Context: an optimization exercise on an open-source flow, tuned for small area, a short achievable clock period and few clock cycles. The choices shown serve that exercise and are no tape-out recipe. RTL that was checked went through simulation tests only; none was proved equivalent to the original. Some runs may be left out. An edit can pass the tests and still lose a function that they never use. Function not checked in runs 3, 4 and 7 to 11: the RTL went through the layout flow alone. No activity file was given, so power comes from the tool's default toggle rates.

==> design/flow/design.v <==
`default_nettype none 
module ALU (
    input [31:0] SrcAE,
    input [31:0] SrcBE,
    input [3:0] ALUControlE,
    output reg [31:0] ALUResultE,
    output reg ZeroE
);
    always @(*) begin
        ZeroE = 0;
        ALUResultE = 0;
            case (ALUControlE) 
                4'b0000 : ALUResultE = SrcAE + SrcBE;  
                4'b0001 : ALUResultE = SrcAE - SrcBE;  
                4'b0101 : ALUResultE = ($signed(SrcAE) < $signed(SrcBE)) ? 32'b1 : 32'b0;  
                4'b0100 : ALUResultE = ($unsigned(SrcAE) < $unsigned(SrcBE)) ? 32'b1 : 32'b0;  
                4'b0110 : ALUResultE = SrcAE ^ SrcBE;  
                4'b0011 : ALUResultE = SrcAE | SrcBE;  
                4'b0010 : ALUResultE = SrcAE & SrcBE;  
                4'b0111 : ALUResultE = SrcAE << SrcBE[4:0];  
                4'b1000 : ALUResultE = SrcAE >> SrcBE[4:0];  
                4'b1001 : ALUResultE = $signed(SrcAE) >>> SrcBE[4:0];  
                4'b1010 : ZeroE = (SrcAE == SrcBE) ? 1 : 0;  
                4'b1011 : ZeroE = (SrcAE != SrcBE) ? 1 : 0;  
                4'b1100 : ZeroE = ($signed(SrcAE) < $signed(SrcBE)) ? 1 : 0;  
                4'b1101 : ZeroE = ($signed(SrcAE) >= $signed(SrcBE)) ? 1 : 0;  
                4'b1110 : ZeroE = ($unsigned(SrcAE) < $unsigned(SrcBE)) ? 1 : 0;  
                4'b1111 : ZeroE = ($unsigned(SrcAE) >= $unsigned(SrcBE)) ? 1 : 0;  
                default : begin
                    ALUResultE = 32'b0;
                    ZeroE = 0;
                end
            endcase
    end
endmodule
`default_nettype none
module ALU_Decoder(
    input opcode_bit5,
    input [2:0] funct3,
    input funct7_bit5,
    input [1:0] ALUOp,
    output reg [3:0] ALUControlD
);
always @(*) begin
    case (ALUOp)
        2'b00 : ALUControlD = 4'b0000;  
        2'b01 : begin
                case (funct3)
                    3'b000: ALUControlD = 4'b1010;  
                    3'b001: ALUControlD = 4'b1011;  
                    3'b100: ALUControlD = 4'b1100;  
                    3'b101: ALUControlD = 4'b1101;  
                    3'b110: ALUControlD = 4'b1110;  
                    3'b111: ALUControlD = 4'b1111;  
                    default: ALUControlD = 4'b0000;  
                endcase
        end
        2'b10: begin
            case (funct3)
                3'b000: ALUControlD = (opcode_bit5 && funct7_bit5) ? 4'b0001 : 4'b0000;  
                3'b010: ALUControlD = 4'b0101;  
                3'b011: ALUControlD = 4'b0100;  
                3'b100: ALUControlD = 4'b0110;  
                3'b110: ALUControlD = 4'b0011;  
                3'b111: ALUControlD = 4'b0010;  
                3'b001: ALUControlD = 4'b0111;  
                3'b101: ALUControlD = funct7_bit5 ? 4'b1001 : 4'b1000;  
                default: ALUControlD = 4'b0000;
            endcase
        end
        default: ALUControlD = 4'b0000;
    endcase
end
endmodule
`default_nettype none
module Control_unit (
    input [6:0] opcode,
    input [4:0] Des_Reg,
    output reg RegWriteD,
    output reg [2:0] ImmSrcD,
    output reg ALUSrcD,
    output reg [1:0] ResultSrcD,
    output reg MemWriteD,
    output reg JumpD,
    output reg BranchD,
    output reg [1:0] ALUOp,
    output reg JalSrcD,
    output reg USrcD,
    output reg UOControlD
);
always @(*) begin
            RegWriteD  = 1'b0;
            ImmSrcD    = 3'b000;
            ALUSrcD    = 1'b0;
            ResultSrcD = 2'b00;
            MemWriteD  = 1'b0;
            BranchD    = 1'b0;
            ALUOp      = 2'b00;
            JumpD      = 1'b0;
            JalSrcD    = 1'b0;
            USrcD      = 1'b0;
            UOControlD = 1'b0;
    case (opcode)
        7'b0110011 : begin  
            RegWriteD = 1'b1;
            ALUSrcD = 0;
            MemWriteD = 0;
            ResultSrcD = 2'b00;
            BranchD = 0;
            ALUOp = 2'b10;
            JumpD = 0;
        end
        7'b0010011 : begin  
            RegWriteD = (Des_Reg != 5'b0) ? 1 : 0;   
            ImmSrcD = 3'b000;
            ALUSrcD = 1'b1;
            MemWriteD = 0;
            ResultSrcD = 2'b00;
            BranchD = 0;
            ALUOp = 2'b10;
            JumpD = 0;
            USrcD = 0;
        end
        7'b0000011 : begin  
            RegWriteD = 1'b1;
            ImmSrcD = 3'b000;
            ALUSrcD = 1'b1;
            MemWriteD = 0;
            ResultSrcD = 2'b01;
            BranchD = 0;
            ALUOp = 2'b00;
            JumpD = 0;
            USrcD = 0;
        end
        7'b0100011 : begin  
            RegWriteD = 1'b0;
            ImmSrcD = 3'b001;
            ALUSrcD = 1;
            MemWriteD = 1;
            BranchD = 0;
            ALUOp = 2'b00;
            JumpD = 0;
            USrcD = 0;
        end
        7'b1100011 : begin  
            RegWriteD = 1'b0;
            ImmSrcD = 3'b010;
            ALUSrcD = 0;
            MemWriteD = 0;
            BranchD = 1;
            ALUOp = 2'b01;
            JumpD = 0;
            JalSrcD = 0;
            USrcD = 0;
        end
        7'b1101111 : begin  
            RegWriteD = 1'b1;
            ImmSrcD = 3'b011;
            MemWriteD = 0;
            ResultSrcD = 2'b10;
            BranchD = 0;
            JumpD = 1;
            JalSrcD = 0;
            USrcD = 0;
        end
        7'b1100111 : begin  
            RegWriteD = 1'b1;
            ImmSrcD = 3'b000;
            MemWriteD = 0;
            ResultSrcD = 2'b10;
            BranchD = 0;
            JumpD = 1;
            JalSrcD = 1;
            USrcD = 0;
        end
        7'b0110111 : begin  
            RegWriteD = 1'b1;
            ImmSrcD = 3'b100;
            MemWriteD = 0;
            ResultSrcD = 2'b11;
            BranchD = 0;
            JumpD = 0;
            UOControlD = 1;
        end
        7'b0010111 : begin  
            RegWriteD = 1'b1;
            ImmSrcD = 3'b100;
            MemWriteD = 0;
            ResultSrcD = 2'b11;
            BranchD = 0;
            JumpD = 0;
            JalSrcD = 0;
            USrcD = 1;
            UOControlD = 0;
        end
        default : begin
            RegWriteD = 1'b0;
            ImmSrcD = 3'b000;
            ALUSrcD = 0;
            MemWriteD = 0;
            ResultSrcD = 2'b00;
            BranchD = 0;
            ALUOp = 2'b00;
            JumpD = 0;
            JalSrcD = 0;
            USrcD = 0;
            UOControlD = 0;
        end
    endcase
end
endmodule
`default_nettype none
module Decode_Reg (
    input reset,             
    input CLR,               
    input CLK,               
    input EN,                
    input [31:0] Instr,
    input [31:0] PCF,
    input [31:0] PCPlus4F,
    output reg [31:0] InstrD,
    output reg [31:0] PCD,
    output reg [31:0] PCPlus4D
);
always @(posedge CLK or posedge reset) begin
    if (reset) begin
        InstrD <= 32'b0;
        PCD <= 32'b0;
        PCPlus4D <= 32'b0;
    end
    else if (CLR) begin
        InstrD <= 32'b0;
        PCD <= 32'b0;
        PCPlus4D <= 32'b0;
    end
    else if (EN) begin
    InstrD <= Instr;
    PCD <= PCF;
    PCPlus4D <= PCPlus4F;
    end
end
endmodule
`default_nettype none
module Execute_Reg (
    input reset,             
    input CLR,               
    input CLK,               
    input ZeroE,
    input RegWriteD,
    input ALUSrcD,
    input [1:0] ResultSrcD,
    input MemWriteD,
    input JumpD,
    input BranchD,
    input [3:0] ALUControlD,
    input [31:0] RD1D,        
    input [31:0] RD2D,        
    input [31:0] PCD,
    input [31:0] PCPlus4D,
    input [4:0] Rs1D,
    input [4:0] Rs2D,
    input [4:0] RdD,
    input [31:0] ImmExtD,
    input JalSrcD,
    input USrcD,
    input UOControlD,
    output reg RegWriteE,
    output reg ALUSrcE,
    output reg [1:0] ResultSrcE,
    output reg MemWriteE,
    output reg JumpE,
    output reg BranchE,
    output reg [3:0] ALUControlE,
    output reg [31:0] RD1E,        
    output reg [31:0] RD2E,        
    output reg [31:0] PCE,
    output reg [31:0] PCPlus4E,
    output reg [4:0] Rs1E,
    output reg [4:0] Rs2E,
    output reg [4:0] RdE,
    output reg [31:0] ImmExtE,
    output reg JalSrcE,
    output reg USrcE,
    output reg UOControlE
);
always @(posedge CLK or posedge reset) begin
    if (reset) begin
        RegWriteE    <= 1'b0;
        ALUSrcE      <= 1'b0;
        ResultSrcE   <= 2'b00;
        MemWriteE    <= 1'b0;
        JumpE        <= 1'b0;
        BranchE      <= 1'b0;
        ALUControlE  <= 4'b0000;
        RD1E         <= 32'b0;
        RD2E         <= 32'b0;
        PCE          <= 32'b0;
        PCPlus4E     <= 32'b0;
        Rs1E         <= 5'b00000;
        Rs2E         <= 5'b00000;
        RdE          <= 5'b00000;
        ImmExtE      <= 32'b0;
        JalSrcE      <= 1'b0;
        USrcE        <= 1'b0;
        UOControlE   <= 1'b0;
    end
    else if (CLR) begin
        RegWriteE    <= 1'b0;
        ALUSrcE      <= 1'b0;
        ResultSrcE   <= 2'b00;
        MemWriteE    <= 1'b0;
        JumpE        <= 1'b0;
        BranchE      <= 1'b0;
        ALUControlE  <= 4'b0000;
        RD1E         <= 32'b0;
        RD2E         <= 32'b0;
        PCE          <= 32'b0;
        PCPlus4E     <= 32'b0;
        Rs1E         <= 5'b00000;
        Rs2E         <= 5'b00000;
        RdE          <= 5'b00000;
        ImmExtE      <= 32'b0;
        JalSrcE      <= 1'b0;
        USrcE        <= 1'b0;
        UOControlE   <= 1'b0;
    end 
    else begin
        RegWriteE <= RegWriteD;
        ResultSrcE <= ResultSrcD;
        MemWriteE <= MemWriteD;
        JumpE <= JumpD;
        BranchE <= BranchD;
        ALUControlE <= ALUControlD;
        ALUSrcE <= ALUSrcD;
        JalSrcE <= JalSrcD;
        USrcE <= USrcD;
        UOControlE <= UOControlD;
        RD1E <= RD1D;
        RD2E <= RD2D;
        PCE <= PCD;
        Rs1E <= Rs1D;
        Rs2E <= Rs2D;
        RdE <= RdD;
        ImmExtE <= ImmExtD;
        PCPlus4E <= PCPlus4D;
    end
end
endmodule
`default_nettype none
module Hazard_Unit(
    input  [4:0] Rs1E,
    input  [4:0] Rs2E,
    input  [4:0] RdE,
    input  [4:0] RdM,
    input  [4:0] RdW,
    input  [4:0] Rs1D,
    input  [4:0] Rs2D,
    input PCSrcE,
    input [1:0] ResultSrcE,
    input RegWriteM,
    input RegWriteW,
    output reg StallF,
    output reg StallD,
    output reg FlushD,
    output reg FlushE,
    output reg [1:0] ForwardAE,
    output reg [1:0] ForwardBE
);
    reg lwStall;
    always @(*) begin
        lwStall = (ResultSrcE == 2'b01) && ((Rs1D == RdE && Rs1D != 5'b0) || (Rs2D == RdE && Rs2D != 5'b0));
        StallF = lwStall;
        StallD = lwStall;
        FlushD = PCSrcE;
        FlushE = lwStall || PCSrcE;
        if ((Rs1E == RdM) && RegWriteM && (Rs1E != 5'b0))
            ForwardAE = 2'b10;   
        else if ((Rs1E == RdW) && RegWriteW && (Rs1E != 5'b0))
            ForwardAE = 2'b01;   
        else
            ForwardAE = 2'b00;   
        if ((Rs2E == RdM) && RegWriteM && (Rs2E != 5'b0))
            ForwardBE = 2'b10;   
        else if ((Rs2E == RdW) && RegWriteW && (Rs2E != 5'b0))
            ForwardBE = 2'b01;   
        else
            ForwardBE = 2'b00;   
    end
endmodule
`default_nettype none
module Mem_Reg (
    input CLK,               
    input reset,             
    input RegWriteE,
    input [1:0] ResultSrcE,
    input MemWriteE,
    input [31:0] PCPlus4E,
    input [4:0] RdE,
    input [31:0] UOutE,
    input [31:0] WriteDataE,
    input [31:0] ALUResultE,
    output reg RegWriteM,
    output reg [1:0] ResultSrcM,
    output reg MemWriteM,
    output reg [31:0] WriteDataM,       
    output reg [31:0] ALUResultM,       
    output reg [31:0] PCPlus4M,
    output reg [4:0] RdM,
    output reg [31:0] UOutM
);
always @(posedge CLK or posedge reset) begin
    if (reset) begin
        RegWriteM <= 0;
        ResultSrcM <= 0;
        MemWriteM <= 0;
        ALUResultM <= 0;
        WriteDataM <= 0;
        UOutM <= 0;
        RdM <= 0;
        PCPlus4M <= 0;
    end else begin
    RegWriteM <= RegWriteE;
    ResultSrcM <= ResultSrcE;
    MemWriteM <= MemWriteE;
    ALUResultM <= ALUResultE;
    WriteDataM <= WriteDataE;
    UOutM <= UOutE;
    RdM <= RdE;
    PCPlus4M <= PCPlus4E;
    end
end
endmodule
`default_nettype none
module PC (
    input wire CLK,                       
    input reset,                          
    input wire EN,                        
    input PCSrcE,
    output wire [31:0] PCFI,              
    input wire [31:0] PCTargetE,          
    input wire [31:0] PCPlus4F,           
    output reg [31:0] PCF                 
);
    assign PCFI = PCSrcE ? PCTargetE : PCPlus4F;
    always @(posedge CLK or posedge reset) begin
        if (reset)
            PCF <= 32'b0;             
        else if (EN)
            PCF <= PCFI;              
    end
endmodule
`default_nettype none
module Registers (
    input CLK,
    input [4:0] A1,            
    input [4:0] A2,              
    input [4:0] A3,              
    input WE3,                   
    input [31:0] WD3,            
    output [31:0] RD1,           
    output [31:0] RD2            
);
    reg [31:0] reg_file [1:15];
    assign RD1 = (A1[3:0] == 4'b0) ? 32'b0 : reg_file[A1[3:0]];
    assign RD2 = (A2[3:0] == 4'b0) ? 32'b0 : reg_file[A2[3:0]];
    always @(negedge CLK) begin
    if (WE3 && A3[3:0] != 0) begin
        reg_file[A3[3:0]] <= WD3;
    end
end
endmodule
`default_nettype none
module Writeback_Reg (
    input CLK,               
    input reset,             
    input RegWriteM,
    input [1:0] ResultSrcM,
    input [31:0] PCPlus4M,
    input [4:0] RdM,
    input [31:0] UOutM,
    input [31:0] ReadDataM,
    input [31:0] ALUResultM,
    output reg RegWriteW,
    output reg [1:0] ResultSrcW,
    output reg [31:0] ReadDataW,        
    output reg [31:0] ALUResultW,        
    output reg [31:0] PCPlus4W,
    output reg [4:0] RdW,
    output reg [31:0] UOutW
);
always @(posedge CLK or posedge reset) begin
    if (reset) begin
        RegWriteW <= 0;
        ResultSrcW <= 0;
        ALUResultW <= 0;
        ReadDataW <= 0;
        UOutW <= 0;
        RdW <= 0;
        PCPlus4W <= 0;
    end else begin
    RegWriteW <= RegWriteM;
    ResultSrcW <= ResultSrcM;
    ALUResultW <= ALUResultM;
    ReadDataW <= ReadDataM;
    UOutW <= UOutM;
    RdW <= RdM;
    PCPlus4W <= PCPlus4M;
    end
end
endmodule
`default_nettype none
module immediate (
    input wire [31:7] InstrD,
    input wire [2:0] ImmSrcD,
    output reg [31:0] ImmExtD
);
always @(*) begin
    case (ImmSrcD)
        3'b000 : ImmExtD = {{20{InstrD[31]}}, InstrD[31:20]};  
        3'b001 : ImmExtD = {{20{InstrD[31]}}, InstrD[31:25], InstrD[11:7]};  
        3'b010 : ImmExtD = {{20{InstrD[31]}}, InstrD[7], InstrD[30:25], InstrD[11:8], 1'b0};  
        3'b011 : ImmExtD = {{12{InstrD[31]}}, InstrD[19:12], InstrD[20], InstrD[30:21], 1'b0};  
        3'b100 : ImmExtD = {InstrD[31:12], 12'b0};  
        default : ImmExtD = 32'b0;
    endcase
end
endmodule
`default_nettype none
module Processor (
    input CLK,
    input reset,
    output [31:0] imem_addr,
    input  [31:0] imem_rdata,
    output [31:0] dmem_addr,
    output [31:0] dmem_wdata,
    output        dmem_we,
    output        dmem_re,
    input  [31:0] dmem_rdata
);
    wire StallF, StallD, FlushD, FlushE;
    wire [1:0] ForwardAE, ForwardBE;
    wire RegWriteD, RegWriteE, RegWriteM, RegWriteW;
    wire MemWriteD, MemWriteE;
    wire JumpD, JumpE;
    wire BranchD, BranchE;
    wire ALUSrcD, ALUSrcE;
    wire JalSrcD, JalSrcE;
    wire USrcD, USrcE;
    wire UOControlD, UOControlE;
    wire [1:0] ResultSrcD, ResultSrcE, ResultSrcM, ResultSrcW, ALUOp;
    wire [2:0] ImmSrcD;
    wire [3:0] ALUControlD, ALUControlE;
    wire PCSrcE;
    wire [31:0] PCFI, PCF, PCD, PCE, PCPlus4F, PCPlus4D, PCPlus4E, PCPlus4M, PCPlus4W;
    wire [31:0] Instr, InstrD;
    wire ZeroE;
    wire [31:0] RD1D, RD1E, RD2D, RD2E;
    wire [4:0] Rs1E, Rs2E, RdE, RdM, RdW;
    wire [31:0] ImmExtD, ImmExtE;
    wire [31:0] ALUResultE, ALUResultW;
    wire [31:0] ReadDataM, ReadDataW;
    wire [31:0] UOutM, UOutW;
    wire [31:0] ALUResultM; 
    wire MemWriteM;
    wire [31:0] WriteDataM;
    reg [31:0] SrcAE, SrcBE;
    reg [31:0] PCTargetE, UOutE, WriteDataE;
    reg [31:0] ResultW;
    reg [31:0] ResultM;
    PC pc_module (  
        .CLK(CLK),
        .reset(reset),
        .EN(~StallF),
        .PCFI(PCFI),
        .PCF(PCF),
        .PCTargetE(PCTargetE),
        .PCPlus4F(PCPlus4F),
        .PCSrcE(PCSrcE)
    );
    assign PCPlus4F = PCF + 4;
    assign imem_addr = PCF;
    assign Instr = imem_rdata;
    Decode_Reg decode_module(
        .reset(reset),
        .CLR(FlushD),
        .CLK(CLK),            
        .EN(~StallD),
        .Instr(Instr),
        .PCF(PCF),
        .PCPlus4F(PCPlus4F),
        .InstrD(InstrD),
        .PCD(PCD),
        .PCPlus4D(PCPlus4D)
);
    Hazard_Unit Hazard_module(
        .Rs1E(Rs1E),
        .Rs2E(Rs2E),
        .RdE(RdE),
        .RdM(RdM),
        .RdW(RdW),
        .Rs1D(InstrD[19:15]),
        .Rs2D(InstrD[24:20]),
        .PCSrcE(PCSrcE),
        .ResultSrcE(ResultSrcE),
        .RegWriteM(RegWriteM),
        .RegWriteW(RegWriteW),
        .StallF(StallF),
        .StallD(StallD),
        .FlushD(FlushD),
        .FlushE(FlushE),
        .ForwardAE(ForwardAE),
        .ForwardBE(ForwardBE)
    );
    Control_unit CU_module( 
        .opcode(InstrD[6:0]),
        .Des_Reg(InstrD[11:7]),
        .RegWriteD(RegWriteD),
        .ImmSrcD(ImmSrcD),
        .ALUSrcD(ALUSrcD),
        .ResultSrcD(ResultSrcD),
        .MemWriteD(MemWriteD),
        .JumpD(JumpD),
        .BranchD(BranchD),
        .ALUOp(ALUOp),
        .JalSrcD(JalSrcD),
        .USrcD(USrcD),
        .UOControlD(UOControlD)
    );
    ALU_Decoder ALUDecode_module(
        .opcode_bit5(InstrD[5]),
        .funct3(InstrD[14:12]),
        .funct7_bit5(InstrD[30]),
        .ALUOp(ALUOp),
        .ALUControlD(ALUControlD)
    );
    immediate immediate_module ( 
        .InstrD(InstrD[31:7]),
        .ImmSrcD(ImmSrcD),
        .ImmExtD(ImmExtD)
    );
    Registers register_module ( 
        .CLK(CLK),
        .A1(InstrD[19:15]),
        .A2(InstrD[24:20]),
        .A3(RdW),
        .WE3(RegWriteW),
        .WD3(ResultW),
        .RD1(RD1D),
        .RD2(RD2D)
    );
   Execute_Reg execute_module(
        .CLK(CLK),
        .reset(reset),
        .CLR(FlushE),
        .ZeroE(ZeroE),
        .RegWriteD(RegWriteD),
        .ALUSrcD(ALUSrcD),
        .ResultSrcD(ResultSrcD),
        .MemWriteD(MemWriteD),
        .JumpD(JumpD),
        .BranchD(BranchD),
        .ALUControlD(ALUControlD),
        .RD1D(RD1D),
        .RD2D(RD2D),
        .PCD(PCD),
        .PCPlus4D(PCPlus4D),
        .Rs1D(InstrD[19:15]),
        .Rs2D(InstrD[24:20]),
        .RdD(InstrD[11:7]),
        .ImmExtD(ImmExtD),
        .JalSrcD(JalSrcD),
        .USrcD(USrcD),
        .UOControlD(UOControlD),
        .RegWriteE(RegWriteE),
        .ALUSrcE(ALUSrcE),
        .ResultSrcE(ResultSrcE),
        .MemWriteE(MemWriteE),
        .JumpE(JumpE),
        .BranchE(BranchE),
        .ALUControlE(ALUControlE),
        .RD1E(RD1E),
        .RD2E(RD2E),
        .PCE(PCE),
        .PCPlus4E(PCPlus4E),
        .Rs1E(Rs1E),
        .Rs2E(Rs2E),
        .RdE(RdE),
        .ImmExtE(ImmExtE),
        .JalSrcE(JalSrcE),
        .USrcE(USrcE),
        .UOControlE(UOControlE)
   );
   assign PCSrcE = ((ZeroE && BranchE) || JumpE);
   reg [31:0] Imm, Add1, Add2;
   always @(*) begin 
        case (ForwardAE)
        2'b00 : SrcAE = RD1E;
        2'b01 : SrcAE = ResultW;
        2'b10 : SrcAE = ResultM;
        default : SrcAE = RD1E;
        endcase
        case (ForwardBE)
        2'b00 : WriteDataE = RD2E;
        2'b01 : WriteDataE = ResultW;
        2'b10 : WriteDataE = ResultM;
        default : WriteDataE = RD2E;
        endcase
        SrcBE = (ALUSrcE == 1) ? ImmExtE : WriteDataE;
        Add1 = (JalSrcE == 1) ? SrcAE : PCE;
        Add2 = (USrcE == 1) ? (ImmExtE) : ImmExtE;
        PCTargetE = Add1 + Add2;
        UOutE = (UOControlE == 1) ? (ImmExtE) : PCTargetE;
   end
    ALU ALU_module(   
        .SrcAE(SrcAE),
        .SrcBE(SrcBE),
        .ALUControlE(ALUControlE),
        .ALUResultE(ALUResultE),
        .ZeroE(ZeroE)
    );
    Mem_Reg Mem_module (
        .CLK(CLK),
        .reset(reset),
        .RegWriteE(RegWriteE),
        .ResultSrcE(ResultSrcE),
        .MemWriteE(MemWriteE),
        .PCPlus4E(PCPlus4E),
        .RdE(RdE),
        .UOutE(UOutE),
        .WriteDataE(WriteDataE),
        .ALUResultE(ALUResultE),
        .RegWriteM(RegWriteM),
        .ResultSrcM(ResultSrcM),
        .MemWriteM(MemWriteM),
        .WriteDataM(WriteDataM),
        .ALUResultM(ALUResultM),
        .PCPlus4M(PCPlus4M),
        .RdM(RdM),
        .UOutM(UOutM)
    );
    assign dmem_addr = ALUResultM;
    assign dmem_wdata = WriteDataM;
    assign dmem_we = MemWriteM;
    assign dmem_re = (ResultSrcM == 2'b01);
    assign ReadDataM = dmem_rdata;
    always @(*) begin
        case (ResultSrcM)
            2'b10 : ResultM = PCPlus4M;
            2'b11 : ResultM = UOutM;
            default : ResultM = ALUResultM;
        endcase
    end
    Writeback_Reg Writeback_module (
        .CLK(CLK),
        .reset(reset),
        .RegWriteM(RegWriteM),
        .ResultSrcM(ResultSrcM),
        .PCPlus4M(PCPlus4M),
        .RdM(RdM),
        .UOutM(UOutM),
        .ReadDataM(ReadDataM),
        .ALUResultM(ALUResultM),
        .RegWriteW(RegWriteW),
        .ResultSrcW(ResultSrcW),
        .ReadDataW(ReadDataW),
        .ALUResultW(ALUResultW),
        .PCPlus4W(PCPlus4W),
        .RdW(RdW),
        .UOutW(UOutW)
    );
    always @(*) begin
        case (ResultSrcW)
            2'b00 : ResultW = ALUResultW;
            2'b01 : ResultW = ReadDataW;
            2'b10 : ResultW = PCPlus4W;
            2'b11 : ResultW = UOutW;
        endcase
    end
endmodule
==> design/flow/run.sh <==
#!/bin/bash
# synth_recipe.tcl (not shown) runs the flow's synth.tcl, then flattens the netlist and writes it again
# the make line also repeats each setting of config.mk as NAME=value (left out here)
make -C /OpenROAD-flow-scripts/flow DESIGN_CONFIG=/design/flow/config.mk WORK_HOME=/design/flow/orfs CLKGATE_MAP_FILE= SYNTH_SCRIPT=/design/flow/synth_recipe.tcl finish
==> design/flow/config.mk <==
export PLATFORM = sky130hd
export DESIGN_NAME = Processor
export DESIGN_NICKNAME = Processor
export VERILOG_FILES = /design/flow/design.v
export SDC_FILE = /design/flow/constraint.sdc
export NUM_CORES = 4
export LEC_CHECK = 0
export CAP_MARGIN = 20
export CORE_MARGIN = 2
export CORE_UTILIZATION = 40
export SLEW_MARGIN = 20
==> design/flow/constraint.sdc <==
create_clock -name core_clock -period 12.0 [get_ports {CLK}]
set_input_delay 2.4000 -clock core_clock [delete_from_list [all_inputs] [get_ports {CLK}]]
set_output_delay 2.4000 -clock core_clock [all_outputs]
set_load 0.01 [all_outputs]
**Run 1: cells by drive strength**

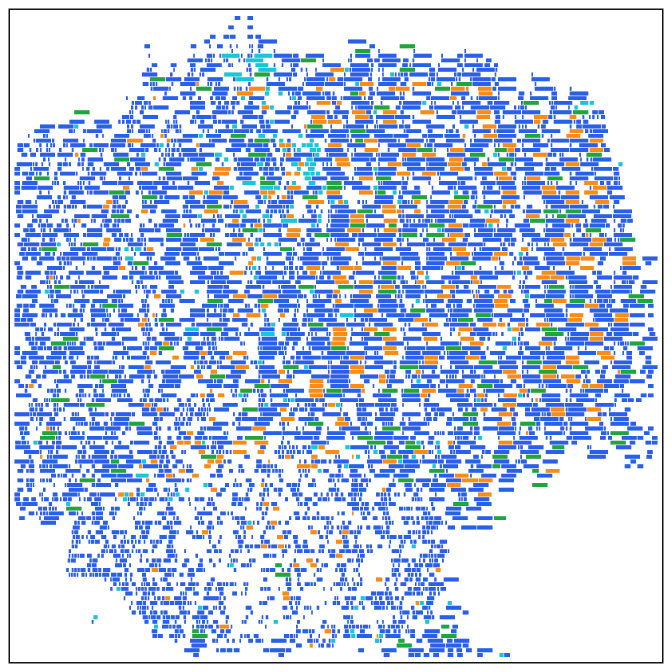
Cyan marks drive 3 to 4, cells 179. Blue marks drive 1 or less, cells 4676. Green marks drive 6 and up, cells 155. Orange marks drive 2, cells 380.
Final Instance Area: 64990 um^2
Area Overhead vs Synth: 17.51%
Signal buffers: 302

**Run 1: signal wires by layer**

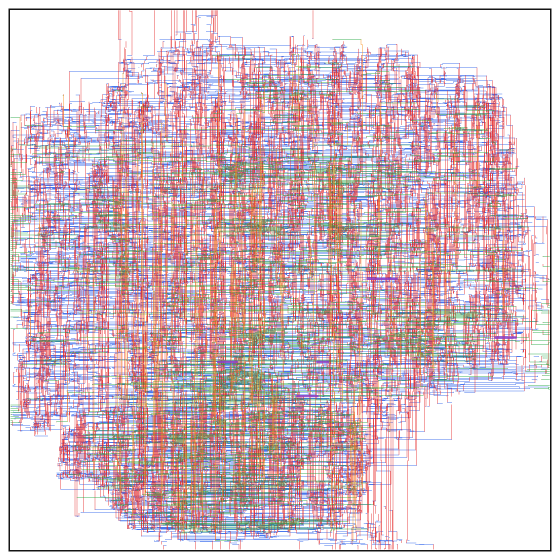
Purple marks met5, wire length 68.1 um. Green marks met3, wire length 27.8 mm. Red marks met2, wire length 93.0 mm. Blue marks met1, wire length 88.9 mm. Orange marks met4, wire length 11500 um.
global-route usage over all layers: 0.3077
drt wl/cell: 30.78 um
Via Count: 44819

==> results.json, run 1 <==
{
  "dieWidth_um": 375.8,
  "inv_count": 129,
  "slew_viol_final": 0,
  "dp.cells": 6496,
  "synthMuxAreaShare": 0.1553,
  "fin_ws_ns": 3.089,
  "htree_levels": 3,
  "clk_latency_ns": 0.77,
  "fin_cells": 7190,
  "final_nets": 5500,
  "netlist_instances": 4760,
  "synthTopCellsByArea": "dfrtp_1 26%, edfxtp_1 26%, mux4_2 8.2%",
  "min_period_ns": 8.911,
  "status": "timing/DRC/antenna clean",
  "die_area_um2": 141300,
  "leakagePower_nw": 26.39,
  "synth_seq_area_share": 0.5253,
  "route.met3.wl_um": 27850,
  "power-per-cell-area_nw_per_um2": 197.0,
  "dp_hpwl_um": 150000,
  "path_buf_inv": 4,
  "cp_data_required_time_ns": 12.55,
  "yosysWarnings": 12,
  "synth-edff-count": 480,
  "r2r_slack_ns": 3.09,
  "yosys.area_share.simple": 0.09461,
  "period_share": 0.7426,
  "cp-end-kind": "flop",
  "multi_input_area_um2": 24710,
  "n_clock_buffer": 151,
  "drt_iter0_drc": 6192,
  "critPathCapture": "execute_module.RD2E[20]",
  "port_buffers": 163,
  "design.seq.count": 1065,
  "slew-limit-headroom": 0.1868,
  "clockBufferDepth": 3,
  "ys_ff_latch": 1065,
  "cp-start-kind": "flop",
  "async_reset_ff_frac": 0.5493,
  "synthAdderAreaFrac": 0.03140,
  "grt_pass1_vias": 42583,
  "p_total_mw": 12.80,
  "setup_tns_ns": 0,
  "worst-path-stages": 21,
  "hold_start": "execute_module.PCPlus4E[2]",
  "critical_path.top_delay_family": "compound AO/OA/AOI/OAI gates",
  "ff2ff_path_depth": 21
}
Testbench counts for the RTL of run 1, summed over its fixed seeds: cycles 131,165.
**Run 1: routing congestion map**

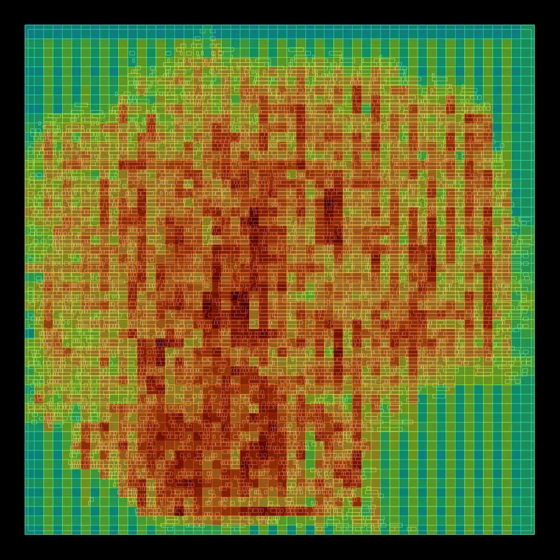
Most Used Layer, Global Route: met2
Util after Layout: 0.4733
M2 GR Usage: 0.4378
routing usage on met3: 0.1001
met1 Resource Use GR: 0.4269

**Run 1: cell classes on the final placement**

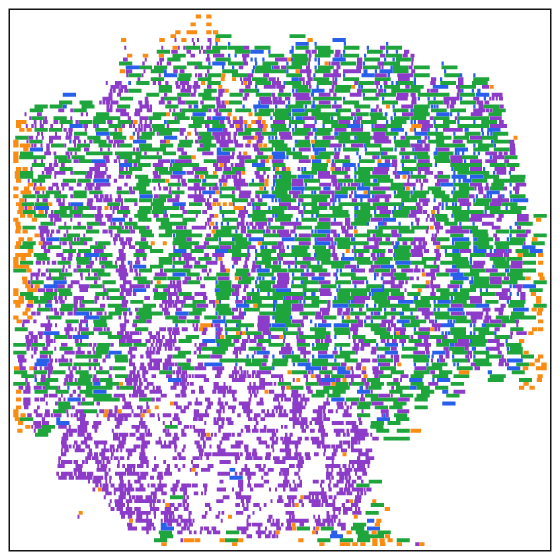
Green marks flip-flops, cells 1065, share of their area 46%. Purple marks all other logic, cells 3334, share of their area 40%. Orange marks other buffers and delay cells, cells 302, share of their area 4.4%. Blue marks clock drivers and dummy loads, cells 689, share of their area 9.1%.
sequential share of cell area: 0.4475
row count: 136

## Run 2: files that changed since run 1, shown whole
==> design/flow/design.v <==
`default_nettype none
module Processor (
    input CLK,
    input reset,
    output [31:0] imem_addr,
    input  [31:0] imem_rdata,
    output [31:0] dmem_addr,
    output [31:0] dmem_wdata,
    output        dmem_we,
    output        dmem_re,
    input  [31:0] dmem_rdata
);
    reg [31:0] pc;
    wire [31:0] ins = imem_rdata;
    wire [6:0] op = ins[6:0];
    wire [2:0] f3 = ins[14:12];
    wire is_r    = (op == 7'b0110011);
    wire is_i    = (op == 7'b0010011);
    wire is_ld   = (op == 7'b0000011);
    wire is_st   = (op == 7'b0100011);
    wire is_br   = (op == 7'b1100011);
    wire is_jal  = (op == 7'b1101111);
    wire is_jalr = (op == 7'b1100111);
    wire is_lui  = (op == 7'b0110111);
    wire is_aui  = (op == 7'b0010111);
    reg [31:0] rf [1:15];
    wire [3:0] ra1 = ins[18:15];
    wire [3:0] ra2 = ins[23:20];
    wire [3:0] rd  = ins[10:7];
    wire [31:0] rs1 = (ra1 == 4'd0) ? 32'd0 : rf[ra1];
    wire [31:0] rs2 = (ra2 == 4'd0) ? 32'd0 : rf[ra2];
    wire [31:0] imm_i = {{20{ins[31]}}, ins[31:20]};
    wire [31:0] imm_s = {{20{ins[31]}}, ins[31:25], ins[11:7]};
    wire [31:0] imm_b = {{20{ins[31]}}, ins[7], ins[30:25], ins[11:8], 1'b0};
    wire [31:0] imm_j = {{12{ins[31]}}, ins[19:12], ins[20], ins[30:21], 1'b0};
    wire [31:0] imm_u = {ins[31:12], 12'b0};
    wire [31:0] srcb = is_r ? rs2 : imm_i;
    wire sub = is_r & ins[30];
    wire [31:0] sum = rs1 + (sub ? ~srcb : srcb) + {31'd0, sub};
    wire lt  = ($signed(rs1) < $signed(srcb));
    wire ltu = (rs1 < srcb);
    wire [31:0] sra = $signed(rs1) >>> srcb[4:0];
    reg [31:0] alu;
    always @(*) begin
        case (f3)
            3'b000: alu = sum;
            3'b001: alu = rs1 << srcb[4:0];
            3'b010: alu = {31'd0, lt};
            3'b011: alu = {31'd0, ltu};
            3'b100: alu = rs1 ^ srcb;
            3'b101: alu = ins[30] ? sra : (rs1 >> srcb[4:0]);
            3'b110: alu = rs1 | srcb;
            default: alu = rs1 & srcb;
        endcase
    end
    wire beq = (rs1 == rs2);
    wire blt = ($signed(rs1) < $signed(rs2));
    wire bltu = (rs1 < rs2);
    reg cond;
    always @(*) begin
        case (f3)
            3'b000: cond = beq;
            3'b001: cond = ~beq;
            3'b100: cond = blt;
            3'b101: cond = ~blt;
            3'b110: cond = bltu;
            3'b111: cond = ~bltu;
            default: cond = 1'b0;
        endcase
    end
    wire [31:0] pc4 = pc + 32'd4;
    wire [31:0] tgt = (is_jalr ? rs1 : pc) + (is_jalr ? imm_i : is_jal ? imm_j : imm_b);
    wire taken = is_jal | is_jalr | (is_br & cond);
    assign imem_addr = pc;
    assign dmem_addr = rs1 + (is_st ? imm_s : imm_i);
    assign dmem_wdata = rs2;
    assign dmem_we = is_st & ~reset;
    assign dmem_re = is_ld;
    reg [31:0] wd;
    always @(*) begin
        if (is_ld) wd = dmem_rdata;
        else if (is_jal | is_jalr) wd = pc4;
        else if (is_lui) wd = imm_u;
        else if (is_aui) wd = pc + imm_u;
        else wd = alu;
    end
    wire we = (is_r | is_i | is_ld | is_jal | is_jalr | is_lui | is_aui) && (rd != 4'd0);
    always @(posedge CLK) begin
        if (we) rf[rd] <= wd;
    end
    always @(posedge CLK or posedge reset) begin
        if (reset) pc <= 32'd0;
        else pc <= taken ? tgt : pc4;
    end
endmodule
==> run 2 against run 1 <==
  * Synthesized area fell by 30%
  * Setup slack lost 2.3 ns
  * Maximum frequency shrank 21%
  * Largest power group is now combinational logic
  * Flip-flop and latch count is 553 lower
  * Global-route usage shrank 0.12 points
  * Critical endpoint is now dmem_addr[31]
  * Via count decreased by 28%
  * Core utilization down 1.2 points
  * First-iteration DRC count is 38% lower
  * Worst hold slack improved by 0.35 ns
  * Non-clock buffer count grew 1
  * Final cell count is 30% lower
  * Critical path depth down 3
==> results.json, run 2 <==
{
  "yosysWarnings": 1,
  "inv_count": 126,
  "period_share": 0.9346,
  "ff2ff_path_depth": 18,
  "area_delta_synth_final_pct": 14.09,
  "cp_data_required_time_ns": 9.60,
  "gr-max-usage-layer": "met2",
  "synthMuxAreaShare": 0.1907,
  "fin_cells": 5006,
  "grt_pass1_vias": 30728,
  "hold_start": "pc[1]",
  "dp_hpwl_um": 109700,
  "clockBufferDepth": 3,
  "synthAdderAreaFrac": 0.08025,
  "design.seq.count": 512,
  "slew_viol_final": 0,
  "dieWidth_um": 314.5,
  "p_total_mw": 6.388,
  "status": "timing/DRC/antenna clean",
  "port_buffers": 163,
  "die_area_um2": 98930,
  "drt_iter0_drc": 3831,
  "fin_ws_ns": 0.7843,
  "final_cell_area_um2": 44000,
  "multi_input_area_um2": 22130,
  "ys_ff_latch": 512,
  "synth_seq_area_share": 0.3945,
  "async_reset_ff_frac": 0.06250,
  "critPathCapture": "dmem_addr[31]",
  "dp.cells": 4903,
  "final_nets": 4007,
  "r2r_slack_ns": 5.36,
  "setup_tns_ns": 0,
  "cp-start-kind": "primary input",
  "worst-path-stages": 18,
  "path_buf_inv": 3,
  "route.met3.wl_um": 14830,
  "synthTopCellsByArea": "edfxtp_1 37%, mux4_2 11%, ha_1 7.8%",
  "min_period_ns": 11.22,
  "seq_share": 0.3457
}
Testbench counts for the RTL of run 2, summed over its fixed seeds: cycles 98,442.
**Run 2: signal wires by layer**

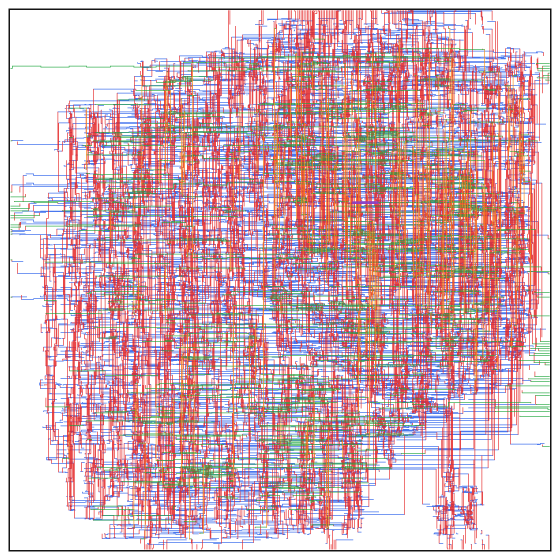
global-route usage over all layers: 0.3065
drt wl/cell: 30.96 um
Via Count: 32202
final WL: 155000 um

**Run 2: close-up of the layout**

Region (59, 59) to (99, 99) um. Cells in gray, sequential cells in the stronger gray; small squares are vias.
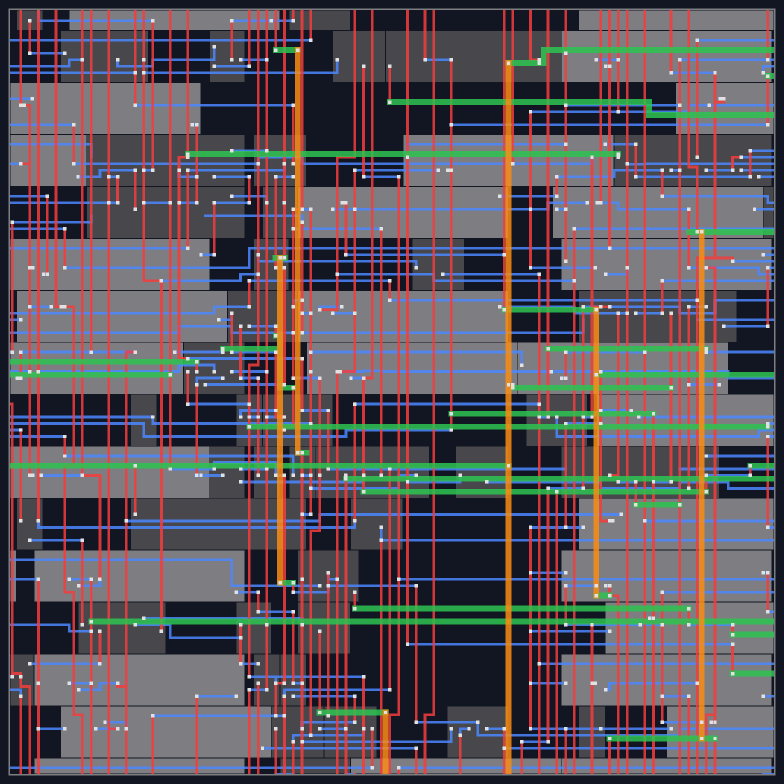
Red marks met2. Green marks met3. Orange marks met4. Blue marks met1.
Most frequent: edfxtp_1 (22), mux4_2 (5), buf_4 (5). 59 logic cells have their middle in the window. Netlist names of flops here include `rf` (22). Sequential cells in the window: 22.

## Run 3: files that changed since run 2, shown whole
removed: design/flow/run.sh
==> design/flow/design.v <==
`default_nettype none
module Processor (
    input CLK,
    input reset,
    output [31:0] imem_addr,
    input  [31:0] imem_rdata,
    output [31:0] dmem_addr,
    output [31:0] dmem_wdata,
    output        dmem_we,
    output        dmem_re,
    input  [31:0] dmem_rdata
);
    reg        we_e, st_e, ld_e, jalr_e, br_e;
    reg        pt_e;
    reg [3:0]  rd_e;
    reg [2:0]  f3_e;
    reg        sub_e, sra_e, useb_e, selalt_e;
    reg [31:0] a_e, b_e;
    reg [31:0] alt_e;      
    reg [11:0] imm_e;
    wire [31:0] immx_e = {{20{imm_e[11]}}, imm_e};
    wire [31:0] srcb = useb_e ? b_e : immx_e;
    wire [32:0] sum = {1'b0, a_e} + {1'b0, sub_e ? ~srcb : srcb} + {32'd0, sub_e};
    wire eq  = (sum[31:0] == 32'd0);
    wire ltu = ~sum[32];
    wire lt  = (a_e[31] ^ srcb[31]) ? a_e[31] : sum[31];
    wire left = ~f3_e[2];
    reg [31:0] a_rev;
    integer i;
    always @(*) for (i = 0; i < 32; i = i + 1) a_rev[i] = a_e[31 - i];
    wire [31:0] sh_in = left ? a_rev : a_e;
    wire fill = sra_e & a_e[31] & ~left;
    wire [63:0] sh_w = {{32{fill}}, sh_in} >> srcb[4:0];
    reg [31:0] sh_rev;
    always @(*) for (i = 0; i < 32; i = i + 1) sh_rev[i] = sh_w[31 - i];
    wire [31:0] shres = left ? sh_rev : sh_w[31:0];
    reg [31:0] alu;
    always @(*) begin
        case (f3_e)
            3'b000: alu = sum[31:0];
            3'b001: alu = shres;
            3'b010: alu = {31'd0, lt};
            3'b011: alu = {31'd0, ltu};
            3'b100: alu = a_e ^ srcb;
            3'b101: alu = shres;
            3'b110: alu = a_e | srcb;
            default: alu = a_e & srcb;
        endcase
    end
    wire [31:0] res_e = ld_e ? dmem_rdata : selalt_e ? alt_e : alu;
    reg cond;
    always @(*) begin
        case (f3_e)
            3'b000: cond = eq;
            3'b001: cond = ~eq;
            3'b100: cond = lt;
            3'b101: cond = ~lt;
            3'b110: cond = ltu;
            3'b111: cond = ~ltu;
            default: cond = 1'b0;
        endcase
    end
    wire mispred = br_e & (cond ^ pt_e);
    wire redirect = mispred | jalr_e;
    wire [31:0] addr = a_e + immx_e;
    wire [31:0] rtgt = jalr_e ? addr : alt_e;
    assign dmem_addr = addr;
    assign dmem_wdata = b_e;
    assign dmem_we = st_e;
    assign dmem_re = ld_e;
    reg [31:0] rf [1:15];
    always @(posedge CLK) begin
        if (we_e) rf[rd_e] <= res_e;
    end
    reg [31:0] pc;
    wire [31:0] ins = imem_rdata;
    wire [6:0] op = ins[6:0];
    wire [2:0] f3 = ins[14:12];
    wire is_r    = (op == 7'b0110011);
    wire is_i    = (op == 7'b0010011);
    wire is_ld   = (op == 7'b0000011);
    wire is_st   = (op == 7'b0100011);
    wire is_br   = (op == 7'b1100011);
    wire is_jal  = (op == 7'b1101111);
    wire is_jalr = (op == 7'b1100111);
    wire is_lui  = (op == 7'b0110111);
    wire is_aui  = (op == 7'b0010111);
    wire [3:0] ra1 = ins[18:15];
    wire [3:0] ra2 = ins[23:20];
    wire [3:0] rd  = ins[10:7];
    wire [31:0] rf1 = (ra1 == 4'd0) ? 32'd0 : rf[ra1];
    wire [31:0] rf2 = (ra2 == 4'd0) ? 32'd0 : rf[ra2];
    wire [31:0] rs1 = (we_e && rd_e == ra1) ? res_e : rf1;
    wire [31:0] rs2 = (we_e && rd_e == ra2) ? res_e : rf2;
    wire [31:0] imm_b = {{20{ins[31]}}, ins[7], ins[30:25], ins[11:8], 1'b0};
    wire [31:0] imm_j = {{12{ins[31]}}, ins[19:12], ins[20], ins[30:21], 1'b0};
    wire [31:0] imm_u = {ins[31:12], 12'b0};
    wire [31:0] pc4 = pc + 32'd4;
    wire [31:0] imm_t = ins[3] ? imm_j : ~ins[6] ? imm_u : imm_b;
    wire [31:0] tgt = pc + imm_t;
    wire pt = is_jal | (is_br & ins[31]);
    assign imem_addr = pc;
    always @(posedge CLK or posedge reset) begin
        if (reset) pc <= 32'd0;
        else if (redirect) pc <= rtgt;
        else if (pt) pc <= tgt;
        else pc <= pc4;
    end
    wire kill = redirect;    
    always @(posedge CLK or posedge reset) begin
        if (reset) begin
            we_e <= 1'b0; st_e <= 1'b0; ld_e <= 1'b0; jalr_e <= 1'b0; br_e <= 1'b0;
        end else begin
            we_e   <= ~kill & (is_r | is_i | is_ld | is_jal | is_jalr | is_lui | is_aui) & (rd != 4'd0);
            st_e   <= ~kill & is_st;
            ld_e   <= ~kill & is_ld;
            jalr_e <= ~kill & is_jalr;
            br_e   <= ~kill & is_br;
        end
    end
    always @(posedge CLK) begin
        pt_e     <= pt;
        rd_e     <= rd;
        f3_e     <= (is_r | is_i | is_br) ? f3 : 3'b000;
        sub_e    <= (is_r & ins[30] & (f3 == 3'b000)) | ((is_r | is_i) & (f3[2:1] == 2'b01)) | is_br;
        sra_e    <= ins[30];
        useb_e   <= is_r | is_br;
        selalt_e <= is_jal | is_jalr | is_lui | is_aui;
        a_e      <= rs1;
        b_e      <= rs2;
        imm_e    <= is_st ? {ins[31:25], ins[11:7]} : ins[31:20];
        alt_e    <= is_lui ? imm_u : (is_aui | (is_br & ~pt)) ? tgt : pc4;
    end
endmodule
==> design/flow/flow/run.sh <==
#!/bin/bash
export SETUP_SLACK_MARGIN=6
export BUFFER_PORTS_ARGS="-buffer_cell sky130_fd_sc_hd__buf_2"
bash standard.sh > standard.log 2>&1
==> design/flow/standard.sh <==
#!/bin/bash
# synth_recipe.tcl (not shown) runs the flow's synth.tcl, then flattens the netlist and writes it again
# the make line also repeats each setting of config.mk as NAME=value (left out here)
make -C /OpenROAD-flow-scripts/flow DESIGN_CONFIG=/design/flow/config.mk WORK_HOME=/design/flow/orfs CLKGATE_MAP_FILE= SYNTH_SCRIPT=/design/flow/synth_recipe.tcl "${@:-finish}"
==> run 3 against run 2 <==
  * Routed wire length down 3.6%
  * Largest cell class unchanged
  * Synthesized area up 2.1%
  * Sequential power up 34%
  * Largest power group is now registers
  * Design area up 2.4%
  * Global-route usage down 1.9 points
  * Flip-flop and latch count up 124
  * Total power up 17%
==> results.json, run 3 <==
{
  "status": "timing/DRC/antenna clean",
  "dp_hpwl_um": 102700,
  "cts_hold_buffers": 0,
  "rr_endpoint": "pc[12]",
  "cp-start-kind": "flop",
  "yosysWarnings": 1,
  "route.met3.wl_um": 14650,
  "final_core_util": 0.4599,
  "grt_util_met2": 0.4478,
  "postCtsSetupRepairBufs": 29,
  "ant_nets": 0,
  "synthAdderAreaFrac": 0.05206,
  "gr-max-usage-layer": "met2",
  "seqPwrFrac": 0.392,
  "fin_cells": 4917,
  "path_buf_inv": 2,
  "dp.cells": 4735,
  "port_buffers": 163,
  "async_reset_ff_frac": 0.05818,
  "r2r_slack_ns": 6.25,
  "synth_seq_area_share": 0.4502,
  "slew_viol_final": 0,
  "critPathCapture": "dmem_addr[28]",
  "die_area_um2": 100900,
  "ys_ff_latch": 636,
  "period_share": 0.5449,
  "min_period_ns": 6.539,
  "design.seq.count": 636,
  "final_cell_area_um2": 45070,
  "final_nets": 3799,
  "ff2ff_path_depth": 20,
  "dieWidth_um": 317.7,
  "drt_iter0_drc": 4351,
  "drive_gt1_frac": 0.2367,
  "clock_power_mw": 2.26,
  "arrival_ns": 4.14,
  "area_delta_synth_final_pct": 14.47,
  "fin_ws_ns": 5.461,
  "cp_data_required_time_ns": 9.60,
  "synthMuxAreaShare": 0.1834,
  "multi_input_area_um2": 20760,
  "root_buffer": "clkbuf_16",
  "hold_start": "alt_e[3]",
  "inv_count": 137,
  "antenna_found_initial": 4,
  "worst-path-stages": 16,
  "p_total_mw": 7.503,
  "intPower_mw": 4.833,
  "synthTopCellsByArea": "edfxtp_1 37%, mux4_2 13%, dfxtp_1 6.1%",
  "n_clock_buffer": 85,
  "rsz0062_at_grt": "yes",
  "seq_share": 0.3941
}
**Run 3: close-up of the layout**

Region (59, 59) to (99, 99) um. Cells in gray, sequential cells in the stronger gray; small squares are vias.
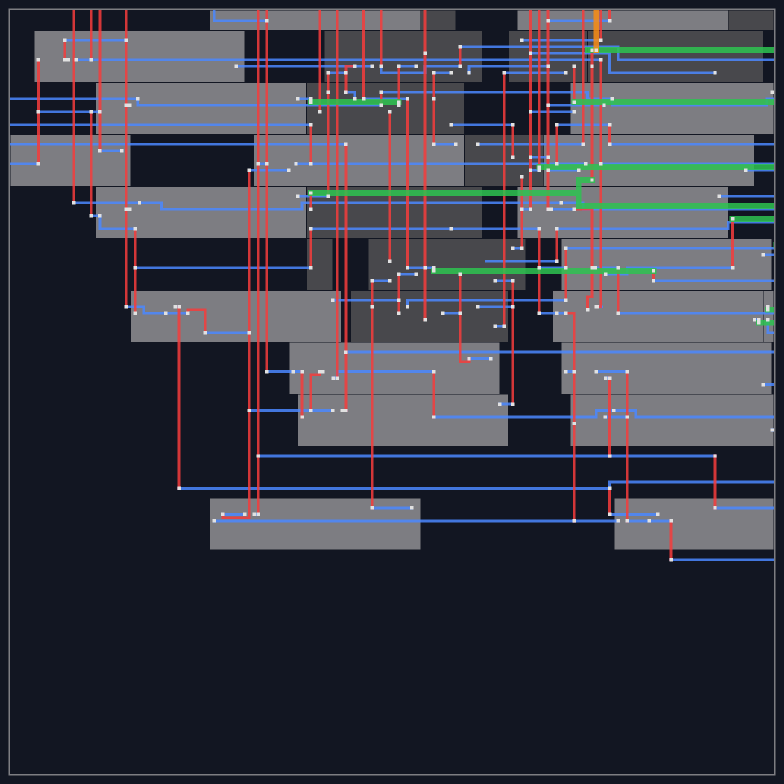
Blue marks met1. Orange marks met4. Green marks met3. Red marks met2.
Netlist names of flops here include `rf` (17). 26 logic cells have their middle in the window. Sequential cells in the window: 17. Most frequent: edfxtp_1 (17), mux4_2 (4).

**Run 3: signal wires by layer**

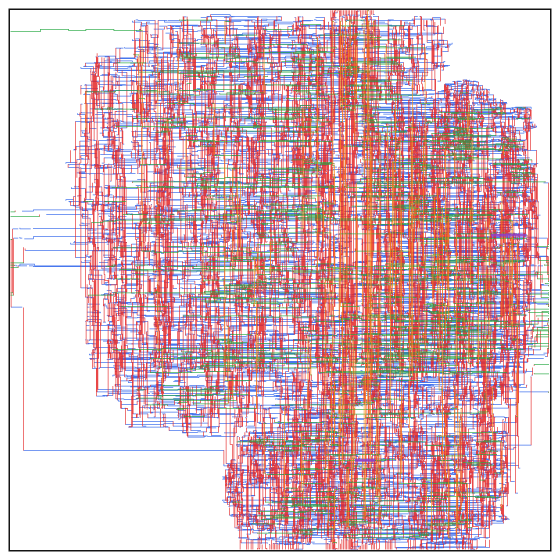
Green marks met3, wire length 14700 um. Blue marks met1, wire length 58.7 mm. Orange marks met4, wire length 8200 um. Red marks met2, wire length 67.9 mm. Purple marks met5, wire length 29.4 um.
global-route usage over all layers: 0.2870
Via Count: 31624
drt wl/cell: 30.40 um
final WL: 149500 um

--- run 4 (diff from run 3) ---
==> design/flow/flow/run.sh (replaced) <==
#!/bin/bash
export SETUP_SLACK_MARGIN=7
export BUFFER_PORTS_ARGS="-buffer_cell sky130_fd_sc_hd__buf_2"
bash standard.sh > standard.log 2>&1
==> run 4 against run 3 <==
  * Worst hold slack got worse by 0.023 ns
  * Largest power group unchanged
  * Flip-flop and latch count unchanged
  * Combinational power increased by 19%
  * Total power increased by 4.2%
  * Critical endpoint is now dmem_addr[30]
  * Routed wire length increased by 3.4%
  * Still clean
==> results.json, run 4 <==
{
  "clock_power_mw": 2.12,
  "p_total_mw": 7.822,
  "status": "timing/DRC/antenna clean",
  "syn_nets": 3671,
  "arrival_ns": 4.13,
  "postCtsSetupRepairBufs": 107,
  "dominant_cells": "multi-input gates",
  "ant_nets": 0,
  "min_period_ns": 6.526,
  "drive_gt1_frac": 0.3165,
  "die_area_um2": 100900,
  "switching_share": 0.3580,
  "place.gp.congestion": 1.022,
  "period_share": 0.5438,
  "timing.rr.start": "useb_e",
  "critPathCapture": "dmem_addr[30]",
  "inv_count": 137,
  "hold_start": "alt_e[27]",
  "grt_util_met2": 0.4599,
  "slew_viol_final": 0,
  "dp.cells": 4736,
  "drt_iter0_drc": 4120,
  "final_nets": 3924,
  "seq_share": 0.3683,
  "worst_pin_slew_ns": 1.212,
  "syn-mean-instance-area_um2": 11.43,
  "yosysWarnings": 1,
  "n_clock_buffer": 97,
  "final_core_util": 0.4929,
  "ys_ff_latch": 636,
  "dpl_worst_slack_ns": 5.159,
  "synth_seq_area_share": 0.4502,
  "dieWidth_um": 317.7,
  "root_buffer": "clkbuf_16",
  "rsz0062_at_grt": "yes",
  "design.seq.count": 636,
  "area_delta_synth_final_pct": 22.69,
  "ff2ff_path_depth": 25,
  "synthAdderAreaFrac": 0.05206,
  "r2r_slack_ns": 6.77,
  "cp_data_required_time_ns": 9.60,
  "worst-path-stages": 16,
  "cts_hold_buffers": 0,
  "path_buf_inv": 3,
  "intPower_mw": 5.022,
  "antenna_found_initial": 4,
  "synth_top_family_by_area": "multiplexers",
  "route.met3.wl_um": 16090,
  "multi_input_area_um2": 22600,
  "gr-max-usage-layer": "met2",
  "final_cell_area_um2": 48300,
  "dp_hpwl_um": 102700,
  "fin_cells": 5038,
  "synthTopCellsByArea": "edfxtp_1 37%, mux4_2 13%, dfxtp_1 6.1%"
}
**Run 4: routing congestion map**

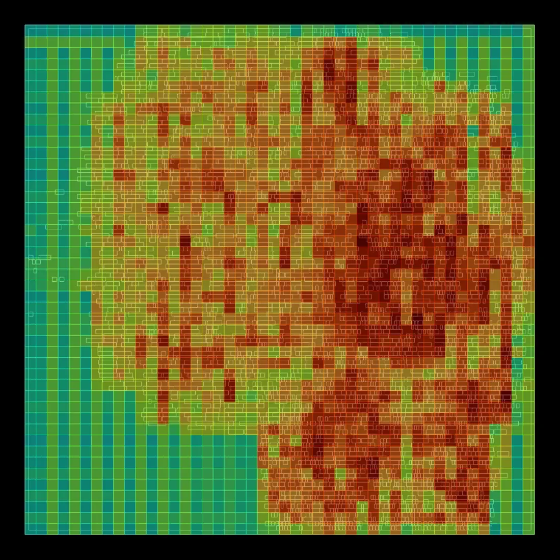
drt wl/cell: 30.67 um
global-route usage over all layers: 0.2940
routing usage on met3: 0.06789

**Run 4: close-up of the layout**

Region (59, 59) to (99, 99) um. Cells in gray, sequential cells in the stronger gray; small squares are vias.
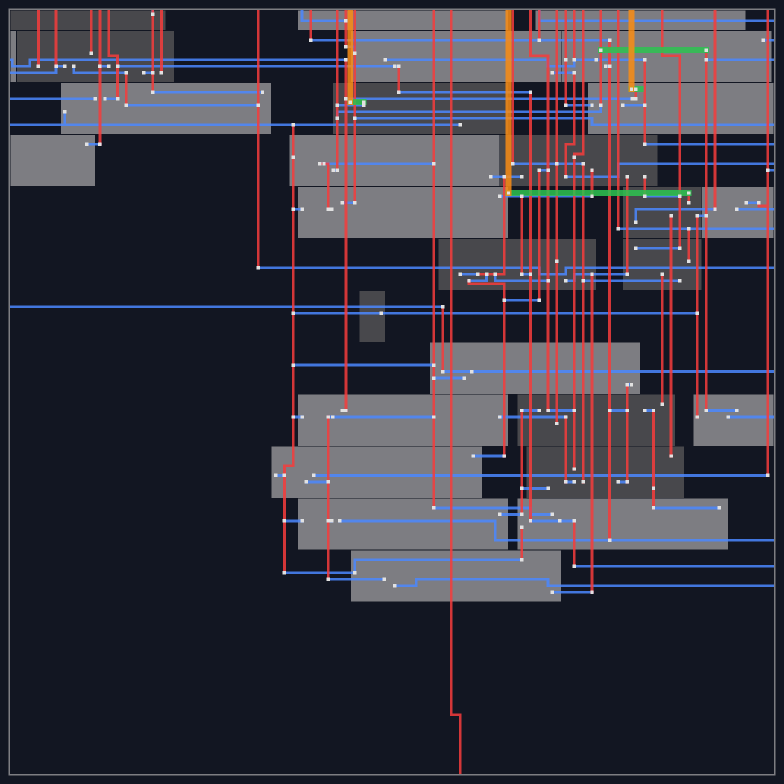
Blue marks met1. Green marks met3. Orange marks met4. Red marks met2.
Netlist names of flops here include `rf` (12). Most frequent: edfxtp_1 (12), mux4_2 (5), mux2_2 (2). Sequential cells in the window: 12. 21 logic cells have their middle in the window.

--- run 5 (diff from run 4) ---
--- a/design/flow/design.v
+++ b/design/flow/design.v
@@ -64,5 +64,4 @@
     wire redirect = mispred | jalr_e;
-    wire [31:0] addr = a_e + immx_e;
-    wire [31:0] rtgt = jalr_e ? addr : alt_e;
-    assign dmem_addr = addr;
+    wire [31:0] rtgt = jalr_e ? sum[31:0] : alt_e;
+    assign dmem_addr = sum[31:0];
     assign dmem_wdata = b_e;
==> design/flow/run.sh (new file) <==
#!/bin/bash
# synth_recipe.tcl (not shown) runs the flow's synth.tcl, then flattens the netlist and writes it again
# the make line also repeats each setting of config.mk as NAME=value (left out here)
make -C /OpenROAD-flow-scripts/flow DESIGN_CONFIG=/design/flow/config.mk WORK_HOME=/design/flow/orfs CLKGATE_MAP_FILE= SYNTH_SCRIPT=/design/flow/synth_recipe.tcl finish
removed: design/flow/flow/run.sh
removed: design/flow/standard.sh
==> run 5 against run 4 <==
  * Core utilization is 3.0 points lower
  * Global-route usage is 0.10 points lower
  * Die area down 3.3%
  * Highest routed layer unchanged
  * Total power decreased by 4.4%
  * Clock skew up 0.010 ns
  * Non-clock buffer count fell by 156
  * Via count is 7.4% lower
  * Maximum frequency shrank 21%
  * First-iteration DRC count down 2.2%
  * Sequential share of layout area up 3.6 points
  * Critical path depth fell by 4
  * Clock power grew 8%
  * Critical endpoint is now dmem_addr[28]
==> results.json, run 5 <==
{
  "status": "timing/DRC/antenna clean",
  "final_core_util": 0.4631,
  "min_period_ns": 8.296,
  "cp_data_required_time_ns": 9.60,
  "cts_hold_buffers": 0,
  "yosysWarnings": 1,
  "switching_share": 0.3433,
  "drive_gt1_frac": 0.1756,
  "wire_per_inst_um": 31.12,
  "clock_power_mw": 2.29,
  "die_area_um2": 97660,
  "area_delta_synth_final_pct": 15.22,
  "intPower_mw": 4.908,
  "r2r_slack_ns": 5.16,
  "final_cell_area_um2": 43860,
  "design.seq.count": 636,
  "final_nets": 3555,
  "worst_pin_slew_ns": 1.172,
  "use_met3": 0.06184,
  "arrival_ns": 5.90,
  "grtUsageTotal": 0.2930,
  "ff2ff_path_depth": 17,
  "dominant_cells": "multi-input gates",
  "synthTopCellsByArea": "edfxtp_1 38%, mux4_2 13%, dfxtp_1 6.3%",
  "place.gp.congestion": 1.007,
  "rsz0062_at_grt": "no",
  "syn-mean-instance-area_um2": 11.70,
  "seq_share": 0.4042,
  "slew_viol_final": 0,
  "fin_cells": 4686,
  "dp.cells": 4550,
  "dpl_worst_slack_ns": 4.521,
  "hold_start": "alt_e[26]",
  "timing.rr.start": "useb_e",
  "p_total_mw": 7.474
}
Testbench counts for the RTL of run 5, summed over its fixed seeds: cycles 108,335.
**Run 5: cells by drive strength**

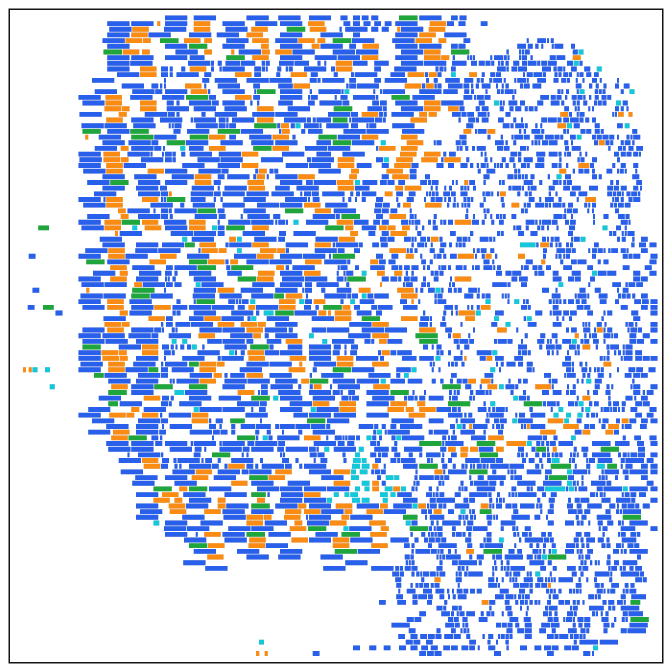
Blue marks drive 1 or less, cells 2817. Green marks drive 6 and up, cells 99. Cyan marks drive 3 to 4, cells 127. Orange marks drive 2, cells 374.

**Run 5: close-up of the layout**

Region (58, 58) to (98, 98) um. Cells in gray, sequential cells in the stronger gray; small squares are vias.
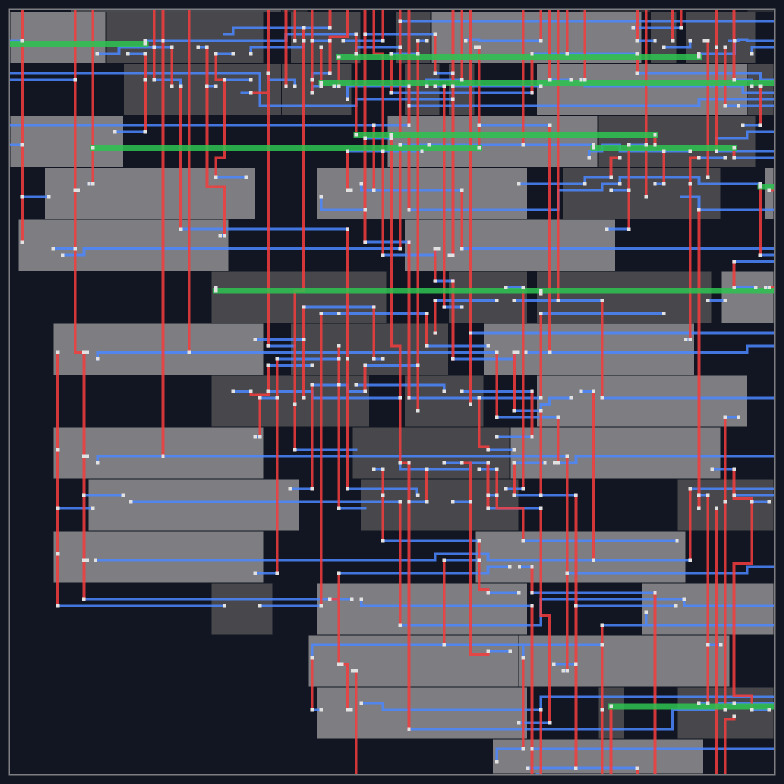

--- run 6 (diff from run 5) ---
--- a/design/flow/config.mk
+++ b/design/flow/config.mk
@@ -10,2 +10,3 @@
 export CORE_UTILIZATION = 40
+export SETUP_SLACK_MARGIN = 5
 export SLEW_MARGIN = 20
==> run 6 against run 5 <==
  * Core utilization grew 0.25 points
  * Final cell count grew 0.17%
  * Maximum frequency grew 19%
  * Routed wire length grew 0.27%
  * Non-clock buffer count grew 7
  * Global-route usage grew 0.067 points
  * Synthesized cell count is the same
  * Critical path type unchanged
  * Largest power group unchanged
  * Highest routed layer is now met4
==> results.json, run 6 <==
{
  "syn_nets": 3449,
  "cts_hold_buffers": 0,
  "status": "timing/DRC/antenna clean",
  "dominant_cells": "multi-input gates",
  "drive_gt1_frac": 0.1843,
  "nWellTaps": 1265,
  "final_core_util": 0.4655,
  "dpl_worst_slack_ns": 4.521,
  "rsz0062_at_grt": "yes",
  "clock_power_mw": 2.29,
  "die_area_um2": 97660,
  "cp_data_required_time_ns": 9.60,
  "antenna_cells": 5,
  "largest_register_ffs": 480,
  "design.seq.count": 636,
  "finClkSkew_ns": 0.04461,
  "switching_share": 0.3436,
  "grt_pass1_vias": 28863,
  "place.gp.congestion": 1.007,
  "use_met3": 0.06457,
  "timing.rr.start": "useb_e",
  "slew_viol_final": 0,
  "hold_start": "alt_e[26]",
  "yosysTopAreaCell": "edfxtp_1",
  "postCtsSetupRepairBufs": 4,
  "syn-mean-instance-area_um2": 11.70,
  "synthTopCellsByArea": "edfxtp_1 38%, mux4_2 13%, dfxtp_1 6.3%",
  "hold_viol": 0,
  "worst_pin_slew_ns": 1.165,
  "path_class": "flop to output port",
  "yosysWarnings": 1,
  "ff2ff_path_depth": 17,
  "grt_pass1_wl_um": 208500,
  "intPower_mw": 4.920,
  "r2r_slack_ns": 5.92,
  "final_nets": 3562,
  "fp.dieH_um": 312.5,
  "synthFlopType": "edfxtp_1",
  "async_reset_ff_frac": 0.05818,
  "arrival_ns": 4.57,
  "min_period_ns": 6.969,
  "p_total_mw": 7.495,
  "seq_share": 0.4021,
  "start_util": 0.4019,
  "fin_cells": 4694
}
**Run 6: signal wires by layer**

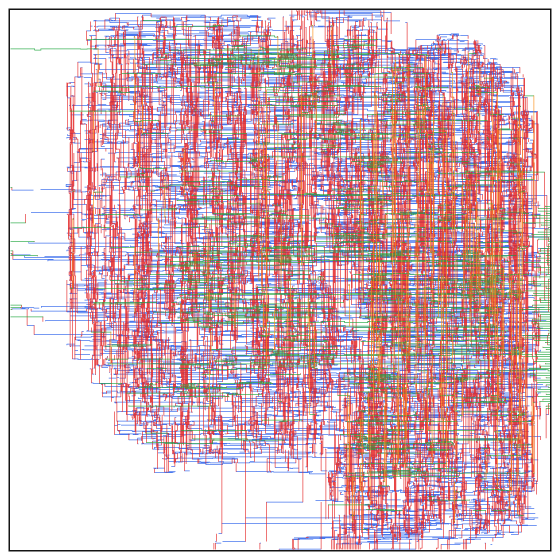
Red marks met2, wire length 66.2 mm. Blue marks met1, wire length 58.4 mm. Orange marks met4, wire length 7570 um. Green marks met3, wire length 14000 um.
Via Count: 30148
drt wl/cell: 31.15 um
global-route usage over all layers: 0.2937
final WL: 146200 um

**Run 6: cells by drive strength**

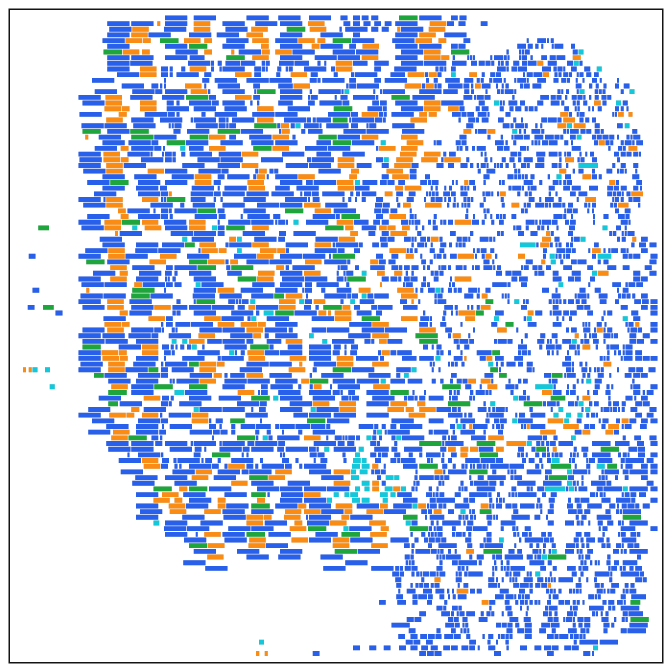
Orange marks drive 2, cells 395. Cyan marks drive 3 to 4, cells 129. Blue marks drive 1 or less, cells 2793. Green marks drive 6 and up, cells 107.
Signal buffers: 276
Final Instance Area: 44100 um^2
Area Overhead vs Synth: 15.83%

--- run 7 (diff from run 6) ---
--- a/design/flow/design.v
+++ b/design/flow/design.v
@@ -1,2 +1,27 @@
 `default_nettype none
+module skl_add #(parameter W = 32) (
+    input  [W-1:0] a,
+    input  [W-1:0] b,
+    input          cin,
+    output [W-1:0] s,
+    output         cout
+);
+    wire [W-1:0] g0 = a & b;
+    wire [W-1:0] p0 = a ^ b;
+    reg [W-1:0] g, p;
+    integer i, l;
+    always @(*) begin
+        g = g0;
+        p = p0;
+        g[0] = g0[0] | (p0[0] & cin);
+        for (l = 0; (1 << l) < W; l = l + 1)
+            for (i = W - 1; i >= 0; i = i - 1)
+                if (((i >> l) & 1) == 1) begin
+                    g[i] = g[i] | (p[i] & g[((i >> l) << l) - 1]);
+                    p[i] = p[i] & p[((i >> l) << l) - 1];
+                end
+    end
+    assign s = p0 ^ {g[W-2:0], cin};
+    assign cout = g[W-1];
+endmodule
 module Processor (
@@ -22,3 +47,4 @@
     wire [31:0] srcb = useb_e ? b_e : immx_e;
-    wire [32:0] sum = {1'b0, a_e} + {1'b0, sub_e ? ~srcb : srcb} + {32'd0, sub_e};
+    wire [32:0] sum;
+    skl_add #(32) u_sum (.a(a_e), .b(sub_e ? ~srcb : srcb), .cin(sub_e), .s(sum[31:0]), .cout(sum[32]));
     wire eq  = (sum[31:0] == 32'd0);
@@ -64,4 +90,7 @@
     wire redirect = mispred | jalr_e;
-    wire [31:0] rtgt = jalr_e ? sum[31:0] : alt_e;
-    assign dmem_addr = sum[31:0];
+    wire [31:0] addr;
+    wire addr_co;
+    skl_add #(32) u_addr (.a(a_e), .b(immx_e), .cin(1'b0), .s(addr), .cout(addr_co));
+    wire [31:0] rtgt = jalr_e ? addr : alt_e;
+    assign dmem_addr = addr;
     assign dmem_wdata = b_e;
@@ -89,4 +118,12 @@
     wire [3:0] rd  = ins[10:7];
-    wire [31:0] rf1 = (ra1 == 4'd0) ? 32'd0 : rf[ra1];
-    wire [31:0] rf2 = (ra2 == 4'd0) ? 32'd0 : rf[ra2];
+    reg [31:0] rf1, rf2;
+    integer k;
+    always @(*) begin
+        rf1 = 32'd0;
+        rf2 = 32'd0;
+        for (k = 1; k < 16; k = k + 1) begin
+            rf1 = rf1 | ({32{ra1 == k}} & rf[k]);
+            rf2 = rf2 | ({32{ra2 == k}} & rf[k]);
+        end
+    end
     wire [31:0] rs1 = (we_e && rd_e == ra1) ? res_e : rf1;
@@ -96,5 +133,10 @@
     wire [31:0] imm_u = {ins[31:12], 12'b0};
-    wire [31:0] pc4 = pc + 32'd4;
+    wire [31:0] pc4;
+    wire pc4_co;
+    skl_add #(30) u_pc4 (.a(pc[31:2]), .b(30'd1), .cin(1'b0), .s(pc4[31:2]), .cout(pc4_co));
+    assign pc4[1:0] = pc[1:0];
     wire [31:0] imm_t = ins[3] ? imm_j : ~ins[6] ? imm_u : imm_b;
-    wire [31:0] tgt = pc + imm_t;
+    wire [31:0] tgt;
+    wire tgt_co;
+    skl_add #(32) u_tgt (.a(pc), .b(imm_t), .cin(1'b0), .s(tgt), .cout(tgt_co));
     wire pt = is_jal | (is_br & ins[31]);
==> design/flow/flow/run.sh (new file) <==
#!/bin/bash
export SETUP_SLACK_MARGIN=6
export BUFFER_PORTS_ARGS="-buffer_cell sky130_fd_sc_hd__buf_2"
bash standard.sh > standard.log 2>&1
==> design/flow/standard.sh (new file) <==
#!/bin/bash
# synth_recipe.tcl (not shown) runs the flow's synth.tcl, then flattens the netlist and writes it again
# the make line also repeats each setting of config.mk as NAME=value (left out here)
make -C /OpenROAD-flow-scripts/flow DESIGN_CONFIG=/design/flow/config.mk WORK_HOME=/design/flow/orfs CLKGATE_MAP_FILE= SYNTH_SCRIPT=/design/flow/synth_recipe.tcl "${@:-finish}"
--- a/design/flow/config.mk
+++ b/design/flow/config.mk
@@ -10,3 +10,2 @@
 export CORE_UTILIZATION = 40
-export SETUP_SLACK_MARGIN = 5
 export SLEW_MARGIN = 20
removed: design/flow/run.sh
==> run 7 against run 6 <==
  * Still clean on timing, DRC and antenna
  * Via count up 5.6%
  * Synthesized area fell by 5.4%
  * Non-clock buffer count is 32 higher
  * Flip-flop and latch count stayed put
  * Routed wire length is 7.0% higher
  * Clock power is 5% lower
==> results.json, run 7 <==
{
  "intPower_mw": 4.708,
  "worst_pin_slew_ns": 1.035,
  "timing.rr.start": "useb_e",
  "seq_share": 0.4233,
  "p_total_mw": 7.254,
  "arrival_ns": 6.58,
  "min_period_ns": 6.047,
  "cp_data_required_time_ns": 12.54,
  "design.seq.count": 636,
  "synth_compound_area_frac": 0.2124,
  "globalRouteOverflowTotal": 0,
  "final_core_util": 0.4688,
  "nWellTaps": 1176,
  "r2r_slack_ns": 5.95,
  "crit_start": "useb_e",
  "cts_hold_buffers": 0,
  "slew_viol_final": 0,
  "dp.cells": 4590,
  "yosysWarnings": 3,
  "cts-buffers-inserted": 70,
  "signal_buffers": 308,
  "status": "timing/DRC/antenna clean",
  "synthFlopType": "edfxtp_1",
  "die_area_um2": 92460,
  "rsz0062_at_grt": "yes",
  "hold_viol": 0,
  "start_util": 0.4020,
  "leakagePower_nw": 15.50,
  "dominant_cells": "flip-flops and latches",
  "use_met3": 0.08099,
  "dpl_worst_slack_ns": 4.503,
  "maxPowerGroup": "registers",
  "place.gp.congestion": 1.013,
  "fp.dieH_um": 304.1,
  "ff2ff_path_depth": 24,
  "syn_nets": 3630,
  "grt_pass1_vias": 30299,
  "path_class": "flop to flop",
  "synthTopCellsByArea": "edfxtp_1 40%, dfxtp_1 6.6%, a22oi_1 6.3%",
  "grt_pass1_wl_um": 219600,
  "wire_per_inst_um": 32.78,
  "finClkSkew_ns": 0.05145,
  "dr_total_vias": 31835,
  "clk_latency_ns": 0.65,
  "switching_share": 0.3510,
  "yosysTopAreaCell": "edfxtp_1",
  "fin_cells": 4773,
  "postCtsSetupRepairBufs": 34,
  "seqPwrFrac": 0.404,
  "drive_gt1_frac": 0.1711
}
**Run 7: close-up of the layout**

Region (56, 56) to (96, 96) um. Cells in gray, sequential cells in the stronger gray; small squares are vias.
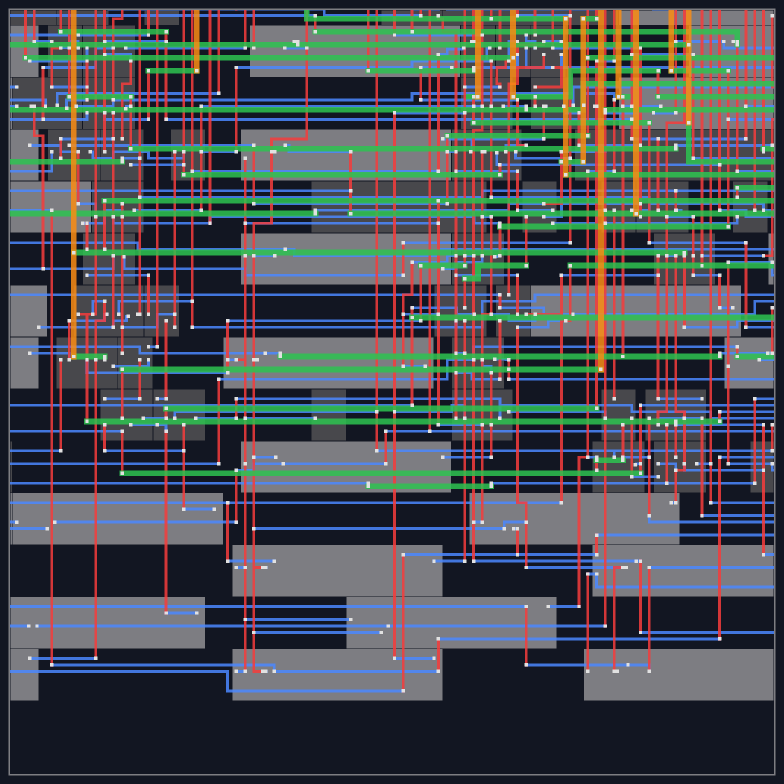
Red marks met2. Blue marks met1. Orange marks met4. Green marks met3.
54 logic cells have their middle in the window. Most frequent: edfxtp_1 (15), a22oi_1 (14), nand3_1 (7). Sequential cells in the window: 15. Netlist names of flops here include `rf` (15).

**Run 7: signal wires by layer**

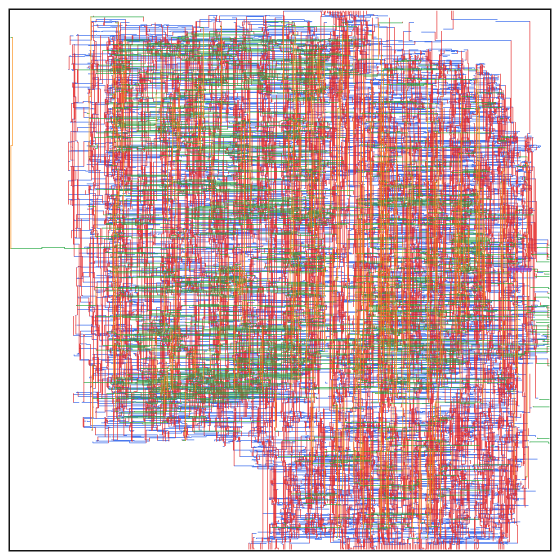
Green marks met3, wire length 20.2 mm. Purple marks met5, wire length 12.0 um. Blue marks met1, wire length 56.5 mm. Orange marks met4, wire length 10700 um. Red marks met2, wire length 69.1 mm.

--- run 8 (diff from run 7) ---
==> design/flow/flow/run.sh (replaced) <==
#!/bin/bash
export SETUP_SLACK_MARGIN=7
export BUFFER_PORTS_ARGS="-buffer_cell sky130_fd_sc_hd__buf_2"
bash standard.sh > standard.log 2>&1
==> run 8 against run 7 <==
  * Still clean on timing, DRC and antenna
  * Synthesized cell count is the same
  * First-iteration DRC count up 1.1%
  * Maximum frequency fell by 0.27%
  * Total power grew 3.7%
  * Die area stayed put
  * Combinational power rose by 11%
  * Sequential power hardly changed
  * Synthesized area stayed put
  * Via count grew 2.6%
  * Clock power barely moved
  * Flip-flop and latch count is the same
  * Worst hold slack better by 0.034 ns
  * Largest power group unchanged
==> results.json, run 8 <==
{
  "status": "timing/DRC/antenna clean",
  "arrival_ns": 3.66,
  "timing.rr.start": "imm_e[11]",
  "intPower_mw": 4.880,
  "fin_cells": 4850,
  "synth_compound_area_frac": 0.2124,
  "r2r_slack_ns": 6.06,
  "maxPowerGroup": "registers",
  "dp.cells": 4582,
  "syn_nets": 3630,
  "seq_share": 0.4076,
  "crit_start": "a_e[7]",
  "die_area_um2": 92460,
  "leakagePower_nw": 16.14,
  "cts_hold_buffers": 0,
  "slew_viol_final": 0,
  "cts-buffers-inserted": 69,
  "finClkSkew_ns": 0.02942,
  "hold_viol": 0,
  "switching_share": 0.3511,
  "fp.dieH_um": 304.1,
  "design.seq.count": 636,
  "place.gp.congestion": 1.007,
  "cp_data_required_time_ns": 9.60,
  "synthTopCellsByArea": "edfxtp_1 40%, dfxtp_1 6.6%, a22oi_1 6.3%",
  "yosysTopAreaCell": "edfxtp_1",
  "p_total_mw": 7.521,
  "yosysWarnings": 3,
  "globalRouteOverflowTotal": 0,
  "postCtsSetupRepairBufs": 95,
  "synthFlopType": "edfxtp_1",
  "ff2ff_path_depth": 29,
  "clk_latency_ns": 0.63
}
**Run 8: cell classes on the final placement**

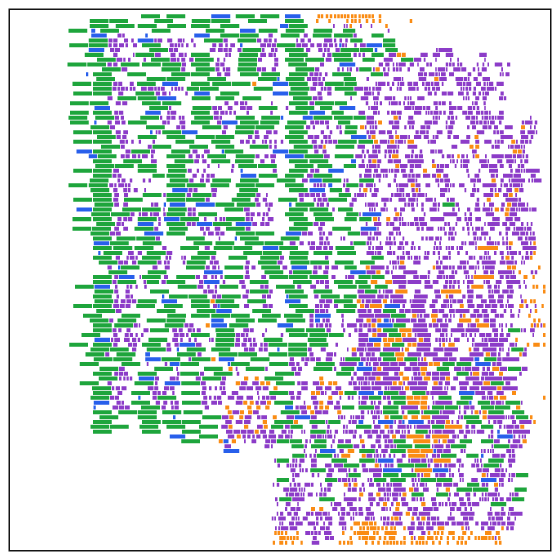
Purple marks all other logic, cells 2529, share of their area 45%. Orange marks other buffers and delay cells, cells 381, share of their area 7.2%. Blue marks clock drivers and dummy loads, cells 126, share of their area 5.5%. Green marks flip-flops, cells 636, share of their area 42%.

**Run 8: signal wires by layer**

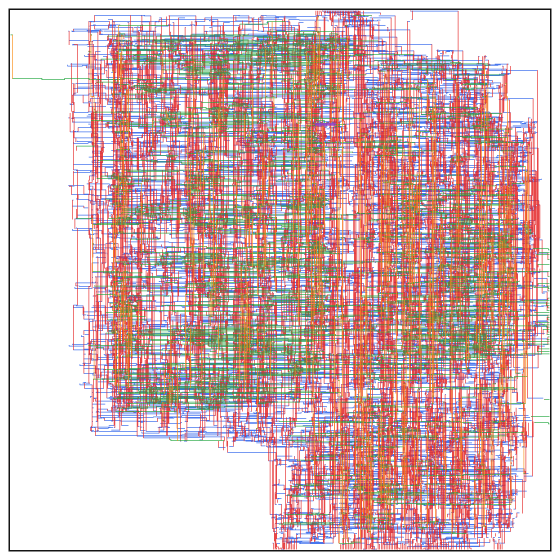
Blue marks met1, wire length 55.5 mm. Red marks met2, wire length 69.2 mm. Orange marks met4, wire length 12100 um. Purple marks met5, wire length 10.1 um. Green marks met3, wire length 21.7 mm.

--- run 9 (diff from run 8) ---
==> design/flow/run.sh (new file) <==
#!/bin/bash
# synth_recipe.tcl (not shown) runs the flow's synth.tcl, then flattens the netlist and writes it again
# the make line also repeats each setting of config.mk as NAME=value (left out here)
make -C /OpenROAD-flow-scripts/flow DESIGN_CONFIG=/design/flow/config.mk WORK_HOME=/design/flow/orfs CLKGATE_MAP_FILE= SYNTH_SCRIPT=/design/flow/synth_recipe.tcl finish
--- a/design/flow/config.mk
+++ b/design/flow/config.mk
@@ -10,2 +10,3 @@
 export CORE_UTILIZATION = 40
+export SETUP_SLACK_MARGIN = 5
 export SLEW_MARGIN = 20
removed: design/flow/flow/run.sh
removed: design/flow/standard.sh
==> run 9 against run 8 <==
  * Still clean
  * Combinational power is 8% lower
  * Total power shrank 3.1%
  * Non-clock buffer count is 110 lower
  * Worst hold slack lost 0.029 ns
  * Core utilization shrank 2.0 points
  * Clock power about the same
  * Synthesized area unchanged
  * Largest power group unchanged
  * Die area unchanged
==> results.json, run 9 <==
{
  "yosysWarnings": 3,
  "crit_start": "a_e[8]",
  "rr_endpoint": "pc[30]",
  "cp-end-kind": "output port",
  "worst_hold_slack_ns": 0.4728,
  "setup_tns_ns": 0,
  "antenna_found_initial": 4,
  "cp_data_required_time_ns": 9.60,
  "multi_input_area_share": 0.4134,
  "p_total_mw": 7.286,
  "route.met3.wl_um": 20100,
  "cts-buffers-inserted": 69,
  "synthTopCellsByArea": "edfxtp_1 40%, dfxtp_1 6.6%, a22oi_1 6.3%",
  "root_buffer": "clkbuf_16",
  "r2r_slack_ns": 5.22,
  "hold_viol": 0,
  "synth_compound_area_frac": 0.2124,
  "fp.dieH_um": 304.1,
  "hold_depth": 2,
  "arrival_ns": 4.46,
  "place.gp.congestion": 1.004,
  "synth-edff-count": 480,
  "port_buffers": 163,
  "design.seq.count": 636,
  "clk_latency_ns": 0.64,
  "cts_hold_buffers": 0,
  "ff2ff_path_depth": 21,
  "status": "timing/DRC/antenna clean",
  "critPathMaxStageDelay_ns": 0.61,
  "register_area_um2": 17740,
  "slew_viol_final": 0,
  "yosysTopAreaCell": "edfxtp_1",
  "timing.rr.start": "sub_e",
  "n_clock_buffer": 81,
  "nWellTaps": 1176,
  "intPower_mw": 4.768,
  "fin_cells": 4738,
  "switching_share": 0.3456,
  "die_area_um2": 92460,
  "seq_share": 0.4238,
  "crit_chain": "buf_4 -> ha_1 -> a21o_1 -> a21o_1 -> a21o_1 -> a21oi_2 -> a31oi_1 -> a221o_1 -> a31o_2 -> nand2_1 -> o21ai_1 -> a31o_2 -> xnor2_2 -> clkdlybuf4s50_1",
  "finClkSkew_ns": 0.03453,
  "cp-start-kind": "flop",
  "maxPowerGroup": "registers",
  "dp.cells": 4600,
  "leakagePower_nw": 15.12,
  "postCtsSetupRepairBufs": 1,
  "globalRouteOverflowTotal": 0,
  "syn_nets": 3630
}
**Run 9: routing congestion map**

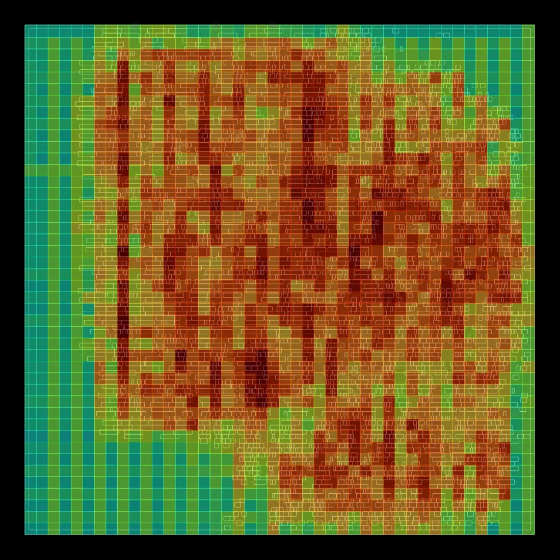
M2 GR Usage: 0.5052
drt wl/cell: 32.56 um
met1 Resource Use GR: 0.4041

**Run 9: signal wires by layer**

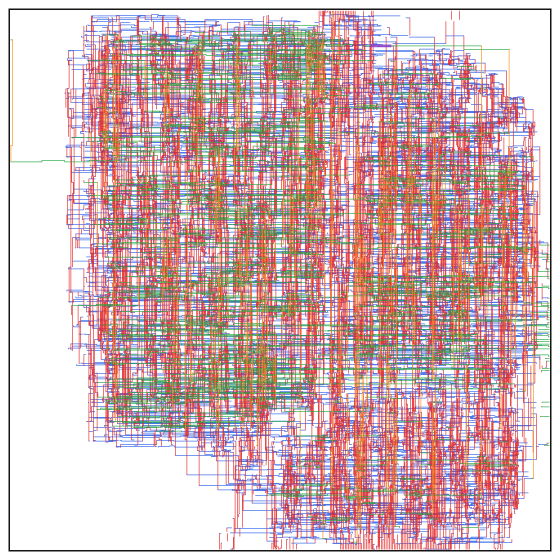
Purple marks met5, wire length 10.1 um. Blue marks met1, wire length 55.4 mm. Green marks met3, wire length 20.1 mm. Orange marks met4, wire length 10100 um. Red marks met2, wire length 68.7 mm.
Via Count: 31204
global-route usage over all layers: 0.3235
final WL: 154300 um

--- run 10 (diff from run 9) ---
--- a/design/flow/design.v
+++ b/design/flow/design.v
@@ -41,4 +41,5 @@
     reg [2:0]  f3_e;
-    reg        sub_e, sra_e, useb_e, selalt_e;
-    reg [31:0] a_e, b_e;
+    reg        sub_e, sra_e, selalt_e;
+    reg [31:0] a_e;
+    reg [31:0] b_e;        
     reg [31:0] alt_e;      
@@ -46,8 +47,7 @@
     wire [31:0] immx_e = {{20{imm_e[11]}}, imm_e};
-    wire [31:0] srcb = useb_e ? b_e : immx_e;
     wire [32:0] sum;
-    skl_add #(32) u_sum (.a(a_e), .b(sub_e ? ~srcb : srcb), .cin(sub_e), .s(sum[31:0]), .cout(sum[32]));
-    wire eq  = (sum[31:0] == 32'd0);
+    skl_add #(32) u_sum (.a(a_e), .b(b_e), .cin(sub_e), .s(sum[31:0]), .cout(sum[32]));
+    wire eq  = &(a_e ^ b_e);
     wire ltu = ~sum[32];
-    wire lt  = (a_e[31] ^ srcb[31]) ? a_e[31] : sum[31];
+    wire lt  = (a_e[31] == b_e[31]) ? a_e[31] : sum[31];
     wire left = ~f3_e[2];
@@ -58,6 +58,14 @@
     wire fill = sra_e & a_e[31] & ~left;
-    wire [63:0] sh_w = {{32{fill}}, sh_in} >> srcb[4:0];
+    reg [31:0] sh_w;
+    always @(*) begin
+        sh_w = sh_in;
+        if (b_e[0]) sh_w = {{1{fill}}, sh_w[31:1]};
+        if (b_e[1]) sh_w = {{2{fill}}, sh_w[31:2]};
+        if (b_e[2]) sh_w = {{4{fill}}, sh_w[31:4]};
+        if (b_e[3]) sh_w = {{8{fill}}, sh_w[31:8]};
+        if (b_e[4]) sh_w = {{16{fill}}, sh_w[31:16]};
+    end
     reg [31:0] sh_rev;
     always @(*) for (i = 0; i < 32; i = i + 1) sh_rev[i] = sh_w[31 - i];
-    wire [31:0] shres = left ? sh_rev : sh_w[31:0];
+    wire [31:0] shres = left ? sh_rev : sh_w;
     reg [31:0] alu;
@@ -69,6 +77,6 @@
             3'b011: alu = {31'd0, ltu};
-            3'b100: alu = a_e ^ srcb;
+            3'b100: alu = a_e ^ b_e;
             3'b101: alu = shres;
-            3'b110: alu = a_e | srcb;
-            default: alu = a_e & srcb;
+            3'b110: alu = a_e | b_e;
+            default: alu = a_e & b_e;
         endcase
@@ -142,2 +150,4 @@
     wire pt = is_jal | (is_br & ins[31]);
+    wire sub_f = (is_r & ins[30] & (f3 == 3'b000)) | ((is_r | is_i) & (f3[2:1] == 2'b01)) | is_br;
+    wire [31:0] srcb_f = (is_r | is_br | is_st) ? rs2 : {{20{ins[31]}}, ins[31:20]};
     assign imem_addr = pc;
@@ -165,8 +175,7 @@
         f3_e     <= (is_r | is_i | is_br) ? f3 : 3'b000;
-        sub_e    <= (is_r & ins[30] & (f3 == 3'b000)) | ((is_r | is_i) & (f3[2:1] == 2'b01)) | is_br;
+        sub_e    <= sub_f;
         sra_e    <= ins[30];
-        useb_e   <= is_r | is_br;
         selalt_e <= is_jal | is_jalr | is_lui | is_aui;
         a_e      <= rs1;
-        b_e      <= rs2;
+        b_e      <= srcb_f ^ {32{sub_f}};
         imm_e    <= is_st ? {ins[31:25], ins[11:7]} : ins[31:20];
==> design/flow/flow/run.sh (new file) <==
#!/bin/bash
export SETUP_SLACK_MARGIN=7
export BUFFER_PORTS_ARGS="-buffer_cell sky130_fd_sc_hd__buf_2"
bash standard.sh > standard.log 2>&1
==> design/flow/standard.sh (new file) <==
#!/bin/bash
# synth_recipe.tcl (not shown) runs the flow's synth.tcl, then flattens the netlist and writes it again
# the make line also repeats each setting of config.mk as NAME=value (left out here)
make -C /OpenROAD-flow-scripts/flow DESIGN_CONFIG=/design/flow/config.mk WORK_HOME=/design/flow/orfs CLKGATE_MAP_FILE= SYNTH_SCRIPT=/design/flow/synth_recipe.tcl "${@:-finish}"
--- a/design/flow/config.mk
+++ b/design/flow/config.mk
@@ -10,3 +10,2 @@
 export CORE_UTILIZATION = 40
-export SETUP_SLACK_MARGIN = 5
 export SLEW_MARGIN = 20
removed: design/flow/run.sh
==> run 10 against run 9 <==
  * Flip-flop and latch count is 1 lower
  * Synthesized area is 2.5% higher
  * Maximum frequency is 17% higher
  * Clock skew is 0.0042 ns higher
  * Global-route usage is 2.5 points higher
  * Critical path type unchanged
  * Largest cell class is now multi-input gates
  * Largest power group unchanged
  * Highest routed layer unchanged
==> results.json, run 10 <==
{
  "status": "timing/DRC/antenna clean",
  "yosysTopAreaCell": "edfxtp_1",
  "nWellTaps": 1186,
  "fin_cells": 4856,
  "setup_tns_ns": 0,
  "dr_total_vias": 33685,
  "switching_share": 0.3501,
  "postCtsSetupRepairBufs": 55,
  "design.seq.count": 635,
  "critPathMaxStageDelay_ns": 0.37,
  "die_area_um2": 94730,
  "synth-edff-count": 480,
  "synthTopCellsByArea": "edfxtp_1 39%, dfxtp_1 6.4%, a22oi_1 6.0%",
  "multi_input_area_share": 0.4345,
  "hold_viol": 0,
  "yosysWarnings": 3,
  "crit_chain": "ha_4 -> inv_2 -> fa_2 -> nor2b_4 -> o211ai_1 -> nand3_1 -> nand4_1 -> a21o_1 -> a21oi_2 -> buf_4 -> o21ai_2 -> o21bai_2 -> xor2_2 -> buf_2",
  "grtUsageTotal": 0.3489,
  "antenna_found_initial": 5,
  "intPower_mw": 4.862,
  "route.met3.wl_um": 22150,
  "timing.rr.start": "f3_e[2]",
  "drt-total-wl_um": 170400,
  "maxPowerGroup": "registers",
  "root_buffer": "clkbuf_16",
  "finClkSkew_ns": 0.03875
}
**Run 10: cells by drive strength**

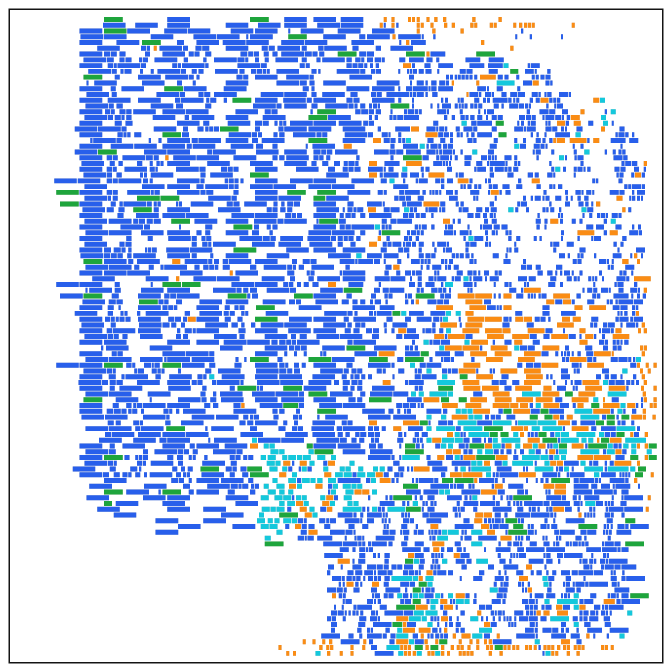
Orange marks drive 2, cells 401. Green marks drive 6 and up, cells 132. Blue marks drive 1 or less, cells 2873. Cyan marks drive 3 to 4, cells 264.
Final Instance Area: 43490 um^2
Signal buffers: 362
Worst Slack Setup Final: 6.157 ns
Area Overhead vs Synth: 17.83%

**Run 10: close-up of the layout**

Region (57, 57) to (97, 97) um. Cells in gray, sequential cells in the stronger gray; small squares are vias.
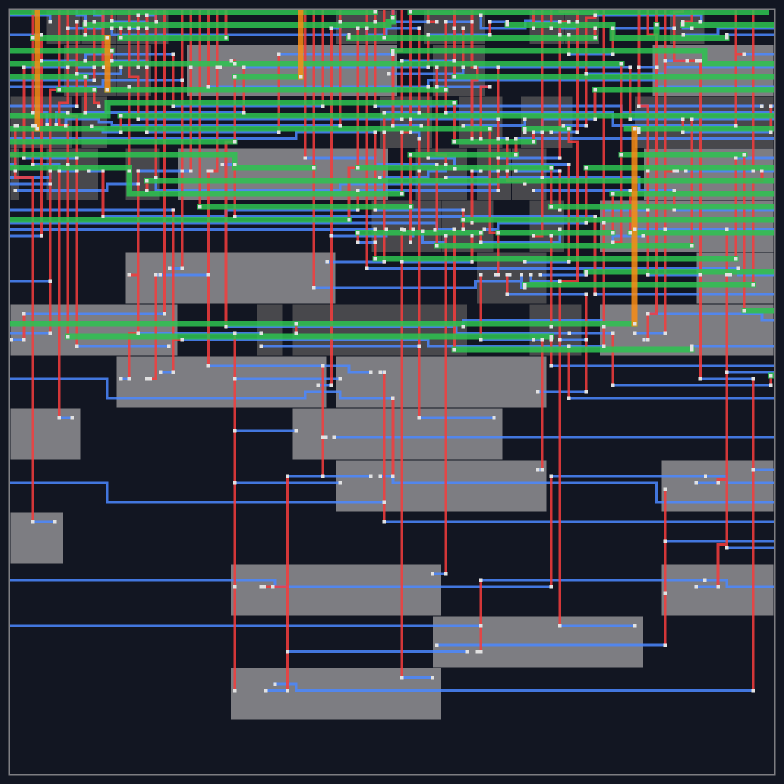

--- run 11 (diff from run 10) ---
==> design/flow/flow/run.sh (replaced) <==
#!/bin/bash
export SETUP_SLACK_MARGIN=6
export BUFFER_PORTS_ARGS="-buffer_cell sky130_fd_sc_hd__buf_2"
bash standard.sh > standard.log 2>&1
==> run 11 against run 10 <==
  * Combinational power down 11%
  * Total power decreased by 3.4%
  * Core utilization is 1.5 points lower
  * Largest cell class unchanged
==> results.json, run 11 <==
{
  "status": "timing/DRC/antenna clean",
  "drt-total-wl_um": 164700,
  "finClkSkew_ns": 0.04503,
  "timing.rr.start": "b_e[1]",
  "synth_xor_area_frac": 0.02658,
  "fin_ws_ns": 6.040,
  "synthAdderAreaFrac": 0.05186,
  "yosysWarnings": 3,
  "critPathMaxStageDelay_ns": 0.40,
  "synthFlopType": "edfxtp_1",
  "grtUsageTotal": 0.3384,
  "root_buffer": "clkbuf_16",
  "htree_levels": 3,
  "synth-edff-count": 480,
  "power-per-cell-area_nw_per_um2": 171.7,
  "route.met3.wl_um": 20650,
  "postCtsSetupRepairBufs": 1,
  "dr_total_vias": 33127,
  "antenna_found_initial": 11,
  "fin_cells": 4778,
  "area_delta_synth_final_pct": 14.09,
  "yosysTopAreaCell": "edfxtp_1",
  "pg_seq_mw": 2.92,
  "hold_viol": 0,
  "switching_share": 0.3485,
  "design.seq.count": 635,
  "intPower_mw": 4.710,
  "netlist_instances": 3422,
  "synthTopCellsByArea": "edfxtp_1 39%, dfxtp_1 6.4%, a22oi_1 6.0%",
  "final_nets": 3747,
  "cp-end-kind": "output port",
  "synth_top_cell_area_share": 0.3905,
  "nWellTaps": 1186,
  "n_clock_buffer": 90,
  "setup_tns_ns": 0,
  "fp.dieH_um": 307.8,
  "die_area_um2": 94730,
  "p_total_mw": 7.229
}
**Run 11: cell classes on the final placement**

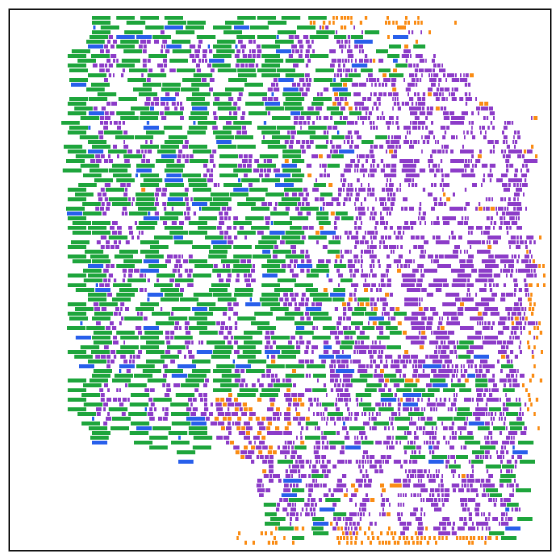
Green marks flip-flops, cells 635, share of their area 44%. Orange marks other buffers and delay cells, cells 285, share of their area 4.3%. Purple marks all other logic, cells 2546, share of their area 46%. Blue marks clock drivers and dummy loads, cells 122, share of their area 5.8%.

**Run 11: cells by drive strength**

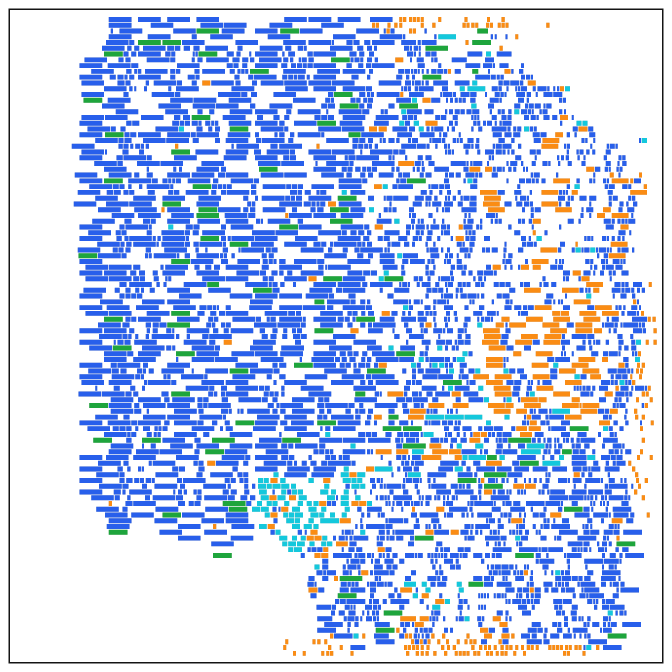
Cyan marks drive 3 to 4, cells 171. Green marks drive 6 and up, cells 92. Blue marks drive 1 or less, cells 2957. Orange marks drive 2, cells 368.
Final Instance Area: 42110 um^2
Signal buffers: 285

--- run 12 (diff from run 11) ---
--- a/design/flow/design.v
+++ b/design/flow/design.v
@@ -45,4 +45,2 @@
     reg [31:0] alt_e;      
-    reg [11:0] imm_e;
-    wire [31:0] immx_e = {{20{imm_e[11]}}, imm_e};
     wire [32:0] sum;
@@ -98,8 +96,5 @@
     wire redirect = mispred | jalr_e;
-    wire [31:0] addr;
-    wire addr_co;
-    skl_add #(32) u_addr (.a(a_e), .b(immx_e), .cin(1'b0), .s(addr), .cout(addr_co));
-    wire [31:0] rtgt = jalr_e ? addr : alt_e;
-    assign dmem_addr = addr;
-    assign dmem_wdata = b_e;
+    wire [31:0] rtgt = jalr_e ? sum[31:0] : alt_e;
+    assign dmem_addr = sum[31:0];
+    assign dmem_wdata = alt_e;
     assign dmem_we = st_e;
@@ -151,3 +146,3 @@
     wire sub_f = (is_r & ins[30] & (f3 == 3'b000)) | ((is_r | is_i) & (f3[2:1] == 2'b01)) | is_br;
-    wire [31:0] srcb_f = (is_r | is_br | is_st) ? rs2 : {{20{ins[31]}}, ins[31:20]};
+    wire [31:0] srcb_f = (is_r | is_br) ? rs2 : {{20{ins[31]}}, ins[31:25], is_st ? ins[11:7] : ins[24:20]};
     assign imem_addr = pc;
@@ -180,4 +175,3 @@
         b_e      <= srcb_f ^ {32{sub_f}};
-        imm_e    <= is_st ? {ins[31:25], ins[11:7]} : ins[31:20];
-        alt_e    <= is_lui ? imm_u : (is_aui | (is_br & ~pt)) ? tgt : pc4;
+        alt_e    <= is_st ? rs2 : is_lui ? imm_u : (is_aui | (is_br & ~pt)) ? tgt : pc4;
     end
==> run 12 against run 11 <==
  * Highest routed layer unchanged
  * Maximum frequency is 0.23% lower
  * Clock-buffer cell count decreased by 7
  * Sequential power is 2% higher
  * Sequential share of layout area decreased by 0.35 points
  * Design area down 0.43%
  * Largest power group unchanged
  * Critical path type unchanged
  * Die area hardly changed
  * Non-clock buffer count unchanged
  * Clock power down 4%
  * Register-to-register slack worse by 0.20 ns
  * Setup slack worse by 0.014 ns
  * Via count up 4.2%
  * Synthesized area barely moved
==> results.json, run 12 <==
{
  "status": "timing/DRC/antenna clean",
  "power-per-cell-area_nw_per_um2": 181.9,
  "seq_share": 0.4178,
  "worst-path-stages": 9,
  "netlist_instances": 3458,
  "synthFlopType": "edfxtp_1",
  "route.met3.wl_um": 26090,
  "yosysTopAreaCell": "edfxtp_1",
  "switching_share": 0.3786,
  "setup_tns_ns": 0,
  "htree_levels": 3,
  "critPathMaxStageDelay_ns": 0.66,
  "ioPinCount": 164,
  "synthTopCellsByArea": "edfxtp_1 39%, a22oi_1 6.3%, dfxtp_1 5.8%",
  "hold_viol": 0,
  "drt-total-wl_um": 172800,
  "antenna_found_initial": 9,
  "timing.rr.start": "b_e[0]",
  "fp.dieH_um": 307.9,
  "cp-end-kind": "output port",
  "finClkSkew_ns": 0.05219,
  "dr_total_vias": 34518,
  "pg_seq_mw": 2.98,
  "root_buffer": "clkbuf_16",
  "synth-edff-count": 480,
  "fmax_ghz": 0.1674,
  "design.seq.count": 624,
  "nWellTaps": 1186,
  "area_delta_synth_final_pct": 13.54,
  "postCtsSetupRepairBufs": 3,
  "grtUsageTotal": 0.3526,
  "intPower_mw": 4.740,
  "yosysWarnings": 3,
  "grt_max_degree": 69,
  "n_clock_buffer": 83,
  "signal_buffers": 285,
  "final_nets": 3724,
  "die_area_um2": 94780,
  "synth_xor_area_frac": 0.02466,
  "fin_cells": 4798,
  "p_total_mw": 7.629
}
Testbench counts for the RTL of run 12, summed over its fixed seeds: cycles 108,335.
**Run 12: cell classes on the final placement**

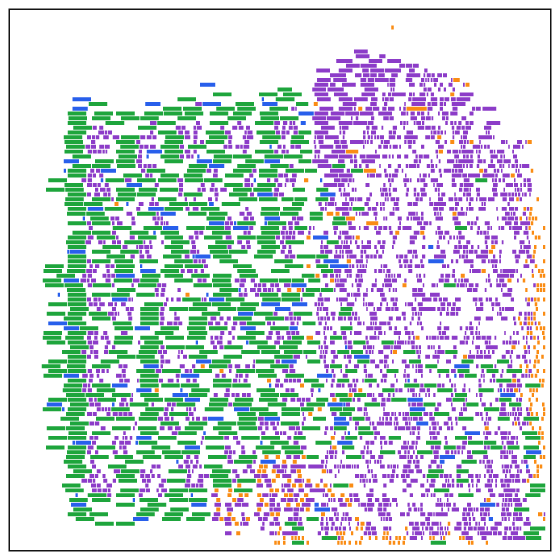
Blue marks clock drivers and dummy loads, cells 127, share of their area 5.5%. Green marks flip-flops, cells 624, share of their area 43%. Purple marks all other logic, cells 2569, share of their area 47%. Orange marks other buffers and delay cells, cells 285, share of their area 4.5%.

**Run 12: cells by drive strength**

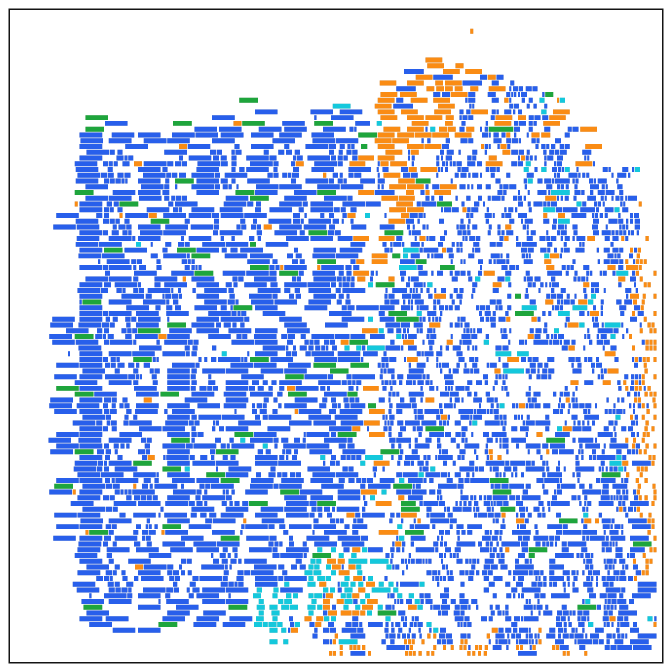
Final Instance Area: 41930 um^2
Worst Slack Setup Final: 6.026 ns

--- run 13 (diff from run 12) ---
==> design/flow/flow/run.sh (replaced) <==
#!/bin/bash
export SETUP_SLACK_MARGIN=6.5
export BUFFER_PORTS_ARGS="-buffer_cell sky130_fd_sc_hd__buf_2"
bash standard.sh > standard.log 2>&1
==> run 13 against run 12 <==
  * Still clean on timing, DRC and antenna
  * Global-route usage increased by 1.6 points
  * Clock skew down 0.0048 ns
  * Sequential share of layout area shrank 1.3 points
  * Design area increased by 3.5%
  * Critical path type unchanged
  * Largest cell class unchanged
  * Largest power group unchanged
==> results.json, run 13 <==
{
  "status": "timing/DRC/antenna clean",
  "n_clock_buffer": 90,
  "power-per-cell-area_nw_per_um2": 184.6,
  "cp-end-kind": "output port",
  "crit_chain": "fa_2 -> fa_2 -> nand3_4 -> a21oi_4 -> o21ai_4 -> a21oi_1 -> or2_2 -> nor2_1 -> xnor2_1 -> buf_2",
  "timing.rr.start": "f3_e[2]",
  "worst-path-stages": 10,
  "start_util": 0.4035,
  "synth-edff-count": 480,
  "dpl_worst_slack_ns": 5.938,
  "rr_endpoint": "b_e[4]",
  "synthFlopType": "edfxtp_1",
  "final_cell_mix": "480 x edfxtp_1, 309 x a22oi_1, 226 x nand2_1",
  "setup_tns_ns": 0,
  "fmax_ghz": 0.1754,
  "dr_total_vias": 35013,
  "fin_cells": 4854,
  "netlist_instances": 3458,
  "nWellTaps": 1186,
  "drc": 0,
  "route.met3.wl_um": 25820,
  "seq_share": 0.4050,
  "switching_share": 0.3702,
  "finClkSkew_ns": 0.04738,
  "yosysTopAreaCell": "edfxtp_1",
  "root_buffer": "clkbuf_16",
  "pg_seq_mw": 2.97,
  "path_buf_inv": 1,
  "final_nets": 3784,
  "grtUsageTotal": 0.3686,
  "postCtsSetupRepairBufs": 40,
  "drt-total-wl_um": 180100,
  "comb_power_share": 0.343,
  "antenna_found_initial": 12,
  "p_total_mw": 8.006,
  "htree_levels": 3,
  "ioPinCount": 164,
  "critPathMaxStageDelay_ns": 0.39,
  "synthTopCellsByArea": "edfxtp_1 39%, a22oi_1 6.3%, dfxtp_1 5.8%",
  "yosysWarnings": 3
}
**Run 13: cells by drive strength**

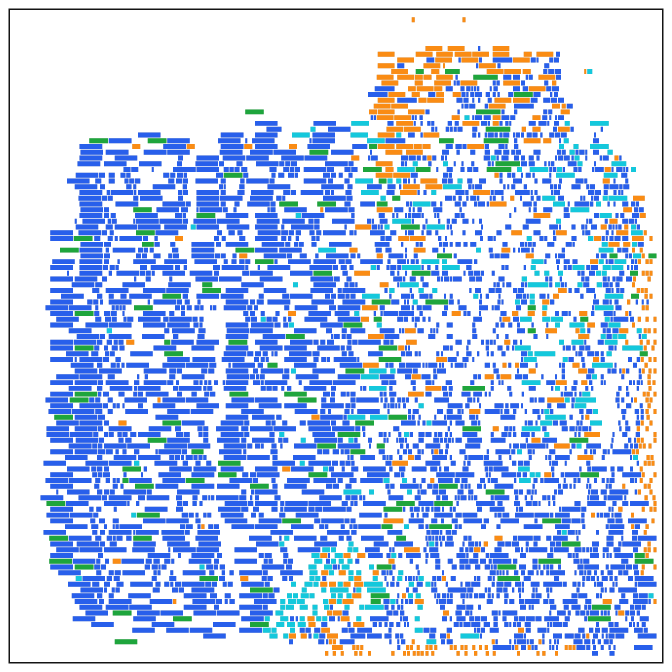
Green marks drive 6 and up, cells 121. Orange marks drive 2, cells 391. Blue marks drive 1 or less, cells 2890. Cyan marks drive 3 to 4, cells 261.
Worst Slack Setup Final: 6.298 ns
Signal buffers: 346
Final Instance Area: 43380 um^2
Area Overhead vs Synth: 17.46%

**Run 13: routing congestion map**

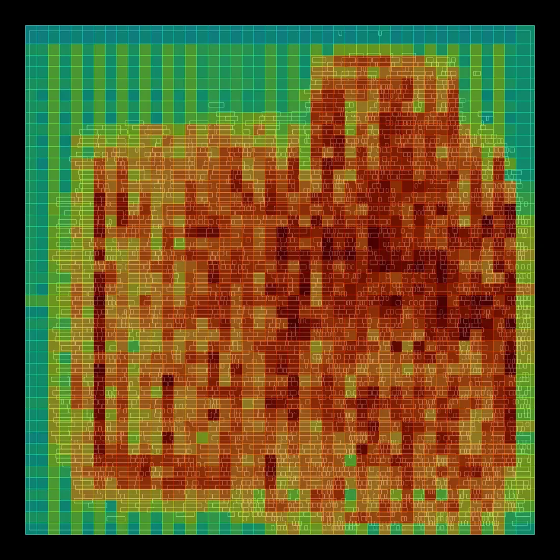
routing usage on met3: 0.1126
drt wl/cell: 37.11 um

--- run 14 (diff from run 13) ---
--- a/design/flow/config.mk
+++ b/design/flow/config.mk
@@ -10,2 +10,3 @@
 export CORE_UTILIZATION = 40
+export CTS_BUF_LIST = sky130_fd_sc_hd__clkbuf_8
 export SLEW_MARGIN = 20
==> run 14 against run 13 <==
  * Setup slack worse by 0.17 ns
  * Clock power is 13% lower
  * Clock skew shrank 0.00095 ns
  * Still clean on timing, DRC and antenna
==> results.json, run 14 <==
{
  "fin_cells": 4947,
  "ioPinCount": 164,
  "fmax_ghz": 0.1702,
  "die_area_um2": 94780,
  "p_switching_mw": 2.993,
  "postCtsSetupRepairBufs": 64,
  "grt_pass1_wl_um": 251500,
  "critPathMaxStageDelay_ns": 0.39,
  "dr_total_vias": 35489,
  "grt_max_degree": 68,
  "synth-edff-count": 480,
  "seq_share": 0.4037,
  "start_util": 0.4035,
  "cts-buffers-inserted": 100,
  "final_nets": 3842,
  "finClkSkew_ns": 0.04643,
  "top_layer": "met5",
  "seqPwrFrac": 0.381,
  "intPower_mw": 4.792,
  "switching_share": 0.3844,
  "final_cell_area_um2": 43550,
  "path_buf_inv": 3,
  "ant_nets": 0,
  "signal_buffers": 373,
  "cpMostUsedCell": "fa_2",
  "comb_power_share": 0.364,
  "area_delta_synth_final_pct": 17.91,
  "drt-total-wl_um": 181900,
  "dominant_cells": "multi-input gates",
  "n_clock_buffer": 111,
  "htree_levels": 3,
  "synth_top_cell_area_share": 0.3903,
  "dpl_worst_slack_ns": 5.938,
  "status": "timing/DRC/antenna clean",
  "design.seq.count": 624,
  "drc": 0,
  "final_cell_mix": "480 x edfxtp_1, 310 x a22oi_1, 226 x nand2_1",
  "setup_tns_ns": 0,
  "synthTopCellsByArea": "edfxtp_1 39%, a22oi_1 6.3%, dfxtp_1 5.8%",
  "r2r_slack_ns": 6.52,
  "placed_cell_area_um2": 39380,
  "yosysWarnings": 3,
  "power-per-cell-area_nw_per_um2": 178.8,
  "drv_cap": 0,
  "rr_endpoint": "b_e[4]",
  "route.met3.wl_um": 27310,
  "crit_chain": "fa_2 -> fa_2 -> nand3_4 -> a21oi_4 -> o21ai_4 -> buf_6 -> buf_6 -> nand2_8 -> fa_2 -> xor2_4 -> buf_2",
  "fin_ws_ns": 6.125,
  "cts-resized-gates": 223,
  "pwr-share-clk": 0.255,
  "pg_seq_mw": 2.97,
  "use_met3": 0.1227,
  "synthFlopType": "edfxtp_1",
  "root_buffer": "clkbuf_8",
  "antenna_found_initial": 19,
  "cp-end-kind": "output port",
  "timing.rr.start": "f3_e[2]"
}
**Run 14: close-up of the layout**

Region (57, 57) to (97, 97) um. Cells in gray, sequential cells in the stronger gray; small squares are vias.
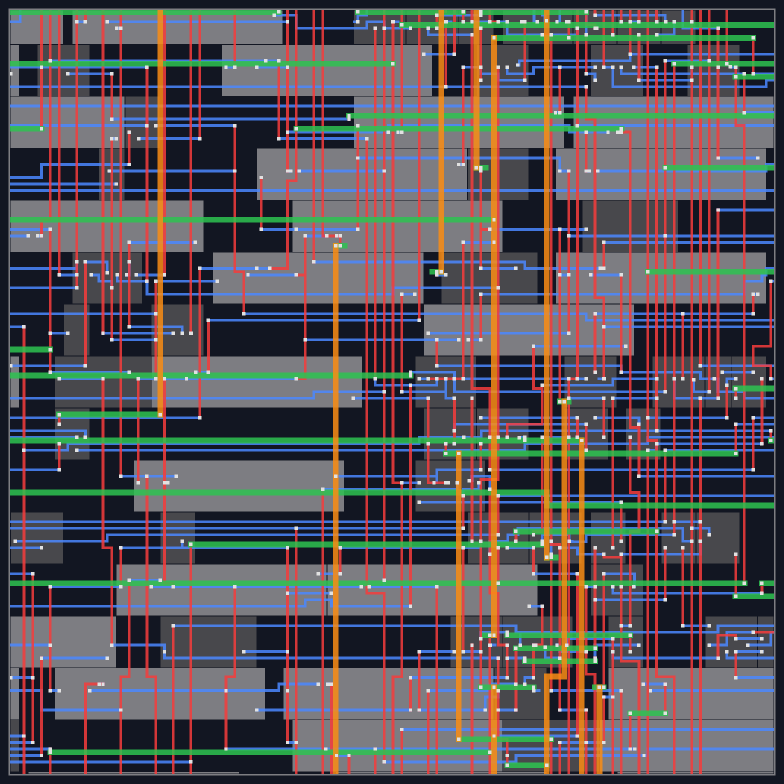
Green marks met3. Red marks met2. Blue marks met1. Orange marks met4.
68 logic cells have their middle in the window. Sequential cells in the window: 22. Netlist names of flops here include `rf` (22). Most frequent: edfxtp_1 (22), a22oi_1 (15), clkbuf_8 (5).

**Run 14: routing congestion map**

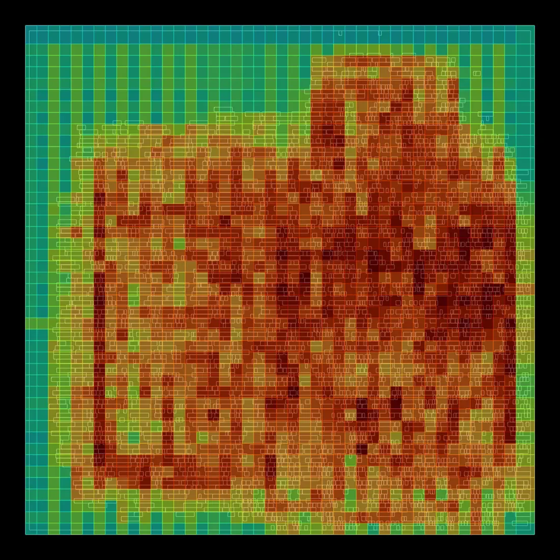
M2 GR Usage: 0.5422
Util after Layout: 0.4758
drt wl/cell: 36.78 um
global-route usage over all layers: 0.3731

--- run 15 (diff from run 14) ---
==> design/flow/flow/run.sh (replaced) <==
#!/bin/bash
export SETUP_SLACK_MARGIN=7
export BUFFER_PORTS_ARGS="-buffer_cell sky130_fd_sc_hd__buf_2"
bash standard.sh > standard.log 2>&1
--- a/design/flow/config.mk
+++ b/design/flow/config.mk
@@ -10,3 +10,2 @@
 export CORE_UTILIZATION = 40
-export CTS_BUF_LIST = sky130_fd_sc_hd__clkbuf_8
 export SLEW_MARGIN = 20
==> run 15 against run 14 <==
  * First-iteration DRC count increased by 6.7%
  * Maximum frequency grew 3.4%
  * Setup slack better by 0.20 ns
  * Design area increased by 1.1%
  * Still clean on timing, DRC and antenna
  * Routed wire length down 2.7%
  * Highest routed layer unchanged
==> results.json, run 15 <==
{
  "pg_seq_mw": 2.96,
  "cts-resized-gates": 209,
  "grt_max_degree": 51,
  "drc": 0,
  "status": "timing/DRC/antenna clean",
  "p_switching_mw": 3.012,
  "final_cell_area_um2": 44010,
  "signal_buffers": 388,
  "timing.rr.start": "f3_e[2]",
  "die_area_um2": 94780,
  "yosysWarnings": 3,
  "cts-buffers-inserted": 67,
  "placed_cell_area_um2": 39520,
  "critPathMaxStageDelay_ns": 0.41,
  "synth-edff-count": 480,
  "grt_pass1_wl_um": 244900,
  "seqPwrFrac": 0.370,
  "pwr-share-clk": 0.266,
  "crit_chain": "fa_2 -> fa_2 -> nand3_4 -> a21oi_4 -> o21ai_4 -> nand2_2 -> fa_2 -> xor2_2 -> buf_2",
  "postCtsSetupRepairBufs": 55,
  "top_layer": "met5",
  "n_clock_buffer": 84,
  "finClkSkew_ns": 0.03487,
  "ant_nets": 0,
  "drv_cap": 0,
  "rr_endpoint": "a_e[14]",
  "cpMostUsedCell": "fa_2",
  "synthTopCellsByArea": "edfxtp_1 39%, a22oi_1 6.3%, dfxtp_1 5.8%",
  "synth_top_cell_area_share": 0.3903,
  "fmax_ghz": 0.1761
}
**Run 15: cell classes on the final placement**

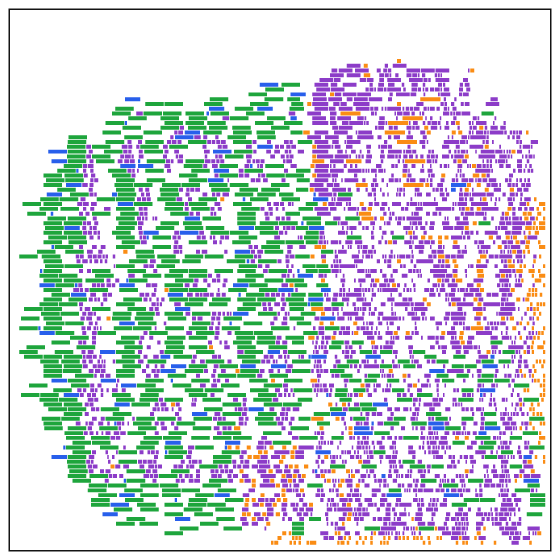
row count: 111
area of the core: 91520 um^2
sequential share of cell area: 0.3993
Util after Layout: 0.4809

**Run 15: signal wires by layer**

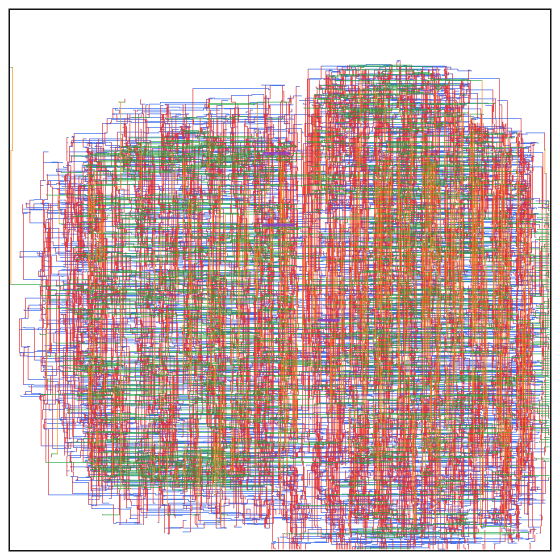
global-route usage over all layers: 0.3612
final WL: 177100 um
Via Count: 35412
drt wl/cell: 36.22 um


==> layout pictures side by side <==
Cells by drive strength.
shot_01.png
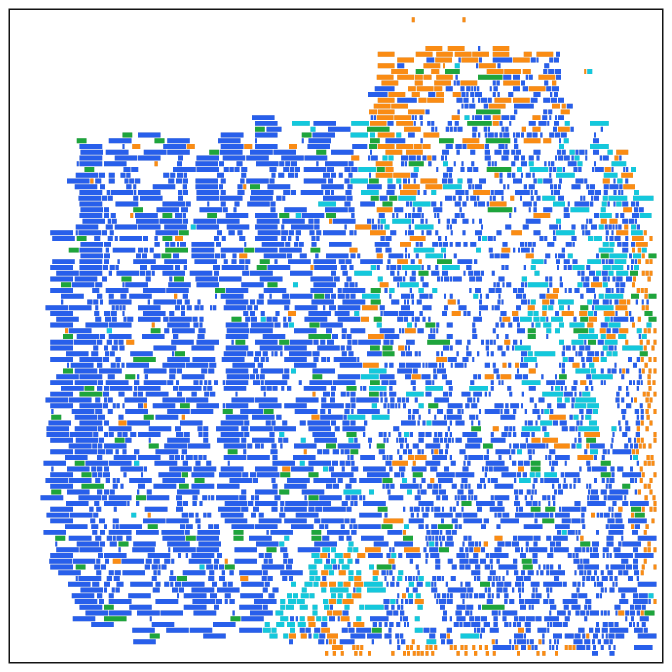
shot_02.png
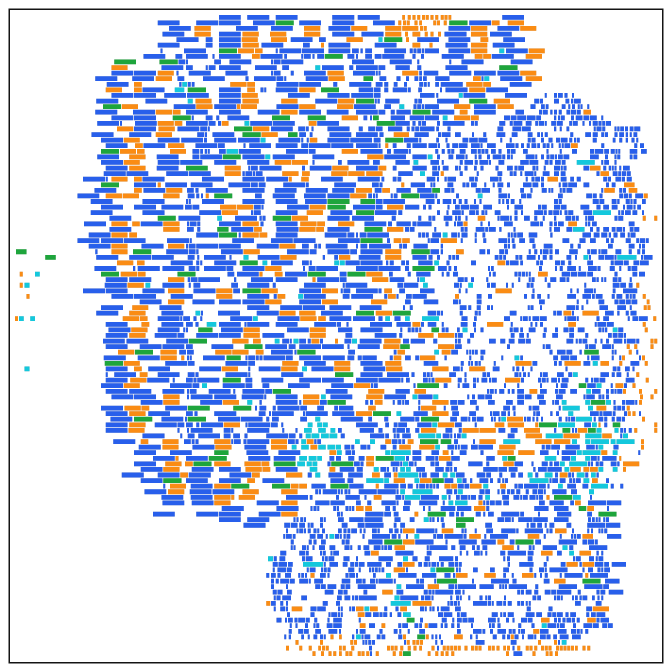
shot_03.png
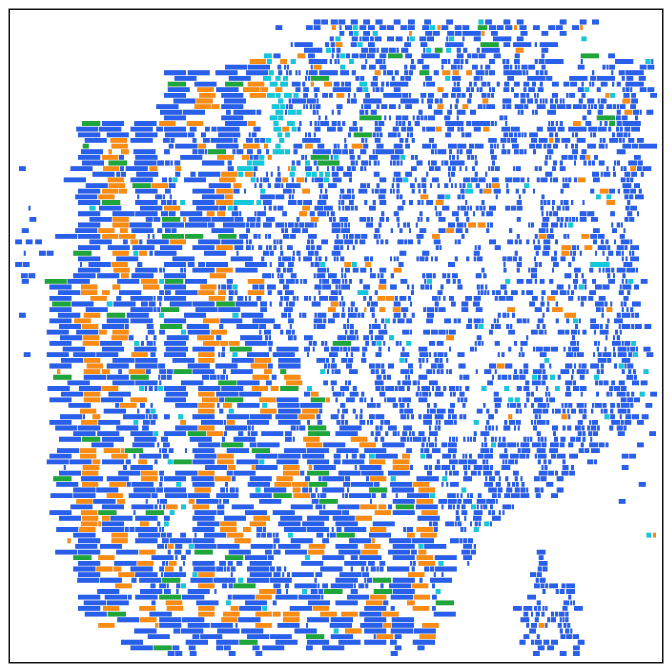
For run 3, see shot_02.png.
For run 14, see shot_01.png.
For run 2, see shot_03.png.

Key to shot_01.png:
Orange marks drive 2, cells 400. Green marks drive 6 and up, cells 160. Cyan marks drive 3 to 4, cells 304. Blue marks drive 1 or less, cells 2890.

==> what the ideal ports hide <==
The results above use ideal ports. As a check the final layouts listed here were re-extracted and re-timed, cells and wires unchanged. Step 1, drivers: a clkbuf_16 drives CLK and a buf_2 each remaining input, both assumed. Step 2, shift: input delay + t, output delay - t, t = (earliest + latest rising clock arrival at the registers) / 2. This alone moves slack from input paths to output paths. a / b / c = ideal / step 1 / step 2; a / b = the first two.
| run | t, ns | slack for setup (ns) | cell pins on the clock port's net |
|---|---|---|---|
| run 2 | 0.716 | 0.784 / 0.731 / 0.731 | 1 |
| run 3 | 0.692 | 5.461 / 5.388 / 5.543 | 1 |
| run 4 | 0.678 | 5.474 / 5.400 / 5.996 | 1 |
| run 5 | 0.700 | 3.704 / 3.629 / 4.328 | 1 |
| run 6 | 0.700 | 5.031 / 4.956 / 4.802 | 1 |
| run 7 | 0.686 | 5.953 / 5.913 / 5.507 | 1 |
| run 8 | 0.693 | 5.937 / 5.864 / 6.056 | 1 |
| run 9 | 0.694 | 5.140 / 5.072 / 4.689 | 1 |
| run 10 | 0.701 | 6.157 / 6.084 / 6.357 | 1 |
| run 11 | 0.700 | 6.040 / 5.975 / 5.760 | 1 |
| run 12 | 0.684 | 6.026 / 5.959 / 5.692 | 1 |
| run 13 | 0.695 | 6.298 / 6.232 / 5.987 | 1 |
| run 14 | 0.811 | 6.125 / 6.055 / 5.859 | 1 |
| run 15 | 0.696 | 6.320 / 6.255 / 6.340 | 1 |
After both steps setup and hold are still met in every run listed. The setup slack of run 9, which loses most, moves by -0.068 ns with the drivers and by -0.451 ns with both steps.
